Source: an optimization exercise on an open RTL-to-GDS flow (aim: small area and a short achievable clock period). Production flows keep margins and buffers that such runs may drop. In this exercise RTL edits were held to simulation tests only and were not proved equivalent to the original. Some runs may be left out. An edit can pass the tests and still lose a function that they never use.

Figure 1. Pin placement (run 1).
Pins as bars across the die edge, other pins in gray.
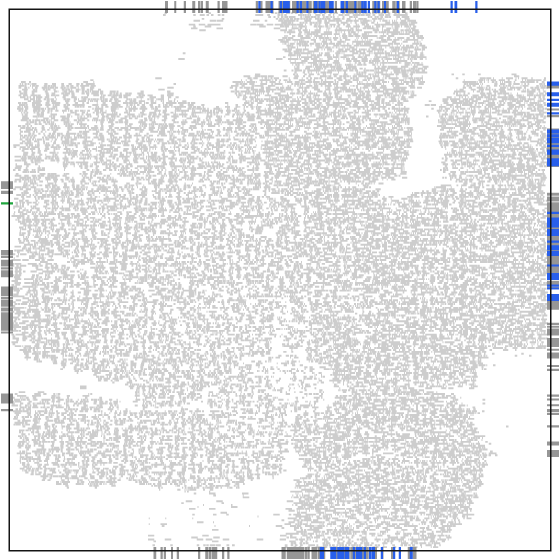
Figure 2. The metal 2 layer (run 1).
Scale bar: 200 um.
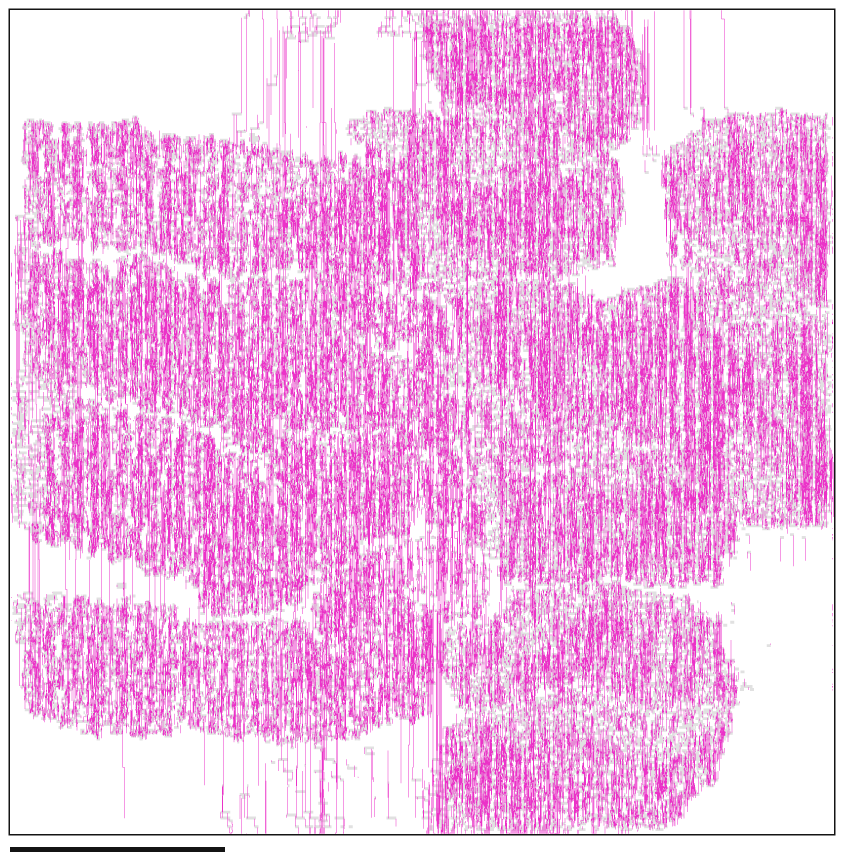
Figure 3. Cell density map (run 1).
Scale bar: 200 um. 38 x 38 tiles, from black (low) to pale yellow (high), 0 to 100% covered.
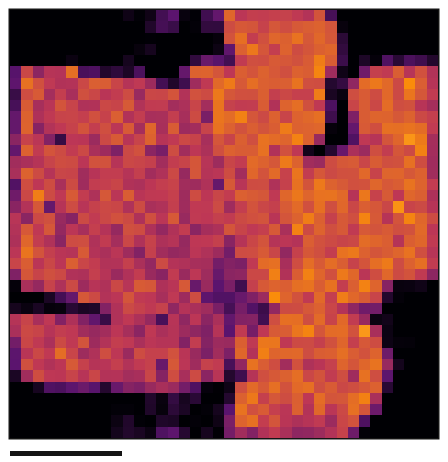
Figure 4. Final layout (run 1).
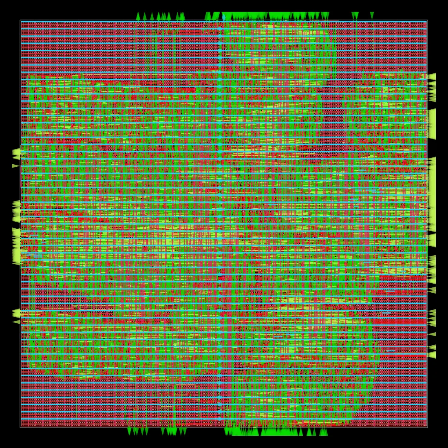
==> design/flow/design.v <==
module multihead_attention #(
    parameter HEADS = 1,   
    parameter DIM = 4      
)(
    input clk,
    input reset,
    input [HEADS*DIM*32-1:0] query,
    input [HEADS*DIM*32-1:0] key,
    input [HEADS*DIM*32-1:0] value,
    output reg [HEADS*DIM*32-1:0] attention_output
);
    reg [31:0] scores [0:HEADS-1][0:DIM-1];
    reg [31:0] sum [0:HEADS-1];
    reg [31:0] weighted;
    reg [HEADS*DIM*32-1:0] next_output;
    integer i, j;
    always @* begin
        next_output = {HEADS*DIM*32{1'b0}};
        for (i = 0; i < HEADS; i = i + 1) begin
            sum[i] = 0;
            for (j = 0; j < DIM; j = j + 1) begin
                scores[i][j] = query[(i*DIM+j)*32 +: 32] * key[(i*DIM+j)*32 +: 32];  
                sum[i] = sum[i] + scores[i][j];
            end
            for (j = 0; j < DIM; j = j + 1) begin
                weighted = scores[i][j] * value[(i*DIM+j)*32 +: 32];
                next_output[(i*DIM+j)*32 +: 32] = (sum[i] == 32'd0) ? 32'd0 : weighted / sum[i];  
            end
        end
    end
    always @(posedge clk or posedge reset) begin
        if (reset)
            attention_output <= {HEADS*DIM*32{1'b0}};
        else
            attention_output <= next_output;
    end
endmodule
==> design/flow/run.sh <==
#!/bin/bash
# synth_recipe.tcl (not shown) runs the flow's synth.tcl, then flattens the netlist and writes it again
# the make line also repeats each setting of config.mk as NAME=value (left out here)
make -C /OpenROAD-flow-scripts/flow DESIGN_CONFIG=/design/flow/config.mk WORK_HOME=/design/flow/orfs CLKGATE_MAP_FILE= SYNTH_SCRIPT=/design/flow/synth_recipe.tcl finish
==> design/flow/config.mk <==
export PLATFORM = sky130hd
export DESIGN_NAME = multihead_attention
export DESIGN_NICKNAME = multihead_attention
export VERILOG_FILES = /design/flow/design.v
export SDC_FILE = /design/flow/constraint.sdc
export NUM_CORES = 4
export LEC_CHECK = 0
export CAP_MARGIN = 20
export CORE_MARGIN = 2
export CORE_UTILIZATION = 40
export SLEW_MARGIN = 20
==> design/flow/constraint.sdc <==
create_clock -name core_clock -period 170.0 [get_ports {clk}]
set_input_delay 34.0000 -clock core_clock [delete_from_list [all_inputs] [get_ports {clk}]]
set_output_delay 34.0000 -clock core_clock [all_outputs]
set_load 0.01 [all_outputs]
==> impl_metrics.py, run 1 <==
metrics = {
    "timing": {
        "worst_pin_slew_ns": 1.35,
        "setup_viol_count_final": 0,
        "rsz0062_at_grt": "no",
        "slew_headroom_pct": 9.87,
        "finalSetupTns_ns": 0,
        "finalCriticalPeriod_ns": 160.24,
        "hold_violations": 0,
        "max_freq_mhz": 6.24,
    },
    "detailed_routing": {
        "wl_met3_mm": 68.8,
        "top_layer": "met5",
        "drtIter0Drc": 16326,
        "viasPerCell": 5.64,
        "wl_per_cell_um": 22.4,
        "drc": 0,
    },
    "worst_setup_path": {
        "crit_top_cell": "o21a_1",
        "path_depth": 497,
        "crit_arrival_ns": 160.66,
        "crit_buf_inv": 21,
        "critPathTopFamily": "compound AO/OA/AOI/OAI gates",
        "startpoint_type": "input pin",
        "critPathMaxFanout": 40,
        "worstSetupEndpointType": "register",
        "critPathCapture": "attention_output[0]",
    },
    "synth": {
        "synth-seq-cells": 128,
        "synth_cells": 29720,
        "synth-async-reset-ratio_pct": 100,
        "synthMuxAreaShare_pct": 2.88,
        "ys_warn_count": 3,
        "yosys.area_share.simple_pct": 20.7,
        "synth_area_um2": 233000,
        "ys_seq_area_share_pct": 1.37,
        "synth_top_area_share_pct": 28.6,
        "synth_enable_flop_cells": 0,
        "synth.distinct_cells": 107,
        "yosysTopAreaCell": "fa_1",
        "synth_area_leaders": "fa_1, ha_1, inv_1",
        "postSynthAreaPerCell_um2": 7.84,
    },
    "floorplan": {
        "dieArea_um2": 589000,
    },
    "cells_and_area": {
        "area_delta_synth_final_pct": 7.13,
        "largest_reg_flops": 128,
        "final_nets": 36452,
    },
    "global_routing": {
        "grt_pass1_wl_mm": 1290,
        "grt_usage_pct": 28.1,
        "grt_pass1_vias": 213809,
        "grt_max_degree": 77,
    },
    "clock_network": {
        "post_cts_resized": 0,
        "path_clk_slew_ns": 0.06,
        "numCtsBuffers": 25,
        "clock-sinks": 128,
        "clock_path_buffers": 3,
    },
    "placement": {
        "routabilityCongestion": 0.955,
        "dp_cells": 37337,
    },
    "outcome": {
        "status": "no timing/DRC/antenna violations",
    },
}
Back to the opening pictures, Figure 1:
- `clk`: green (pins 1; direction input; edge left)
- `key`: blue (pins 128; direction input; edge 60 right, 36 top, 32 bottom)
- all pins by edge: 189 right, 136 top, 117 bottom, 72 left
Port Buffers: 513
Die Ht: 767 um
die width: 767 um

Back to the opening pictures, Figure 2:
- wire length on this layer: 371 mm
- main direction: vertical
- share of all routed wire: 44%
- longest straight run: 217 um
- nets with wire on the layer: 30739
GRT met2 Usage: 44.3%
DRT Wirelength: 842 mm
vias: 211706

Back to the opening pictures, Figure 3:
- densest ninth of the die: right middle
- mean over tiles: 41%
- nearly empty tiles: 17%
- tiles over 75% full: 0.30%
- fullest tile: 78%
Core ar.: 581000 um^2
Initial Util: 40.1%
fin util: 43.0%

Back to the opening pictures, Figure 4:
Final Non-Filler Cells: 37519
row cnt: 280
Top-Level Pins: 514

-- run 1: routing by layer --
layer	up-vias	global-route usage, %
li1	97448	-
met1	104732	37.8
met2	8008	44.3
met3	1476	4.87
met4	42	12.4
met5	-	0.0325
-- run 1: synthesized netlist by cell type (50+ instances only) --
master,n
buf_1,76
a21o_1,537
mux2_2,494
nand4_1,194
fa_1,3326
nor2b_1,281
nor3_1,961
clkbuf_1,1084
and2_1,1466
and3_1,242
a31oi_1,213
or3_1,264
o21a_1,913
a21boi_0,118
a221o_1,59
nand2_1,3997
xor2_1,485
o21ai_0,907
xnor2_1,1030
nand2b_1,291
nor4_1,66
nand3_1,295
o31ai_1,183
o31a_1,50
nor2_1,1885
inv_1,4443
o211ai_1,117
o21bai_1,119
o21ai_1,50
or2_2,136
dfrtp_1,128
ha_1,3131
mux2i_1,114
a211oi_1,123
a21oi_1,1114
-- run 1: kinds of logic after synthesis --
family	count (synthesis)
buf+inv	5636
fa+ha+maj	6457
flops	128
simple gates	10268
xor+xnor	1552
compound gates	5071
mux	608
-- run 1: stage by stage --
stage	cell area [um^2]	util, %	setup WS (ns)	hold slack (ns)
global placement	249000	42.8	11.63	34.56
finish	250000	43.0	9.76	33.91
global route	250000	43.0	0.278	33.95
detailed placement	249000	42.8	10.88	34.57
CTS	249000	42.9	11.04	33.88
floorplan	233000	-	30.17	34.35
-- run 1: final cells by class --
class	instances	area, um^2
Fill cell	59164	331000
Antenna cell	149	373
Clock buffer	29	671
Clock inverter	4	45.0
Timing Repair Buffer	1052	9110
Tap cell	7755	9700
Inverter	4446	16700
Sequential cell	128	3200
Multi-Input combinational cell	23956	210000
-- run 1: cells in the final DEF, fill, tap and decap left out, types with 494 or more instances in the layout --
master	n
inv_1	4433
mux2_2	494
nand2_1	3997
clkdlybuf4s50_1	499
a21oi_1	1100
buf_4	538
a21o_1	537
and2_1	1466
fa_1	3326
o21ai_0	897
ha_1	3131
nor3_1	958
xnor2_1	976
nor2_1	1879
o21a_1	913
Figure 5. Routing congestion (run 1).
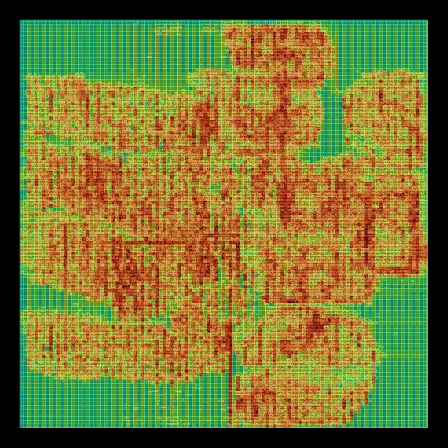

## Run 2: large edit since run 1, in outline
design/flow/design.v: 37 -> 8438 lines; modules unchanged: 0
  multihead_attention: edited, 37 -> 37 lines
  mul32lo: new, 1353 lines
  mul32lo_b: new, 896 lines
  sum4: new, 340 lines
  udiv32: new, 5385 lines
  dprep: new, 404 lines
  bpp_c: new, 5 lines
  fa_c: new, 6 lines
  ha_c: new, 6 lines
  hai_c: new, 6 lines
==> module ha_c as of run 2 <==
module ha_c (a, b, s, co);
    input a, b;
    output s, co;
    assign s = a ^ b;
    assign co = a & b;
endmodule
==> module sum4 as of run 2 <==
module sum4 (a, b, c, d, y);
    input [31:0] a;
    input [31:0] b;
    input [31:0] c;
    input [31:0] d;
    output [31:0] y;
    wire c1, c2, c4, c5, c7, c8, c10, c11, c13, c14, c16, c17, c19, c20, c22, c23;
    wire c25, c26, c28, c29, c31, c32, c34, c35, c37, c38, c40, c41, c43, c44, c46, c47;
    wire c49, c50, c52, c53, c55, c56, c58, c59, c61, c62, c64, c65, c67, c68, c70, c71;
    wire c73, c74, c76, c77, c79, c80, c82, c83, c85, c86, c88, c89, c91, c92, c94, c95;
    wire c97, c98, c100, c101, c103, c104, c106, c107, c109, c110, c112, c113, c115, c116, c118, c119;
    wire c121, c122, c124, c125, c127, c128, c130, c131, c133, c134, c136, c137, c139, c140, c142, c143;
    wire c145, c146, c148, c149, c151, c152, c154, c155, c157, c158, c160, c161, c163, c164, c166, c167;
    wire c169, c170, c172, c173, c175, c176, c178, c179, c181, c182, c184, c185, c187, c188, c190, c191;
    wire c193, c194, c196, c197, c199, c200, c202, c203, c205, c206, c208, c209, c211, c212, c214, c215;
    wire c217, c218, c220, c221, c223, c224, c226, c227, c229, c230, c232, c233, c235, c236, c238, c239;
    wire c241, c242, c244, c245, c247, c248, c250, c251, c253, c254, c256, c257, c259, c260, c262, c263;
    wire c265, c266, c268, c269, c271, c272, c274, c275, c277, c278, c280, c281, c283, c284, c286, c287;
    wire n289, n290, n291, n292, n293, n294, n295, n296, n297, n298, n299, n300, n301, n302, n303, n304;
    wire n305, n306, n307, n308, n309, n310, n311, n312, n313, n314, n315, n316, n317, n318, n319, n320;
    wire n321, n322, n323, n324, n325, n326, n327, n328, n329, n330, n331, n332, n333, n334, n335, n336;
    wire n337, n338, n339, n340, n341, n342, n343, n344, n345, n346, n347, n348, n349, n350, n351, n352;
    wire n353, n354, n355, n356, n357, n358, n359, n360, n361, n362, n363, n364, n365, n366, n367, n368;
    wire n369, n370, n371, n372, n373, n374, n375, n376, n377, n378, n379, n380, n381, n382, n383, n384;
    wire n385, n386, n387, n388, n389, n390, n391, n392, n393, n394, n395, n396, n397, n398, n399, n400;
    wire n401, n402, n403, n404, n405, n406, n407, n408, n409, n410, n411, n412, n413, n414, n415, n416;
    wire n417, n418, n419, n420, n421, n422, n423, n424, n425, n426, n427, n428, n429, n430, n431, n432;
    wire n433, n434, n435, n436, n437, n438, n439, n440, n441, n442, n443, n444, n445, n446, n447, n448;
    wire n449, n450, n451, n452, n453, n454, n455, n456, n457, n458, n459, n460, n461, n462, n463, n464;
    wire n465, n466, n467, n468, n469;
    ha_c u3 (.a(a[0]), .b(b[0]), .s(c1), .co(c2));
    fa_c u6 (.a(a[1]), .b(b[1]), .c(c[1]), .s(c4), .co(c5));
    fa_c u9 (.a(a[2]), .b(b[2]), .c(c[2]), .s(c7), .co(c8));
    fa_c u12 (.a(a[3]), .b(b[3]), .c(c[3]), .s(c10), .co(c11));
    fa_c u15 (.a(a[4]), .b(b[4]), .c(c[4]), .s(c13), .co(c14));
    fa_c u18 (.a(a[5]), .b(b[5]), .c(c[5]), .s(c16), .co(c17));
    fa_c u21 (.a(a[6]), .b(b[6]), .c(c[6]), .s(c19), .co(c20));
    fa_c u24 (.a(a[7]), .b(b[7]), .c(c[7]), .s(c22), .co(c23));
    fa_c u27 (.a(a[8]), .b(b[8]), .c(c[8]), .s(c25), .co(c26));
    fa_c u30 (.a(a[9]), .b(b[9]), .c(c[9]), .s(c28), .co(c29));
    fa_c u33 (.a(a[10]), .b(b[10]), .c(c[10]), .s(c31), .co(c32));
    fa_c u36 (.a(a[11]), .b(b[11]), .c(c[11]), .s(c34), .co(c35));
    fa_c u39 (.a(a[12]), .b(b[12]), .c(c[12]), .s(c37), .co(c38));
    fa_c u42 (.a(a[13]), .b(b[13]), .c(c[13]), .s(c40), .co(c41));
    fa_c u45 (.a(a[14]), .b(b[14]), .c(c[14]), .s(c43), .co(c44));
    fa_c u48 (.a(a[15]), .b(b[15]), .c(c[15]), .s(c46), .co(c47));
    fa_c u51 (.a(a[16]), .b(b[16]), .c(c[16]), .s(c49), .co(c50));
    fa_c u54 (.a(a[17]), .b(b[17]), .c(c[17]), .s(c52), .co(c53));
    fa_c u57 (.a(a[18]), .b(b[18]), .c(c[18]), .s(c55), .co(c56));
    fa_c u60 (.a(a[19]), .b(b[19]), .c(c[19]), .s(c58), .co(c59));
    fa_c u63 (.a(a[20]), .b(b[20]), .c(c[20]), .s(c61), .co(c62));
    fa_c u66 (.a(a[21]), .b(b[21]), .c(c[21]), .s(c64), .co(c65));
    fa_c u69 (.a(a[22]), .b(b[22]), .c(c[22]), .s(c67), .co(c68));
    fa_c u72 (.a(a[23]), .b(b[23]), .c(c[23]), .s(c70), .co(c71));
    fa_c u75 (.a(a[24]), .b(b[24]), .c(c[24]), .s(c73), .co(c74));
    fa_c u78 (.a(a[25]), .b(b[25]), .c(c[25]), .s(c76), .co(c77));
    fa_c u81 (.a(a[26]), .b(b[26]), .c(c[26]), .s(c79), .co(c80));
    fa_c u84 (.a(a[27]), .b(b[27]), .c(c[27]), .s(c82), .co(c83));
    fa_c u87 (.a(a[28]), .b(b[28]), .c(c[28]), .s(c85), .co(c86));
    fa_c u90 (.a(a[29]), .b(b[29]), .c(c[29]), .s(c88), .co(c89));
    fa_c u93 (.a(a[30]), .b(b[30]), .c(c[30]), .s(c91), .co(c92));
    fa_c u96 (.a(a[31]), .b(b[31]), .c(c[31]), .s(c94), .co(c95));
    ha_c u99 (.a(c1), .b(c[0]), .s(c97), .co(c98));
    fa_c u102 (.a(c2), .b(c4), .c(d[1]), .s(c100), .co(c101));
    fa_c u105 (.a(c5), .b(c7), .c(d[2]), .s(c103), .co(c104));
    fa_c u108 (.a(c8), .b(c10), .c(d[3]), .s(c106), .co(c107));
    fa_c u111 (.a(c11), .b(c13), .c(d[4]), .s(c109), .co(c110));
    fa_c u114 (.a(c14), .b(c16), .c(d[5]), .s(c112), .co(c113));
    fa_c u117 (.a(c17), .b(c19), .c(d[6]), .s(c115), .co(c116));
    fa_c u120 (.a(c20), .b(c22), .c(d[7]), .s(c118), .co(c119));
    fa_c u123 (.a(c23), .b(c25), .c(d[8]), .s(c121), .co(c122));
    fa_c u126 (.a(c26), .b(c28), .c(d[9]), .s(c124), .co(c125));
    fa_c u129 (.a(c29), .b(c31), .c(d[10]), .s(c127), .co(c128));
    fa_c u132 (.a(c32), .b(c34), .c(d[11]), .s(c130), .co(c131));
    fa_c u135 (.a(c35), .b(c37), .c(d[12]), .s(c133), .co(c134));
    fa_c u138 (.a(c38), .b(c40), .c(d[13]), .s(c136), .co(c137));
    fa_c u141 (.a(c41), .b(c43), .c(d[14]), .s(c139), .co(c140));
    fa_c u144 (.a(c44), .b(c46), .c(d[15]), .s(c142), .co(c143));
    fa_c u147 (.a(c47), .b(c49), .c(d[16]), .s(c145), .co(c146));
    fa_c u150 (.a(c50), .b(c52), .c(d[17]), .s(c148), .co(c149));
    fa_c u153 (.a(c53), .b(c55), .c(d[18]), .s(c151), .co(c152));
    fa_c u156 (.a(c56), .b(c58), .c(d[19]), .s(c154), .co(c155));
    fa_c u159 (.a(c59), .b(c61), .c(d[20]), .s(c157), .co(c158));
    fa_c u162 (.a(c62), .b(c64), .c(d[21]), .s(c160), .co(c161));
    fa_c u165 (.a(c65), .b(c67), .c(d[22]), .s(c163), .co(c164));
    fa_c u168 (.a(c68), .b(c70), .c(d[23]), .s(c166), .co(c167));
    fa_c u171 (.a(c71), .b(c73), .c(d[24]), .s(c169), .co(c170));
    fa_c u174 (.a(c74), .b(c76), .c(d[25]), .s(c172), .co(c173));
    fa_c u177 (.a(c77), .b(c79), .c(d[26]), .s(c175), .co(c176));
    fa_c u180 (.a(c80), .b(c82), .c(d[27]), .s(c178), .co(c179));
    fa_c u183 (.a(c83), .b(c85), .c(d[28]), .s(c181), .co(c182));
    fa_c u186 (.a(c86), .b(c88), .c(d[29]), .s(c184), .co(c185));
    fa_c u189 (.a(c89), .b(c91), .c(d[30]), .s(c187), .co(c188));
    fa_c u192 (.a(c92), .b(c94), .c(d[31]), .s(c190), .co(c191));
    ha_c u195 (.a(c97), .b(d[0]), .s(c193), .co(c194));
    ha_c u198 (.a(c98), .b(c100), .s(c196), .co(c197));
    ha_c u201 (.a(c101), .b(c103), .s(c199), .co(c200));
    ha_c u204 (.a(c104), .b(c106), .s(c202), .co(c203));
    ha_c u207 (.a(c107), .b(c109), .s(c205), .co(c206));
    ha_c u210 (.a(c110), .b(c112), .s(c208), .co(c209));
    ha_c u213 (.a(c113), .b(c115), .s(c211), .co(c212));
    ha_c u216 (.a(c116), .b(c118), .s(c214), .co(c215));
    ha_c u219 (.a(c119), .b(c121), .s(c217), .co(c218));
    ha_c u222 (.a(c122), .b(c124), .s(c220), .co(c221));
    ha_c u225 (.a(c125), .b(c127), .s(c223), .co(c224));
    ha_c u228 (.a(c128), .b(c130), .s(c226), .co(c227));
    ha_c u231 (.a(c131), .b(c133), .s(c229), .co(c230));
    ha_c u234 (.a(c134), .b(c136), .s(c232), .co(c233));
    ha_c u237 (.a(c137), .b(c139), .s(c235), .co(c236));
    ha_c u240 (.a(c140), .b(c142), .s(c238), .co(c239));
    ha_c u243 (.a(c143), .b(c145), .s(c241), .co(c242));
    ha_c u246 (.a(c146), .b(c148), .s(c244), .co(c245));
    ha_c u249 (.a(c149), .b(c151), .s(c247), .co(c248));
    ha_c u252 (.a(c152), .b(c154), .s(c250), .co(c251));
    ha_c u255 (.a(c155), .b(c157), .s(c253), .co(c254));
    ha_c u258 (.a(c158), .b(c160), .s(c256), .co(c257));
    ha_c u261 (.a(c161), .b(c163), .s(c259), .co(c260));
    ha_c u264 (.a(c164), .b(c166), .s(c262), .co(c263));
    ha_c u267 (.a(c167), .b(c169), .s(c265), .co(c266));
    ha_c u270 (.a(c170), .b(c172), .s(c268), .co(c269));
    ha_c u273 (.a(c173), .b(c175), .s(c271), .co(c272));
    ha_c u276 (.a(c176), .b(c178), .s(c274), .co(c275));
    ha_c u279 (.a(c179), .b(c181), .s(c277), .co(c278));
    ha_c u282 (.a(c182), .b(c184), .s(c280), .co(c281));
    ha_c u285 (.a(c185), .b(c187), .s(c283), .co(c284));
    ha_c u288 (.a(c188), .b(c190), .s(c286), .co(c287));
    assign n289 = c197 | (c196 & c194);
    assign n290 = c196 & c193;
    assign n291 = c203 | (c202 & c200);
    assign n292 = c202 & c199;
    assign n293 = c209 | (c208 & c206);
    assign n294 = c208 & c205;
    assign n295 = c215 | (c214 & c212);
    assign n296 = c214 & c211;
    assign n297 = c221 | (c220 & c218);
    assign n298 = c220 & c217;
    assign n299 = c227 | (c226 & c224);
    assign n300 = c226 & c223;
    assign n301 = c233 | (c232 & c230);
    assign n302 = c232 & c229;
    assign n303 = c239 | (c238 & c236);
    assign n304 = c238 & c235;
    assign n305 = c245 | (c244 & c242);
    assign n306 = c244 & c241;
    assign n307 = c251 | (c250 & c248);
    assign n308 = c250 & c247;
    assign n309 = c257 | (c256 & c254);
    assign n310 = c256 & c253;
    assign n311 = c263 | (c262 & c260);
    assign n312 = c262 & c259;
    assign n313 = c269 | (c268 & c266);
    assign n314 = c268 & c265;
    assign n315 = c275 | (c274 & c272);
    assign n316 = c274 & c271;
    assign n317 = c281 | (c280 & c278);
    assign n318 = c280 & c277;
    assign n319 = c200 | (c199 & n289);
    assign n320 = c199 & n290;
    assign n321 = n291 | (n292 & n289);
    assign n322 = n292 & n290;
    assign n323 = c212 | (c211 & n293);
    assign n324 = c211 & n294;
    assign n325 = n295 | (n296 & n293);
    assign n326 = n296 & n294;
    assign n327 = c224 | (c223 & n297);
    assign n328 = c223 & n298;
    assign n329 = n299 | (n300 & n297);
    assign n330 = n300 & n298;
    assign n331 = c236 | (c235 & n301);
    assign n332 = c235 & n302;
    assign n333 = n303 | (n304 & n301);
    assign n334 = n304 & n302;
    assign n335 = c248 | (c247 & n305);
    assign n336 = c247 & n306;
    assign n337 = n307 | (n308 & n305);
    assign n338 = n308 & n306;
    assign n339 = c260 | (c259 & n309);
    assign n340 = c259 & n310;
    assign n341 = n311 | (n312 & n309);
    assign n342 = n312 & n310;
    assign n343 = c272 | (c271 & n313);
    assign n344 = c271 & n314;
    assign n345 = n315 | (n316 & n313);
    assign n346 = n316 & n314;
    assign n347 = c284 | (c283 & n317);
    assign n348 = c283 & n318;
    assign n349 = c206 | (c205 & n321);
    assign n350 = c205 & n322;
    assign n351 = n293 | (n294 & n321);
    assign n352 = n294 & n322;
    assign n353 = n323 | (n324 & n321);
    assign n354 = n324 & n322;
    assign n355 = n325 | (n326 & n321);
    assign n356 = n326 & n322;
    assign n357 = c230 | (c229 & n329);
    assign n358 = c229 & n330;
    assign n359 = n301 | (n302 & n329);
    assign n360 = n302 & n330;
    assign n361 = n331 | (n332 & n329);
    assign n362 = n332 & n330;
    assign n363 = n333 | (n334 & n329);
    assign n364 = n334 & n330;
    assign n365 = c254 | (c253 & n337);
    assign n366 = c253 & n338;
    assign n367 = n309 | (n310 & n337);
    assign n368 = n310 & n338;
    assign n369 = n339 | (n340 & n337);
    assign n370 = n340 & n338;
    assign n371 = n341 | (n342 & n337);
    assign n372 = n342 & n338;
    assign n373 = c278 | (c277 & n345);
    assign n374 = c277 & n346;
    assign n375 = n317 | (n318 & n345);
    assign n376 = n318 & n346;
    assign n377 = n347 | (n348 & n345);
    assign n378 = n348 & n346;
    assign n379 = c218 | (c217 & n355);
    assign n380 = c217 & n356;
    assign n381 = n297 | (n298 & n355);
    assign n382 = n298 & n356;
    assign n383 = n327 | (n328 & n355);
    assign n384 = n328 & n356;
    assign n385 = n329 | (n330 & n355);
    assign n386 = n330 & n356;
    assign n387 = n357 | (n358 & n355);
    assign n388 = n358 & n356;
    assign n389 = n359 | (n360 & n355);
    assign n390 = n360 & n356;
    assign n391 = n361 | (n362 & n355);
    assign n392 = n362 & n356;
    assign n393 = n363 | (n364 & n355);
    assign n394 = n364 & n356;
    assign n395 = c266 | (c265 & n371);
    assign n396 = c265 & n372;
    assign n397 = n313 | (n314 & n371);
    assign n398 = n314 & n372;
    assign n399 = n343 | (n344 & n371);
    assign n400 = n344 & n372;
    assign n401 = n345 | (n346 & n371);
    assign n402 = n346 & n372;
    assign n403 = n373 | (n374 & n371);
    assign n404 = n374 & n372;
    assign n405 = n375 | (n376 & n371);
    assign n406 = n376 & n372;
    assign n407 = n377 | (n378 & n371);
    assign n408 = n378 & n372;
    assign n409 = c242 | (c241 & n393);
    assign n410 = c241 & n394;
    assign n411 = n305 | (n306 & n393);
    assign n412 = n306 & n394;
    assign n413 = n335 | (n336 & n393);
    assign n414 = n336 & n394;
    assign n415 = n337 | (n338 & n393);
    assign n416 = n338 & n394;
    assign n417 = n365 | (n366 & n393);
    assign n418 = n366 & n394;
    assign n419 = n367 | (n368 & n393);
    assign n420 = n368 & n394;
    assign n421 = n369 | (n370 & n393);
    assign n422 = n370 & n394;
    assign n423 = n371 | (n372 & n393);
    assign n424 = n372 & n394;
    assign n425 = n395 | (n396 & n393);
    assign n426 = n396 & n394;
    assign n427 = n397 | (n398 & n393);
    assign n428 = n398 & n394;
    assign n429 = n399 | (n400 & n393);
    assign n430 = n400 & n394;
    assign n431 = n401 | (n402 & n393);
    assign n432 = n402 & n394;
    assign n433 = n403 | (n404 & n393);
    assign n434 = n404 & n394;
    assign n435 = n405 | (n406 & n393);
    assign n436 = n406 & n394;
    assign n437 = n407 | (n408 & n393);
    assign n438 = n408 & n394;
    assign n439 = c196 ^ c194;
    assign n440 = c199 ^ n289;
    assign n441 = c202 ^ n319;
    assign n442 = c205 ^ n321;
    assign n443 = c208 ^ n349;
    assign n444 = c211 ^ n351;
    assign n445 = c214 ^ n353;
    assign n446 = c217 ^ n355;
    assign n447 = c220 ^ n379;
    assign n448 = c223 ^ n381;
    assign n449 = c226 ^ n383;
    assign n450 = c229 ^ n385;
    assign n451 = c232 ^ n387;
    assign n452 = c235 ^ n389;
    assign n453 = c238 ^ n391;
    assign n454 = c241 ^ n393;
    assign n455 = c244 ^ n409;
    assign n456 = c247 ^ n411;
    assign n457 = c250 ^ n413;
    assign n458 = c253 ^ n415;
    assign n459 = c256 ^ n417;
    assign n460 = c259 ^ n419;
    assign n461 = c262 ^ n421;
    assign n462 = c265 ^ n423;
    assign n463 = c268 ^ n425;
    assign n464 = c271 ^ n427;
    assign n465 = c274 ^ n429;
    assign n466 = c277 ^ n431;
    assign n467 = c280 ^ n433;
    assign n468 = c283 ^ n435;
    assign n469 = c286 ^ n437;
    assign y[0] = c193;
    assign y[1] = n439;
    assign y[2] = n440;
    assign y[3] = n441;
    assign y[4] = n442;
    assign y[5] = n443;
    assign y[6] = n444;
    assign y[7] = n445;
    assign y[8] = n446;
    assign y[9] = n447;
    assign y[10] = n448;
    assign y[11] = n449;
    assign y[12] = n450;
    assign y[13] = n451;
    assign y[14] = n452;
    assign y[15] = n453;
    assign y[16] = n454;
    assign y[17] = n455;
    assign y[18] = n456;
    assign y[19] = n457;
    assign y[20] = n458;
    assign y[21] = n459;
    assign y[22] = n460;
    assign y[23] = n461;
    assign y[24] = n462;
    assign y[25] = n463;
    assign y[26] = n464;
    assign y[27] = n465;
    assign y[28] = n466;
    assign y[29] = n467;
    assign y[30] = n468;
    assign y[31] = n469;
endmodule
==> module bpp_c as of run 2 <==
module bpp_c (one, two, neg, x1, x0, y);
    input one, two, neg, x1, x0;
    output y;
    assign y = ~(((one & x1) | (two & x0)) ^ neg);
endmodule
==> module fa_c as of run 2 <==
module fa_c (a, b, c, s, co);
    input a, b, c;
    output s, co;
    assign s = a ^ b ^ c;
    assign co = (a & b) | (a & c) | (b & c);
endmodule
--- a/design/flow/config.mk
+++ b/design/flow/config.mk
@@ -6,6 +6,10 @@
 export NUM_CORES = 4
 export LEC_CHECK = 0
+export ABC_AREA = 1
 export CAP_MARGIN = 20
 export CORE_MARGIN = 2
 export CORE_UTILIZATION = 40
+export CTS_CLUSTER_DIAMETER = 60
+export CTS_CLUSTER_SIZE = 10
 export SLEW_MARGIN = 20
+export SYNTH_HIERARCHICAL = 1
Figure 6. Routing congestion (run 2).
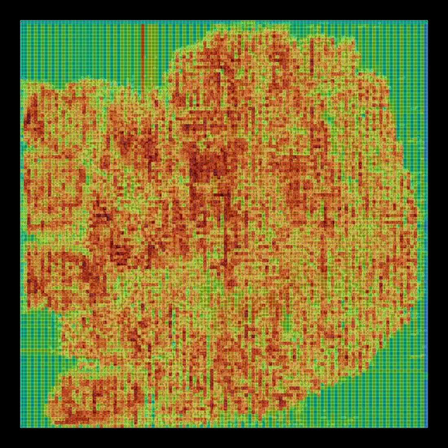
GRT met2 Usage: 50.5%
gr usage total: 30.6%

Figure 7. Pin placement (run 2).
Pins as bars across the die edge, other pins in gray.
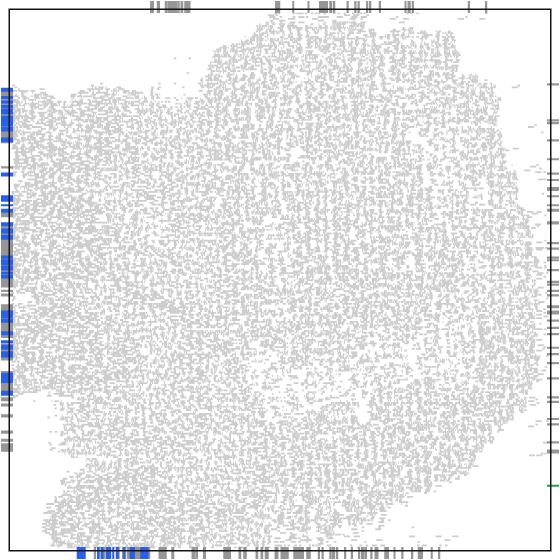
- `key`: blue (pins 128; direction input; edge 96 left, 32 bottom)
- `clk`: green (pins 1; direction input; edge right)
- all pins by edge: 246 left, 161 bottom, 63 top, 44 right
die width: 814 um
Die Ht: 814 um

Figure 8. Final layout (run 2).
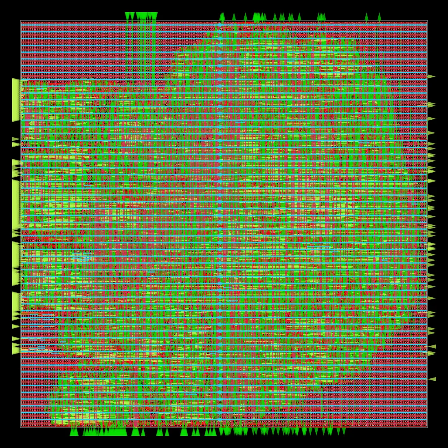
Final Non-Filler Cells: 49080
DRT Wirelength: 1040 mm
row cnt: 297
fin util: 42.8%
Design Area, Final: 280000 um^2

Figure 9. Cell density map (run 2).
Scale bar: 200 um. 20 x 20 tiles, from black (low) to pale yellow (high), 0 to 100% covered.
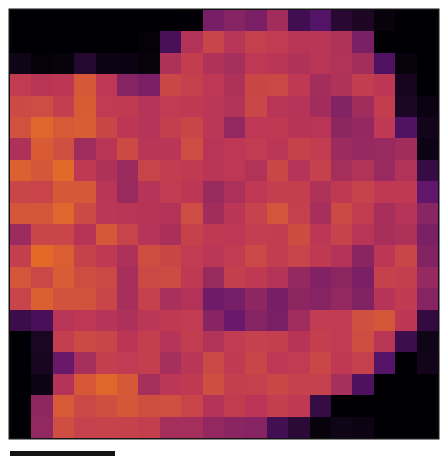
- nearly empty tiles: 11%
- mean over tiles: 41%
- fullest tile: 65%
Core ar.: 654000 um^2
Initial Util: 40.2%

==> run 2 against run 1 <==
Synthesized cell count grew 35%. Maximum frequency grew 87%. Still clean. Area after synthesis grew 13%. Critical endpoint is now attention_output[32].
==> impl_metrics.py, run 2 <==
metrics = {
    "cells_and_area": {
        "area_delta_synth_final_pct": 6.50,
        "mostFrequentLayoutCells": "nand2_1, inv_1, ha_1",
        "final_nets": 47890,
        "top_regs": "attention_output (128)",
        "final_common_cell": "nand2_1",
    },
    "synth": {
        "synth_cells": 40046,
        "ys_warn_count": 7,
        "postSynthAreaPerCell_um2": 6.56,
        "synth_area_um2": 263000,
    },
    "worst_setup_path": {
        "crit_top_cell": "nand2_1",
        "critPathMaxFanout": 24,
        "startpoint_type": "input pin",
        "crit_arrival_ns": 86.19,
        "crit_buf_inv": 15,
        "critPathTopFamily": "simple AND/OR/NAND/NOR gates",
        "worstSetupEndpointType": "register",
        "path_depth": 284,
    },
    "clock_network": {
        "clock-sinks": 128,
        "post_cts_resized": 0,
        "cts_tree": "yes",
        "path_clk_slew_ns": 0.08,
        "h-tree-depth": 4,
        "numCtsBuffers": 25,
        "clock_path_buffers": 3,
    },
    "timing": {
        "finalCriticalPeriod_ns": 85.65,
        "rsz0062_at_grt": "no",
        "finalSetupTns_ns": 0,
        "slew_headroom_pct": 18.8,
        "max_freq_mhz": 11.7,
        "hold_violations": 0,
        "setup_viol_count_final": 0,
    },
    "detailed_routing": {
        "drtIter0Drc": 20862,
        "viasPerCell": 5.42,
        "drc": 0,
    },
    "placement": {
        "dp_cells": 48987,
        "placed_area_um2": 279000,
        "routabilityCongestion": 0.959,
        "port_buffers": 513,
    },
    "floorplan": {
        "dieArea_um2": 663000,
        "io_pins": 514,
    },
    "global_routing": {
        "grt_pass1_vias": 258328,
        "grt_max_degree": 91,
        "grt_pass1_wl_mm": 1570,
    },
    "outcome": {
        "status": "no timing/DRC/antenna violations",
    },
}
-- run 2: routing by layer --
layer  wire length, um  share of wire, %  track usage [%]  up-vias
li1                  -                 -                -   127664
met3             83700               8.0             5.02     2357
met4             66900               6.4             16.3       64
met1            422000                41             38.2   125669
met5               461             0.044                0        -
met2            469000                45             50.5    10116
-- run 2: how the worst max path moves through the flow --
stage / to / slack [ns]
after global routing: attention_output[32] / 80.40
after global placement: attention_output[32] / 84.29
after CTS: attention_output[32] / 84.79
after detailed placement: attention_output[32] / 84.21
final: attention_output[32] / 84.35
after floorplan: attention_output[0] / 98.48
-- run 2: stage by stage --
step           setup slack [ns]  hold WS, ns  utilization (%)
5_1_grt                   80.40        33.83             42.8
2_1_floorplan             98.48        34.35                -
6_report                  84.35        33.77             42.8
3_5_place_dp              84.21        34.52             42.6
4_1_cts                   84.79        33.80             42.7
3_3_place_gp              84.29        34.52             42.6
-- run 2: cell type report --
type                       count  area, um^2
fill                       67882      374000
clock buffer                  31         678
tap                         8671       10800
multi-input combinational  33939      236000
timing repair buffer        1079        9390
clock inverter                 2        35.0
inverter                    5171       19600
antenna                       59         148
sequential                   128        3200
Figure 10. The metal 2 layer (run 2).
Scale bar: 200 um.
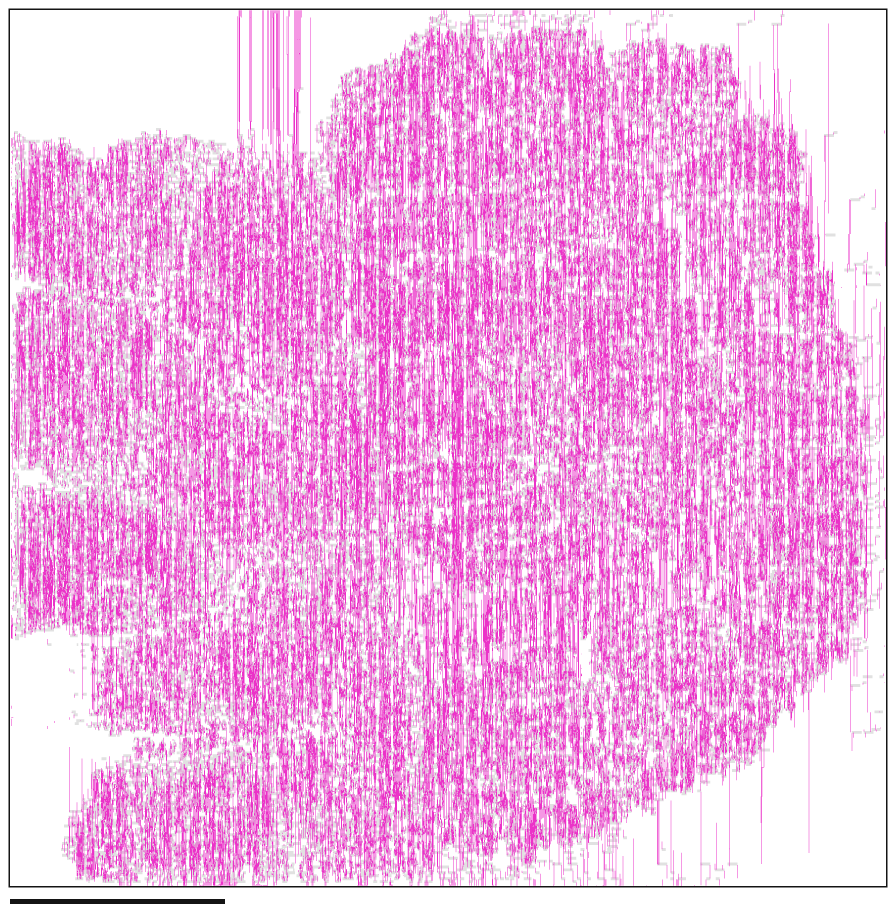

==> run 3, diff against run 2 <==
--- a/design/flow/config.mk
+++ b/design/flow/config.mk
@@ -8,8 +8,9 @@
 export ABC_AREA = 1
 export CAP_MARGIN = 20
 export CORE_MARGIN = 2
-export CORE_UTILIZATION = 40
+export CORE_UTILIZATION = 55
 export CTS_CLUSTER_DIAMETER = 60
 export CTS_CLUSTER_SIZE = 10
+export PLACE_DENSITY = 0.7
 export SLEW_MARGIN = 20
 export SYNTH_HIERARCHICAL = 1
Figure 11. The metal 2 layer (run 3).
Scale bar: 200 um.
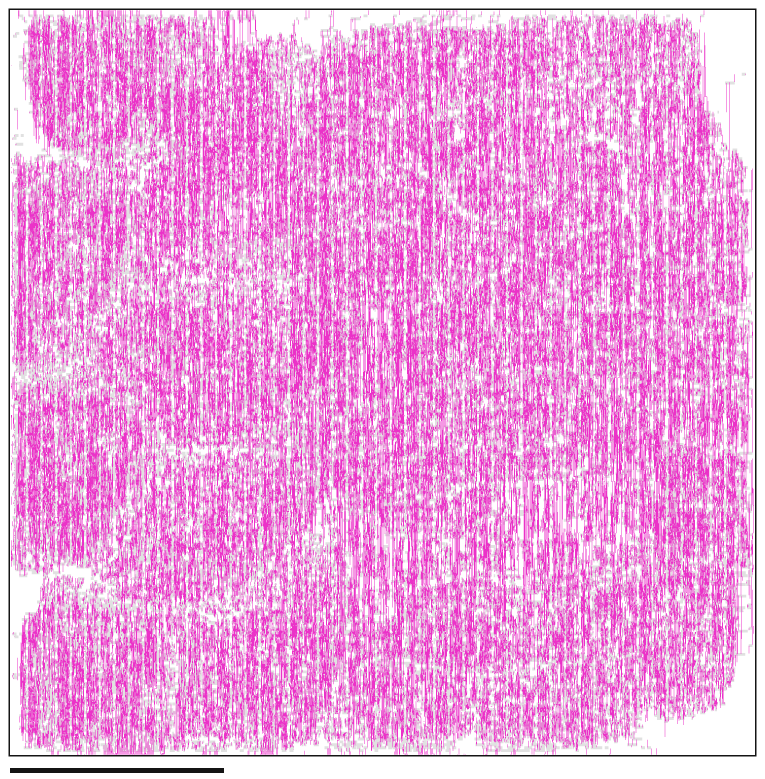
- share of all routed wire: 44%
- wire length on this layer: 432 mm
- main direction: vertical
- longest straight run: 143 um
- nets with wire on the layer: 37040
vias: 267908
DRT Wirelength: 987 mm

Figure 12. Routing congestion (run 3).
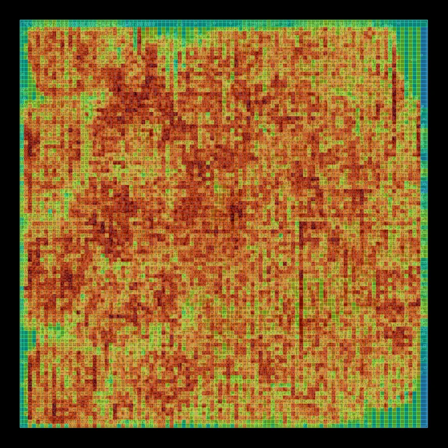
gr usage total: 40.1%
GRT met2 Usage: 64.2%
DR WL/cell: 21.1 um
met1 GRT Util: 48.6%
met3 usage: 8.27%

==> run 3 against run 2 <==
Die area decreased by 27%. Wire length down 5.3%. Core utilization is 15 points higher. Worst setup slack gained 0.54 ns. Critical endpoint is now attention_output[96]. Global-route usage is 9.6 points higher. Count of clock-buffer cells in the layout unchanged. Via count rose by 0.77%. Flip-flop and latch count unchanged. Hold slack better by 0.15 ns. Area after synthesis is the same.
==> impl_metrics.py, run 3 <==
metrics = {
    "cells_and_area": {
        "top_regs": "attention_output (128)",
        "final_common_cell": "nand2_1",
        "final_nets": 47855,
        "mostFrequentLayoutCells": "nand2_1, inv_1, ha_1",
        "final_cells": 46737,
    },
    "synth": {
        "synth_area_um2": 263000,
        "postSynthAreaPerCell_um2": 6.56,
        "synth_cells": 40046,
    },
    "clock_network": {
        "path_clk_slew_ns": 0.09,
        "h-tree-depth": 4,
        "cts_tree": "yes",
        "numCtsBuffers": 25,
        "post_cts_resized": 0,
    },
    "timing": {
        "whs_ns": 33.92,
        "rsz0062_at_grt": "no",
        "setup_viol_count_final": 0,
        "setup_ws_ns": 84.88,
    },
    "floorplan": {
        "dieArea_um2": 483000,
        "io_pins": 514,
        "std_cell_rows": 253,
        "start_util_pct": 55.3,
        "fp.coreArea_um2": 475000,
    },
    "placement": {
        "dp_cells": 46654,
        "port_buffers": 513,
        "routabilityCongestion": 1.00,
        "dp_slack_ns": 85.31,
        "placed_area_um2": 275000,
    },
    "global_routing": {
        "grt_pass1_wl_mm": 1500,
        "grt_pass1_vias": 257868,
        "grt_max_degree": 77,
    },
    "detailed_routing": {
        "drc": 0,
        "drtIter0Drc": 23561,
    },
    "worst_setup_path": {
        "crit_top_cell": "nand2_1",
        "worstSetupEndpointType": "register",
        "crit_arrival_ns": 85.62,
        "startpoint_type": "input pin",
    },
    "outcome": {
        "status": "no timing/DRC/antenna violations",
    },
}
Figure 13. Pin placement (run 3).
Pins as bars across the die edge, other pins in gray.
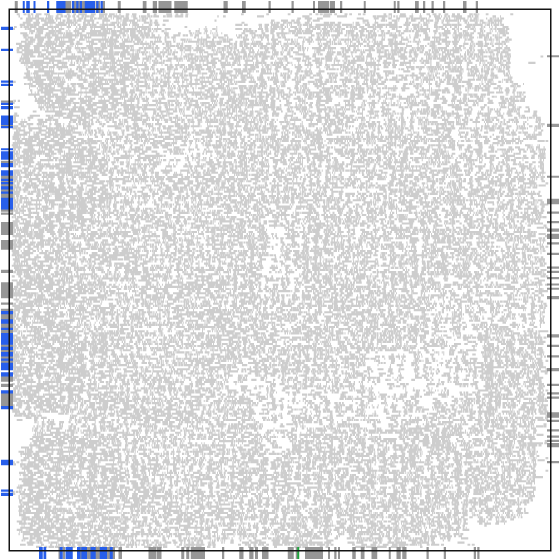
- `key`: blue (pins 128; direction input; edge 78 left, 26 bottom, 24 top)
- `clk`: green (pins 1; direction input; edge bottom)
- all pins by edge: 193 left, 158 bottom, 120 top, 43 right
die width: 695 um
Die Ht: 695 um

Figure 14. Final layout (run 3).
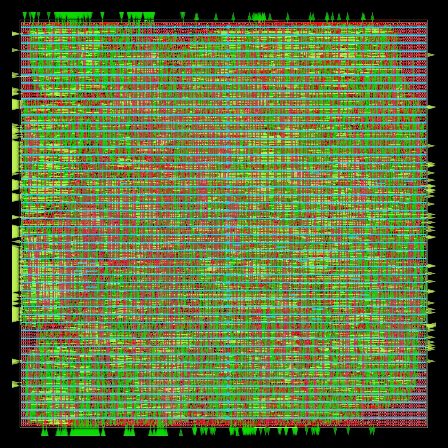
fin util: 58.2%
Design Area, Final: 276000 um^2

-- run 3: per-layer routing --
metal  vias up  routed length, um  GRT usage (%)  share of wire (%)
met3      3018              96700           8.27                9.8
met5         -                257              0              0.026
li1     127597                  -              -                  -
met1    125406             379000           48.6                 38
met4        40              79400           27.4                8.0
met2     11847             432000           64.2                 44
-- run 3: worst max-delay path by stage --
stage / from / to / slack [ns] / depth (start not counted)
2_1_floorplan: query[13] / attention_output[0] / 98.48 / 295
3_3_place_gp: query[49] / attention_output[32] / 85.39 / 279
3_5_place_dp: query[49] / attention_output[32] / 85.31 / 279
4_1_cts: query[49] / attention_output[32] / 85.79 / 279
5_1_grt: query[48] / attention_output[32] / 81.38 / 288
6_report: query[110] / attention_output[96] / 84.88 / 289
-- run 3: critical path, delay by kind of cell --
kind                     cells  cell delay, ns
AO/OA/AOI/OAI               45            9.45
AND/OR/NAND/NOR            194           23.33
buffers and inverters       18            4.69
adder cells (fa/ha/maj)     32           13.92
-- run 3: cell type report --
type | count | area, um^2 | area share [%]
diodes | 47 | 118 | 0.0426
inverters | 5171 | 19600 | 7.08
repair buffers | 1044 | 9080 | 3.28
well taps | 6375 | 7980 | 2.89
multi-input cells | 33939 | 236000 | 85.3
clock inverters | 2 | 13.8 | 0.00498
flip-flops and latches | 128 | 3200 | 1.16
clock buffers | 31 | 708 | 0.256
Figure 15. Cell density map (run 3).
Scale bar: 200 um. 35 x 35 tiles, from black (low) to pale yellow (high), 0 to 100% covered.
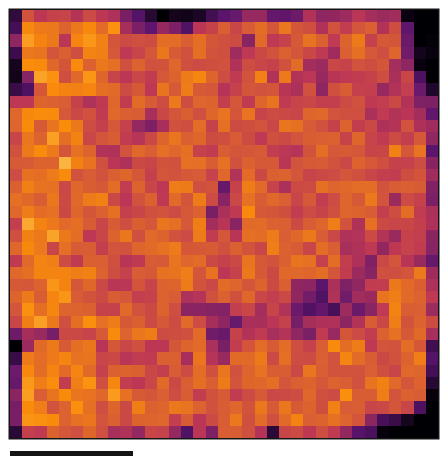

==> run 4, diff against run 3 <==
==> design/flow/flow/run.sh (new file) <==
#!/bin/bash
set -uo pipefail
MARGIN=${MARGIN:-91}
bash standard.sh synth > synth.log 2>&1 || { tail -50 synth.log; exit 1; }
bash standard.sh SETUP_SLACK_MARGIN=$MARGIN SKIP_GATE_CLONING=1 SKIP_PIN_SWAP=1 finish > layout.log 2>&1 || { tail -50 layout.log; exit 1; }
tail -5 layout.log
==> design/flow/standard.sh (new file) <==
#!/bin/bash
# synth_recipe.tcl (not shown) runs the flow's synth.tcl, then flattens the netlist and writes it again
# the make line also repeats each setting of config.mk as NAME=value (left out here)
make -C /OpenROAD-flow-scripts/flow DESIGN_CONFIG=/design/flow/config.mk WORK_HOME=/design/flow/orfs CLKGATE_MAP_FILE= SYNTH_SCRIPT=/design/flow/synth_recipe.tcl "${@:-finish}"
removed: design/flow/run.sh
Figure 16. Cell density map (run 4).
Scale bar: 200 um. 35 x 35 tiles, from black (low) to pale yellow (high), 0 to 100% covered.
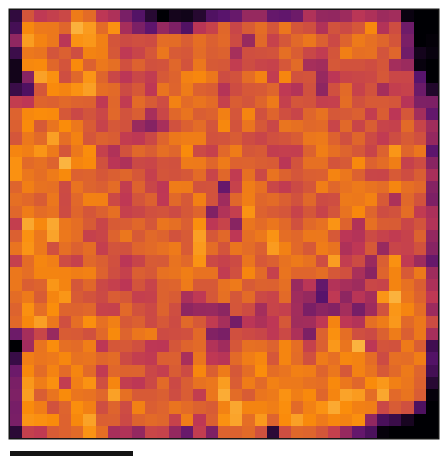
- mean over tiles: 58%
- tiles over 75% full: 6.2%
- nearly empty tiles: 1.6%
- fullest tile: 84%
fin util: 61.0%
Core ar.: 475000 um^2
Initial Util: 55.3%

Figure 17. Final layout (run 4).
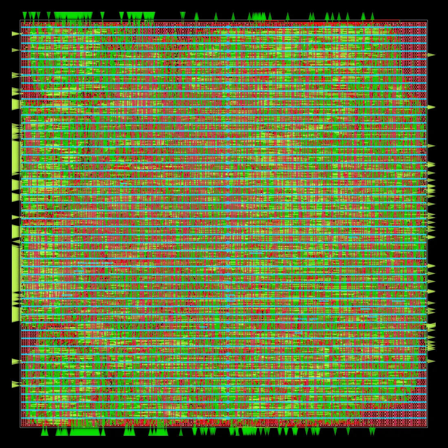
Die ar.: 483000 um^2
Final Non-Filler Cells: 47578
Design Area, Final: 290000 um^2

==> run 4 against run 3 <==
Worst setup slack better by 8.3 ns. Sequential share of layout area down 0.053 points. Maximum frequency up 11%. Non-clock buffer count up 839. Global-route usage up 0.20 points. Wire length up 2.6%. Via count up 2.0%. Hold slack worse by 0.0015 ns.
==> impl_metrics.py, run 4 <==
metrics = {
    "outcome": {
        "status": "no timing/DRC/antenna violations",
    },
    "global_routing": {
        "grt_pass1_wl_mm": 1510,
        "grt_pass1_vias": 259186,
        "gr-total-overflow": 0,
        "grt_max_degree": 77,
        "antenna_found_initial": 80,
    },
    "synth": {
        "synth_cells": 40046,
        "synth_area_um2": 263000,
        "postSynthAreaPerCell_um2": 6.56,
        "ys_warn_count": 7,
    },
    "detailed_routing": {
        "dr.pass1.iters": 7,
        "ant_nets": 0,
        "viasPerCell": 5.74,
        "drtIter0Drc": 23941,
        "drc": 0,
    },
    "cells_and_area": {
        "mostFrequentLayoutCells": "nand2_1, inv_1, ha_1",
        "final_common_cell": "nand2_1",
        "final_nets": 48694,
        "area_delta_synth_final_pct": 10.3,
        "drive_above_1_share_pct": 10.6,
        "top_regs": "attention_output (128)",
        "largest_reg_flops": 128,
        "largest-register": "attention_output",
    },
    "hold_path": {
        "hold_class": "input pin to async pin",
    },
    "timing": {
        "worst_pin_slew_ns": 1.20,
        "max_freq_mhz": 13.0,
        "setup_viol_count_final": 0,
        "fin_crit_sh_pct": 45.2,
        "finalCriticalPeriod_ns": 76.85,
        "slew_headroom_pct": 19.6,
        "rsz0062_at_grt": "no",
        "finalSetupTns_ns": 0,
        "drv_slew": 0,
        "hold_violations": 0,
    },
    "placement": {
        "routabilityCongestion": 1.00,
        "placed_area_um2": 275000,
        "port_buffers": 513,
        "hpwl_mm": 769,
    },
    "clock_network": {
        "numCtsBuffers": 25,
        "cts_hold_buf": 0,
        "cts_tree": "yes",
        "clock-sinks": 128,
        "cts-root-buf": "clkbuf_16",
        "clock_path_buffers": 3,
        "path_clk_slew_ns": 0.09,
        "h-tree-depth": 4,
    },
    "floorplan": {
        "std_cell_rows": 253,
        "die_w_um": 695,
        "die_h_um": 695,
        "io_pins": 514,
    },
    "worst_setup_path": {
        "worstSetupEndpointType": "register",
        "critPathKind": "input pin to register",
        "slowest_delay_ns": 0.63,
        "crit_arrival_ns": 77.35,
        "crit_top_cell": "nand2_1",
        "critPathMaxFanout": 16,
        "startpoint_type": "input pin",
        "slowest_stage": "fa_1",
        "cp.required_ns": 170.50,
    },
    "run": {
        "cap_violations": 0,
    },
}
Figure 18. The metal 2 layer (run 4).
Scale bar: 200 um.
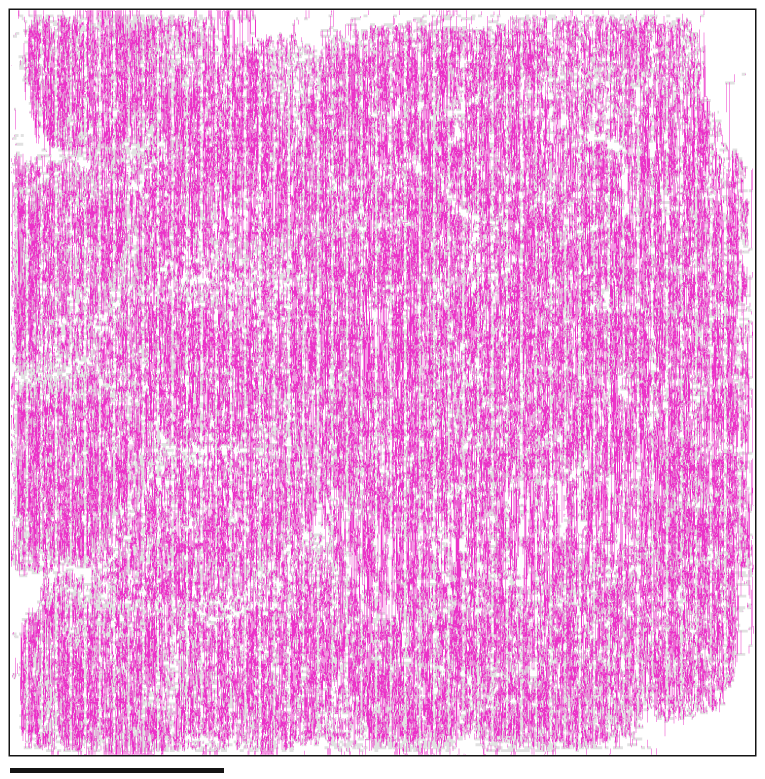
- share of all routed wire: 44%
- nets with wire on the layer: 38116
- main direction: vertical
- longest straight run: 125 um
- wire length on this layer: 442 mm
vias: 273268
DRT Wirelength: 1010 mm
GRT met2 Usage: 64.2%

Figure 19. Routing congestion (run 4).
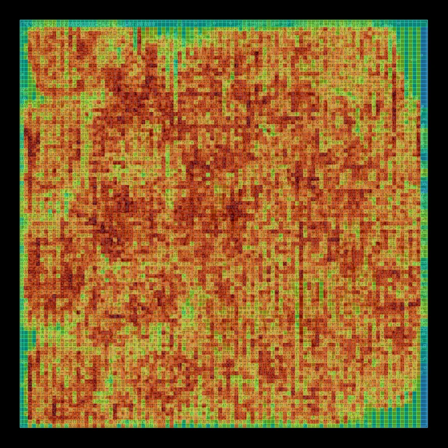
DR WL/cell: 21.3 um
met3 usage: 8.44%
gr usage total: 40.3%

run 4: per-stage QoR:
stage	hold WS [ns]	util, %	worst slack (ns)	cells
2_1_floorplan	34.35	-	98.48	40046
3_3_place_gp	34.57	58.0	85.39	46654
3_5_place_dp	34.61	58.0	85.31	46654
4_1_cts	33.93	58.6	90.99	46841
5_1_grt	33.98	61.0	90.45	47547
6_report	33.92	61.0	93.15	47578
run 4: how the worst max path moves through the flow:
stage	startpoint	endpoint	slack (ns)
2_1_floorplan	query[13]	attention_output[0]	98.48
3_3_place_gp	query[49]	attention_output[32]	85.39
3_5_place_dp	query[49]	attention_output[32]	85.31
4_1_cts	key[35]	attention_output[32]	90.99
5_1_grt	key[1]	attention_output[0]	90.45
6_report	key[99]	attention_output[96]	93.15
run 4: layer usage:
layer	GRT usage, %	part of all wire (%)	vias to the layer above
li1	-	-	129345
met1	48.8	38	127958
met2	64.2	44	12604
met3	8.44	10	3325
met4	28.0	8.5	36
met5	0	0.025	-
run 4: worst max-delay path: cells and delay by family:
| family | cells | cell delay [ns] |
|---|---|---|
| buffers and inverters | 31 | 5.04 |
| AND/OR/NAND/NOR | 161 | 16.17 |
| AO/OA/AOI/OAI | 56 | 9.46 |
| adder cells (fa/ha/maj) | 33 | 12.46 |
| XOR/XNOR | 1 | 0.10 |
run 4: cell type report:
class	instances	area, um^2
Multi-Input combinational cell	33939	241000
Fill cell	44594	185000
Timing Repair Buffer	1883	16600
Inverter	5171	19900
Sequential cell	128	3200
Tap cell	6375	7980
Antenna cell	49	123
Clock buffer	31	708
Clock inverter	2	13.8
run 4: what timing repair did:
item                                    in CTS  in global routing
buffers inserted                           154                685
endpoints found under the hold margin        0                  0
gates resized for setup                    321               1105
endpoints found under the setup margin      16                 16
pin swaps                                    0                  0
Figure 20. Pin placement (run 4).
Pins as bars across the die edge, other pins in gray.
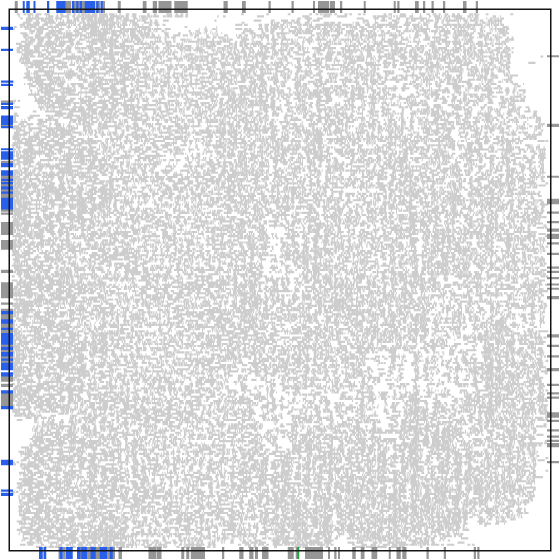

## Run 5: large edit since run 4, in outline
design/flow/design.v: 8438 -> 8884 lines; modules unchanged: 6
  mul32lo: edited, 1353 -> 1353 lines
  mul32lo_b: edited, 896 -> 1353 lines
  removed: bpp_c, hai_c
==> design/flow/flow/run.sh (replaced) <==
#!/bin/bash
set -uo pipefail
MARGIN=${MARGIN:-95}
bash standard.sh synth > synth.log 2>&1 || { tail -50 synth.log; exit 1; }
bash standard.sh SETUP_SLACK_MARGIN=$MARGIN SKIP_GATE_CLONING=1 SKIP_PIN_SWAP=1 cts > cts.log 2>&1 || { tail -50 cts.log; exit 1; }
bash standard.sh SKIP_GATE_CLONING=1 SKIP_PIN_SWAP=1 finish > layout.log 2>&1 || { tail -50 layout.log; exit 1; }
tail -5 layout.log
--- a/design/flow/config.mk
+++ b/design/flow/config.mk
@@ -10,6 +10,6 @@
 export CORE_MARGIN = 2
 export CORE_UTILIZATION = 55
-export CTS_CLUSTER_DIAMETER = 60
-export CTS_CLUSTER_SIZE = 10
+export CTS_CLUSTER_DIAMETER = 40
+export CTS_CLUSTER_SIZE = 8
 export PLACE_DENSITY = 0.7
 export SLEW_MARGIN = 20
Figure 21. Pin placement (run 5).
Pins as bars across the die edge, other pins in gray.
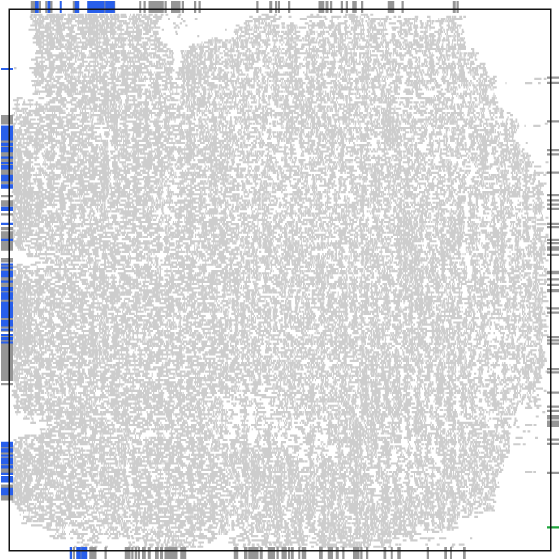
- `clk`: green (pins 1; direction input; edge right)
- `key`: blue (pins 128; direction input; edge 87 left, 31 top, 10 bottom)
Die Ht: 687 um
die width: 687 um

Figure 22. Cell density map (run 5).
Scale bar: 200 um. 34 x 34 tiles, from black (low) to pale yellow (high), 0 to 100% covered.
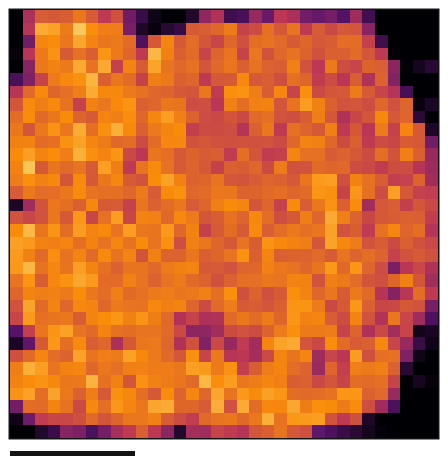
- mean over tiles: 59%
- tiles over 75% full: 11%
- fullest tile: 88%
- nearly empty tiles: 4.7%
Core ar.: 465000 um^2
fin util: 61.9%
Initial Util: 55.3%

Figure 23. The metal 2 layer (run 5).
Scale bar: 200 um.
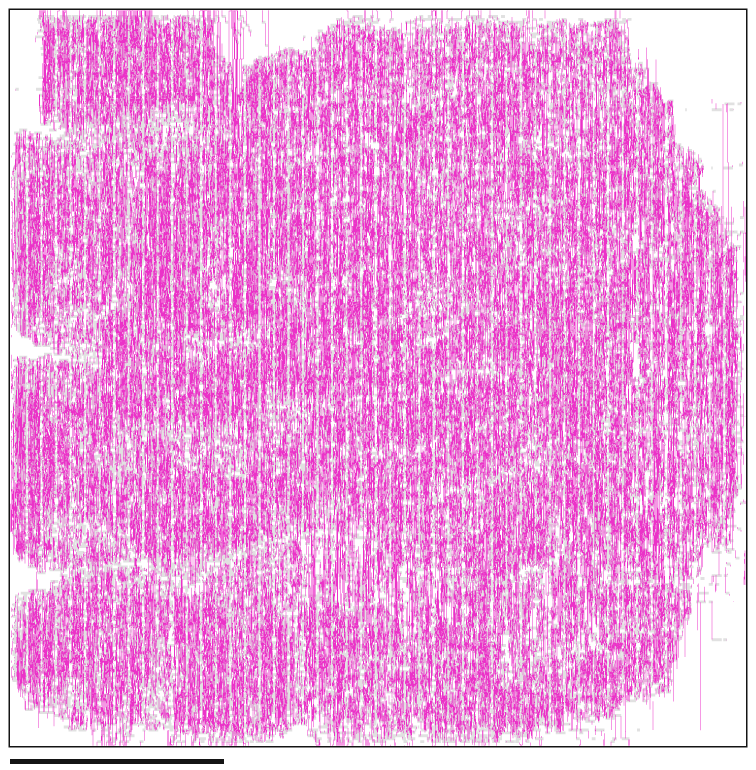
- share of all routed wire: 43%
- longest straight run: 187 um
GRT met2 Usage: 64.6%
DRT Wirelength: 981 mm
vias: 251382

Figure 24. Routing congestion (run 5).
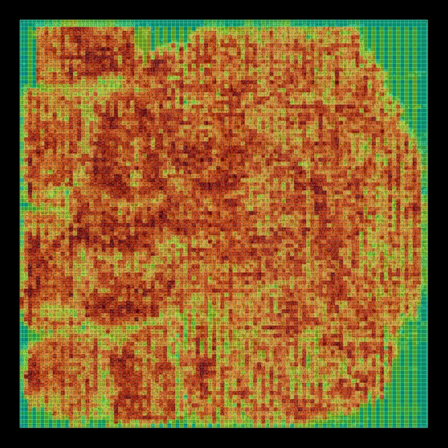
DR WL/cell: 23.3 um
gr usage total: 41.2%

==> run 5 against run 4 <==
Core utilization up 0.89 points. Critical path depth rose by 6. Final cell count decreased by 11%. Maximum frequency is essentially flat. Via count is 8.0% lower. Sequential share of layout area about the same. Area after synthesis fell by 2.2%. Die area decreased by 2.2%. Worst setup slack gained 0.030 ns. Highest routed layer unchanged.
==> impl_metrics.py, run 5 <==
metrics = {
    "outcome": {
        "status": "no timing/DRC/antenna violations",
    },
    "placement": {
        "routabilityCongestion": 1.00,
        "port_buffers": 513,
        "dp_slack_ns": 84.00,
        "hpwl_mm": 723,
        "placed_area_um2": 268000,
        "dp_cells": 40906,
    },
    "timing": {
        "worst_pin_slew_ns": 1.30,
        "drv_slew": 0,
        "max_freq_mhz": 13.0,
        "setup_ws_ns": 93.18,
        "rsz0062_at_grt": "no",
        "finalCriticalPeriod_ns": 76.82,
        "setup_viol_count_final": 0,
        "slew_headroom_pct": 13.3,
        "finalSetupTns_ns": 0,
        "fin_crit_sh_pct": 45.2,
        "hold_violations": 0,
    },
    "worst_setup_path": {
        "critPathMaxFanout": 22,
        "worstSetupEndpointType": "register",
        "startpoint_type": "input pin",
        "critPathKind": "input pin to register",
        "slowest_delay_ns": 0.95,
        "crit_arrival_ns": 77.35,
        "crit_top_cell": "nand2_1",
        "cp.required_ns": 170.54,
        "slowest_stage": "fa_1",
    },
    "cells_and_area": {
        "largest_reg_flops": 128,
        "top_regs": "attention_output (128)",
        "final_nets": 44252,
        "largest-register": "attention_output",
        "mostFrequentLayoutCells": "nand2_1, ha_1, fa_1",
        "final_common_cell": "nand2_1",
        "drive_above_1_share_pct": 13.5,
        "area_delta_synth_final_pct": 11.9,
        "final_cells": 42122,
        "stdcell_area_um2": 287000,
    },
    "run": {
        "cap_violations": 0,
    },
    "clock_network": {
        "numCtsBuffers": 25,
        "cts_tree": "yes",
        "path_clk_slew_ns": 0.10,
        "h-tree-depth": 4,
        "clock_path_buffers": 3,
        "cts-root-buf": "clkbuf_16",
        "clock-sinks": 128,
        "cts_hold_buf": 0,
    },
    "detailed_routing": {
        "dr.pass1.iters": 9,
        "viasPerCell": 5.97,
        "ant_nets": 0,
        "drc": 0,
        "drtIter0Drc": 23261,
    },
    "global_routing": {
        "grt_pass1_vias": 254873,
        "gr-total-overflow": 0,
        "grt_max_degree": 58,
        "antenna_found_initial": 95,
        "grt_pass1_wl_mm": 1490,
    },
    "floorplan": {
        "std_cell_rows": 250,
        "io_pins": 514,
        "dieArea_um2": 473000,
    },
    "synth": {
        "synth_area_um2": 257000,
        "synth_cells": 34721,
        "ys_warn_count": 7,
        "postSynthAreaPerCell_um2": 7.40,
    },
    "hold_path": {
        "hold_class": "input pin to async pin",
    },
}
[run 5: area by class of cell]
| type | count | area (um^2) |
|---|---|---|
| Multi-Input combinational cell | 30544 | 244000 |
| Fill cell | 41307 | 177000 |
| Timing Repair Buffer | 2093 | 19200 |
| Inverter | 3078 | 12000 |
| Tap cell | 6174 | 7720 |
| Sequential cell | 128 | 3200 |
| Clock buffer | 28 | 657 |
| Antenna cell | 73 | 183 |
| Clock inverter | 4 | 45.0 |
[run 5: timing repair]
item                                     CTS  global route
endpoints found under the setup margin    26             0
gates resized for setup                 1847             0
setup buffers                           1111             0
[run 5: stage by stage]
stage	utilization [%]	hold WS [ns]
after detailed placement	57.7	34.40
after CTS	61.8	33.74
after global placement	57.7	34.40
final	61.9	33.74
after global routing	61.9	33.78
after floorplan	-	34.35
[run 5: critical path, delay by kind of cell]
| kind | cells | cell delay (ns) |
|---|---|---|
| AOI/OAI and AO/OA | 39 | 6.49 |
| buffers and inverters | 68 | 10.13 |
| adders and majority gates | 24 | 10.04 |
| and+or+nand+nor | 157 | 16.53 |
[run 5: worst max path at each step]
stage | from | end | depth (start not counted)
floorplan | query[13] | attention_output[0] | 298
global placement | query[38] | attention_output[32] | 280
detailed placement | key[44] | attention_output[32] | 282
CTS | key[46] | attention_output[32] | 298
global route | query[53] | attention_output[96] | 297
finish | key[10] | attention_output[96] | 288
[run 5: per-layer routing]
metal  global-route usage [%]  up-vias  share of wire (%)
li1                         -   113383                  -
met1                     49.2   120155                 36
met2                     64.6    13820                 43
met3                     10.4     3940                 11
met4                     29.6       84                8.8
met5                        0        -              0.061
Figure 25. Final layout (run 5).
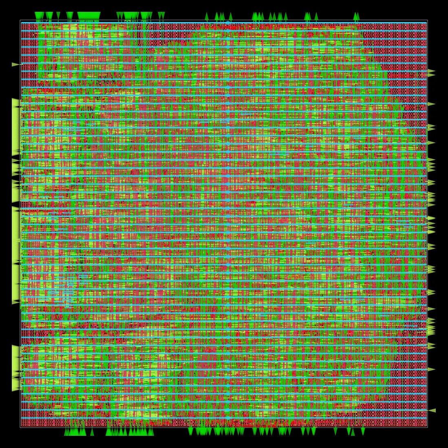

==> run 6, diff against run 5 <==
==> design/flow/flow/run.sh (replaced) <==
#!/bin/bash
set -uo pipefail
MARGIN=${MARGIN:-92}
bash standard.sh synth > synth.log 2>&1 || { tail -50 synth.log; exit 1; }
bash standard.sh SETUP_SLACK_MARGIN=$MARGIN SKIP_GATE_CLONING=1 SKIP_PIN_SWAP=1 cts > cts.log 2>&1 || { tail -50 cts.log; exit 1; }
bash standard.sh SKIP_GATE_CLONING=1 SKIP_PIN_SWAP=1 finish > layout.log 2>&1 || { tail -50 layout.log; exit 1; }
tail -5 layout.log
Figure 26. Final layout (run 6).
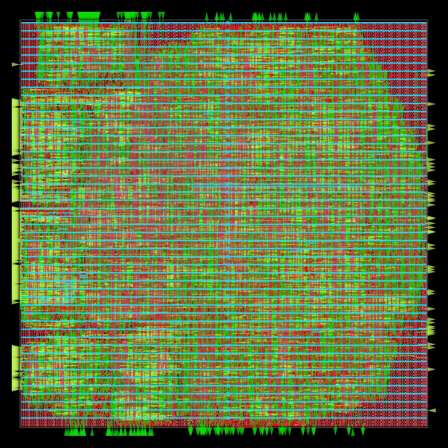
row cnt: 250
DRT Wirelength: 947 mm
fin util: 59.0%

Figure 27. Cell density map (run 6).
Scale bar: 200 um. 34 x 34 tiles, from black (low) to pale yellow (high), 0 to 100% covered.
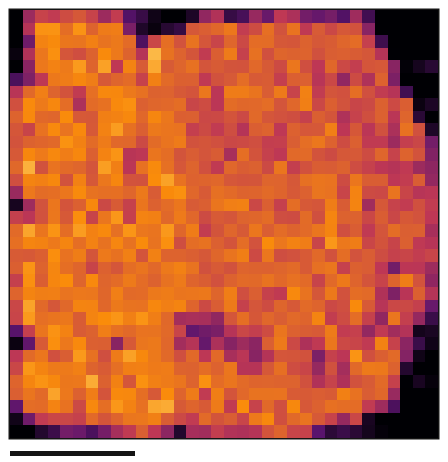
- nearly empty tiles: 4.7%
- fullest tile: 85%
- mean over tiles: 56%
- tiles over 75% full: 4.1%

==> run 6 against run 5 <==
Still clean. Worst setup slack worse by 2.4 ns. Hold slack worse by 0.012 ns. Maximum frequency is 3.0% lower. Critical path depth is 7 higher. Flip-flop and latch count stayed put. Largest cell class unchanged.
==> impl_metrics.py, run 6 <==
metrics = {
    "synth": {
        "postSynthAreaPerCell_um2": 7.40,
        "ys_warn_count": 7,
        "synth_cells": 34721,
        "synth_area_um2": 257000,
    },
    "timing": {
        "max_freq_mhz": 12.6,
        "slew_headroom_pct": 13.7,
        "rsz0062_at_grt": "no",
        "finalSetupTns_ns": 0,
        "hold_violations": 0,
        "setup_viol_count_final": 0,
        "fin_crit_sh_pct": 46.6,
        "drv_slew": 0,
        "worst_pin_slew_ns": 1.29,
        "finalCriticalPeriod_ns": 79.20,
    },
    "worst_setup_path": {
        "slowest_stage": "clkdlybuf4s15_1",
        "critPathKind": "input pin to register",
        "critPathMaxFanout": 20,
        "slowest_delay_ns": 0.84,
        "worstSetupEndpointType": "register",
        "startpoint_type": "input pin",
        "crit_top_cell": "nand2_1",
        "crit_arrival_ns": 79.73,
        "cp.required_ns": 170.54,
    },
    "cells_and_area": {
        "final_nets": 43480,
        "largest_reg_flops": 128,
        "final_common_cell": "nand2_1",
        "mostFrequentLayoutCells": "nand2_1, ha_1, fa_1",
        "top_regs": "attention_output (128)",
        "area_delta_synth_final_pct": 6.67,
        "largest-register": "attention_output",
        "drive_above_1_share_pct": 9.34,
        "fillers": 42953,
        "stdcell_area_um2": 274000,
    },
    "global_routing": {
        "gr-total-overflow": 0,
        "grt_max_degree": 58,
        "antenna_found_initial": 98,
        "grt_usage_pct": 39.7,
        "grt_pass1_vias": 247002,
        "grt_pass1_wl_mm": 1440,
    },
    "placement": {
        "port_buffers": 513,
        "placed_area_um2": 268000,
        "routabilityCongestion": 1.00,
        "hpwl_mm": 723,
    },
    "detailed_routing": {
        "drc": 0,
        "drtIter0Drc": 22311,
        "ant_nets": 0,
        "wl_per_cell_um": 22.9,
        "dr.pass1.iters": 8,
        "viasPerCell": 5.94,
    },
    "floorplan": {
        "die_w_um": 687,
        "die_h_um": 687,
        "start_util_pct": 55.3,
        "fp.coreArea_um2": 465000,
        "io_pins": 514,
        "dieArea_um2": 473000,
    },
    "clock_network": {
        "cts_tree": "yes",
        "clock_path_buffers": 3,
        "cts-root-buf": "clkbuf_16",
        "cts_hold_buf": 0,
        "clock-sinks": 128,
        "h-tree-depth": 4,
        "numCtsBuffers": 25,
        "path_clk_slew_ns": 0.10,
    },
    "run": {
        "cap_violations": 0,
    },
    "outcome": {
        "status": "no timing/DRC/antenna violations",
    },
}
Figure 28. The metal 2 layer (run 6).
Scale bar: 200 um.
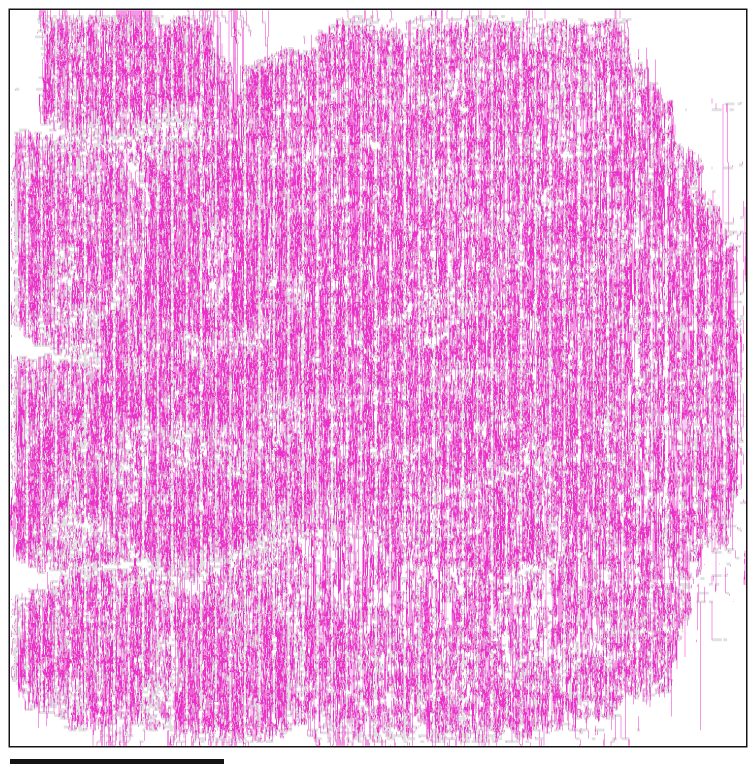
- wire length on this layer: 413 mm
- nets with wire on the layer: 35355
vias: 245582
GRT met2 Usage: 62.9%

Figure 29. Pin placement (run 6).
Pins as bars across the die edge, other pins in gray.
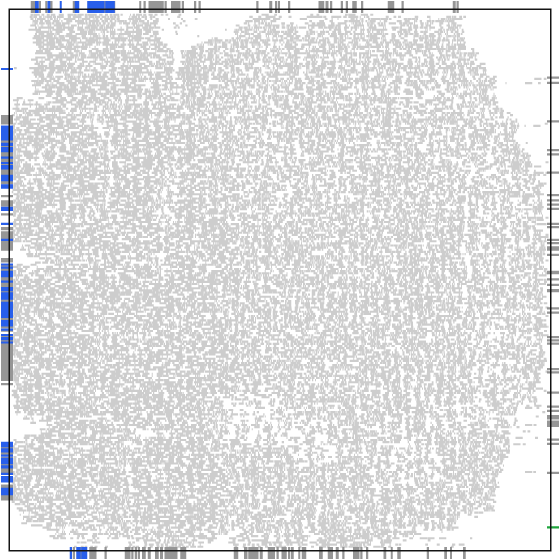
- `clk`: green (pins 1; direction input; edge right)
- `key`: blue (pins 128; direction input; edge 87 left, 31 top, 10 bottom)
- all pins by edge: 247 left, 114 top, 111 bottom, 42 right

run 6: repair_timing:
action | CTS | global route
setup endpoints to repair | 19 | 0
setup buffers | 339 | 0
gates resized for setup | 538 | 0
run 6: worst max-delay path by stage:
stage	startpoint	endpoint	slack [ns]	cells after the start
floorplan	query[13]	attention_output[0]	97.91	298
global placement	query[38]	attention_output[32]	84.32	280
detailed placement	key[44]	attention_output[32]	84.00	282
CTS	key[32]	attention_output[32]	92.00	299
global route	query[111]	attention_output[96]	87.10	298
finish	key[115]	attention_output[96]	90.80	295
run 6: final cells by class:
type | count | area [um^2] | area share [%]
inverters | 3078 | 11900 | 4.34
clock inverters | 4 | 45.0 | 0.0164
clock buffers | 28 | 657 | 0.240
repair buffers | 1321 | 11600 | 4.25
multi-input cells | 30544 | 239000 | 87.1
flip-flops and latches | 128 | 3200 | 1.17
well taps | 6174 | 7720 | 2.82
diodes | 86 | 215 | 0.0785
run 6: metrics by stage:
stage	setup slack, ns	hold slack, ns	utilization [%]	instances
after global placement	84.32	34.40	57.7	40906
after global routing	87.10	33.79	59.0	41318
after floorplan	97.91	34.35	-	34953
after CTS	92.00	33.74	58.9	41277
after detailed placement	84.00	34.40	57.7	40906
final	90.80	33.73	59.0	41363
run 6: metal layers:
layer	up-vias	GRT usage (%)	share of wire, %
met2	12683	62.9	44
met3	3525	9.58	11
li1	111807	-	-
met5	-	0	0.073
met1	117503	48.0	37
met4	64	26.9	8.3
run 6: worst max-delay path, delay by kind of cell:
kind	cells	cell delay, ns
AOI/OAI and AO/OA	47	8.01
adders and majority gates	34	14.26
buffers and inverters	22	3.60
and+or+nand+nor	192	19.65

==> static timing again, ports no longer ideal <==
The results above use ideal ports. As a check the final layouts listed here were re-extracted and re-timed, cells and wires unchanged.
Step 1 (the two cells are an assumption about what drives the block):
set clk [get_ports {clk}]
set_driving_cell -lib_cell sky130_fd_sc_hd__clkbuf_16 $clk
set_driving_cell -lib_cell sky130_fd_sc_hd__buf_2 [delete_from_list [all_inputs] $clk]
Step 2 adds t to the input delays and takes it off the output delays; t is the mean of the earliest and latest rising clock arrival at the registers after step 1. Input paths then give back, and output paths get back, about the clock's delay inside the block.
Slacks: ideal / step 1 / step 2; pairs: ideal / step 1.
run | t (ns) | slack for setup (ns) | clock arrival spread, ns | slew at the worst register clock pin (ns) | worst data-port slew with drivers (ns)
run 1 | 0.686 | 9.763 / 9.818 / 9.132 | 0.064 / 0.064 | 0.12 / 0.12 | 0.25
run 2 | 0.753 | 84.346 / 84.437 / 83.684 | 0.075 / 0.076 | 0.12 / 0.12 | 0.22
run 3 | 0.732 | 84.882 / 84.957 / 84.225 | 0.059 / 0.058 | 0.12 / 0.12 | 0.25
run 4 | 0.740 | 93.154 / 93.234 / 92.494 | 0.058 / 0.059 | 0.12 / 0.12 | 0.25
run 5 | 0.728 | 93.184 / 93.274 / 92.546 | 0.052 / 0.052 | 0.10 / 0.10 | 0.26
run 6 | 0.730 | 90.803 / 90.875 / 90.145 | 0.048 / 0.047 | 0.10 / 0.10 | 0.28
After both steps setup and hold are still met in every run listed. For run 2, which loses most, drivers alone change the setup slack by +0.091 ns; drivers and shift together by -0.662 ns.
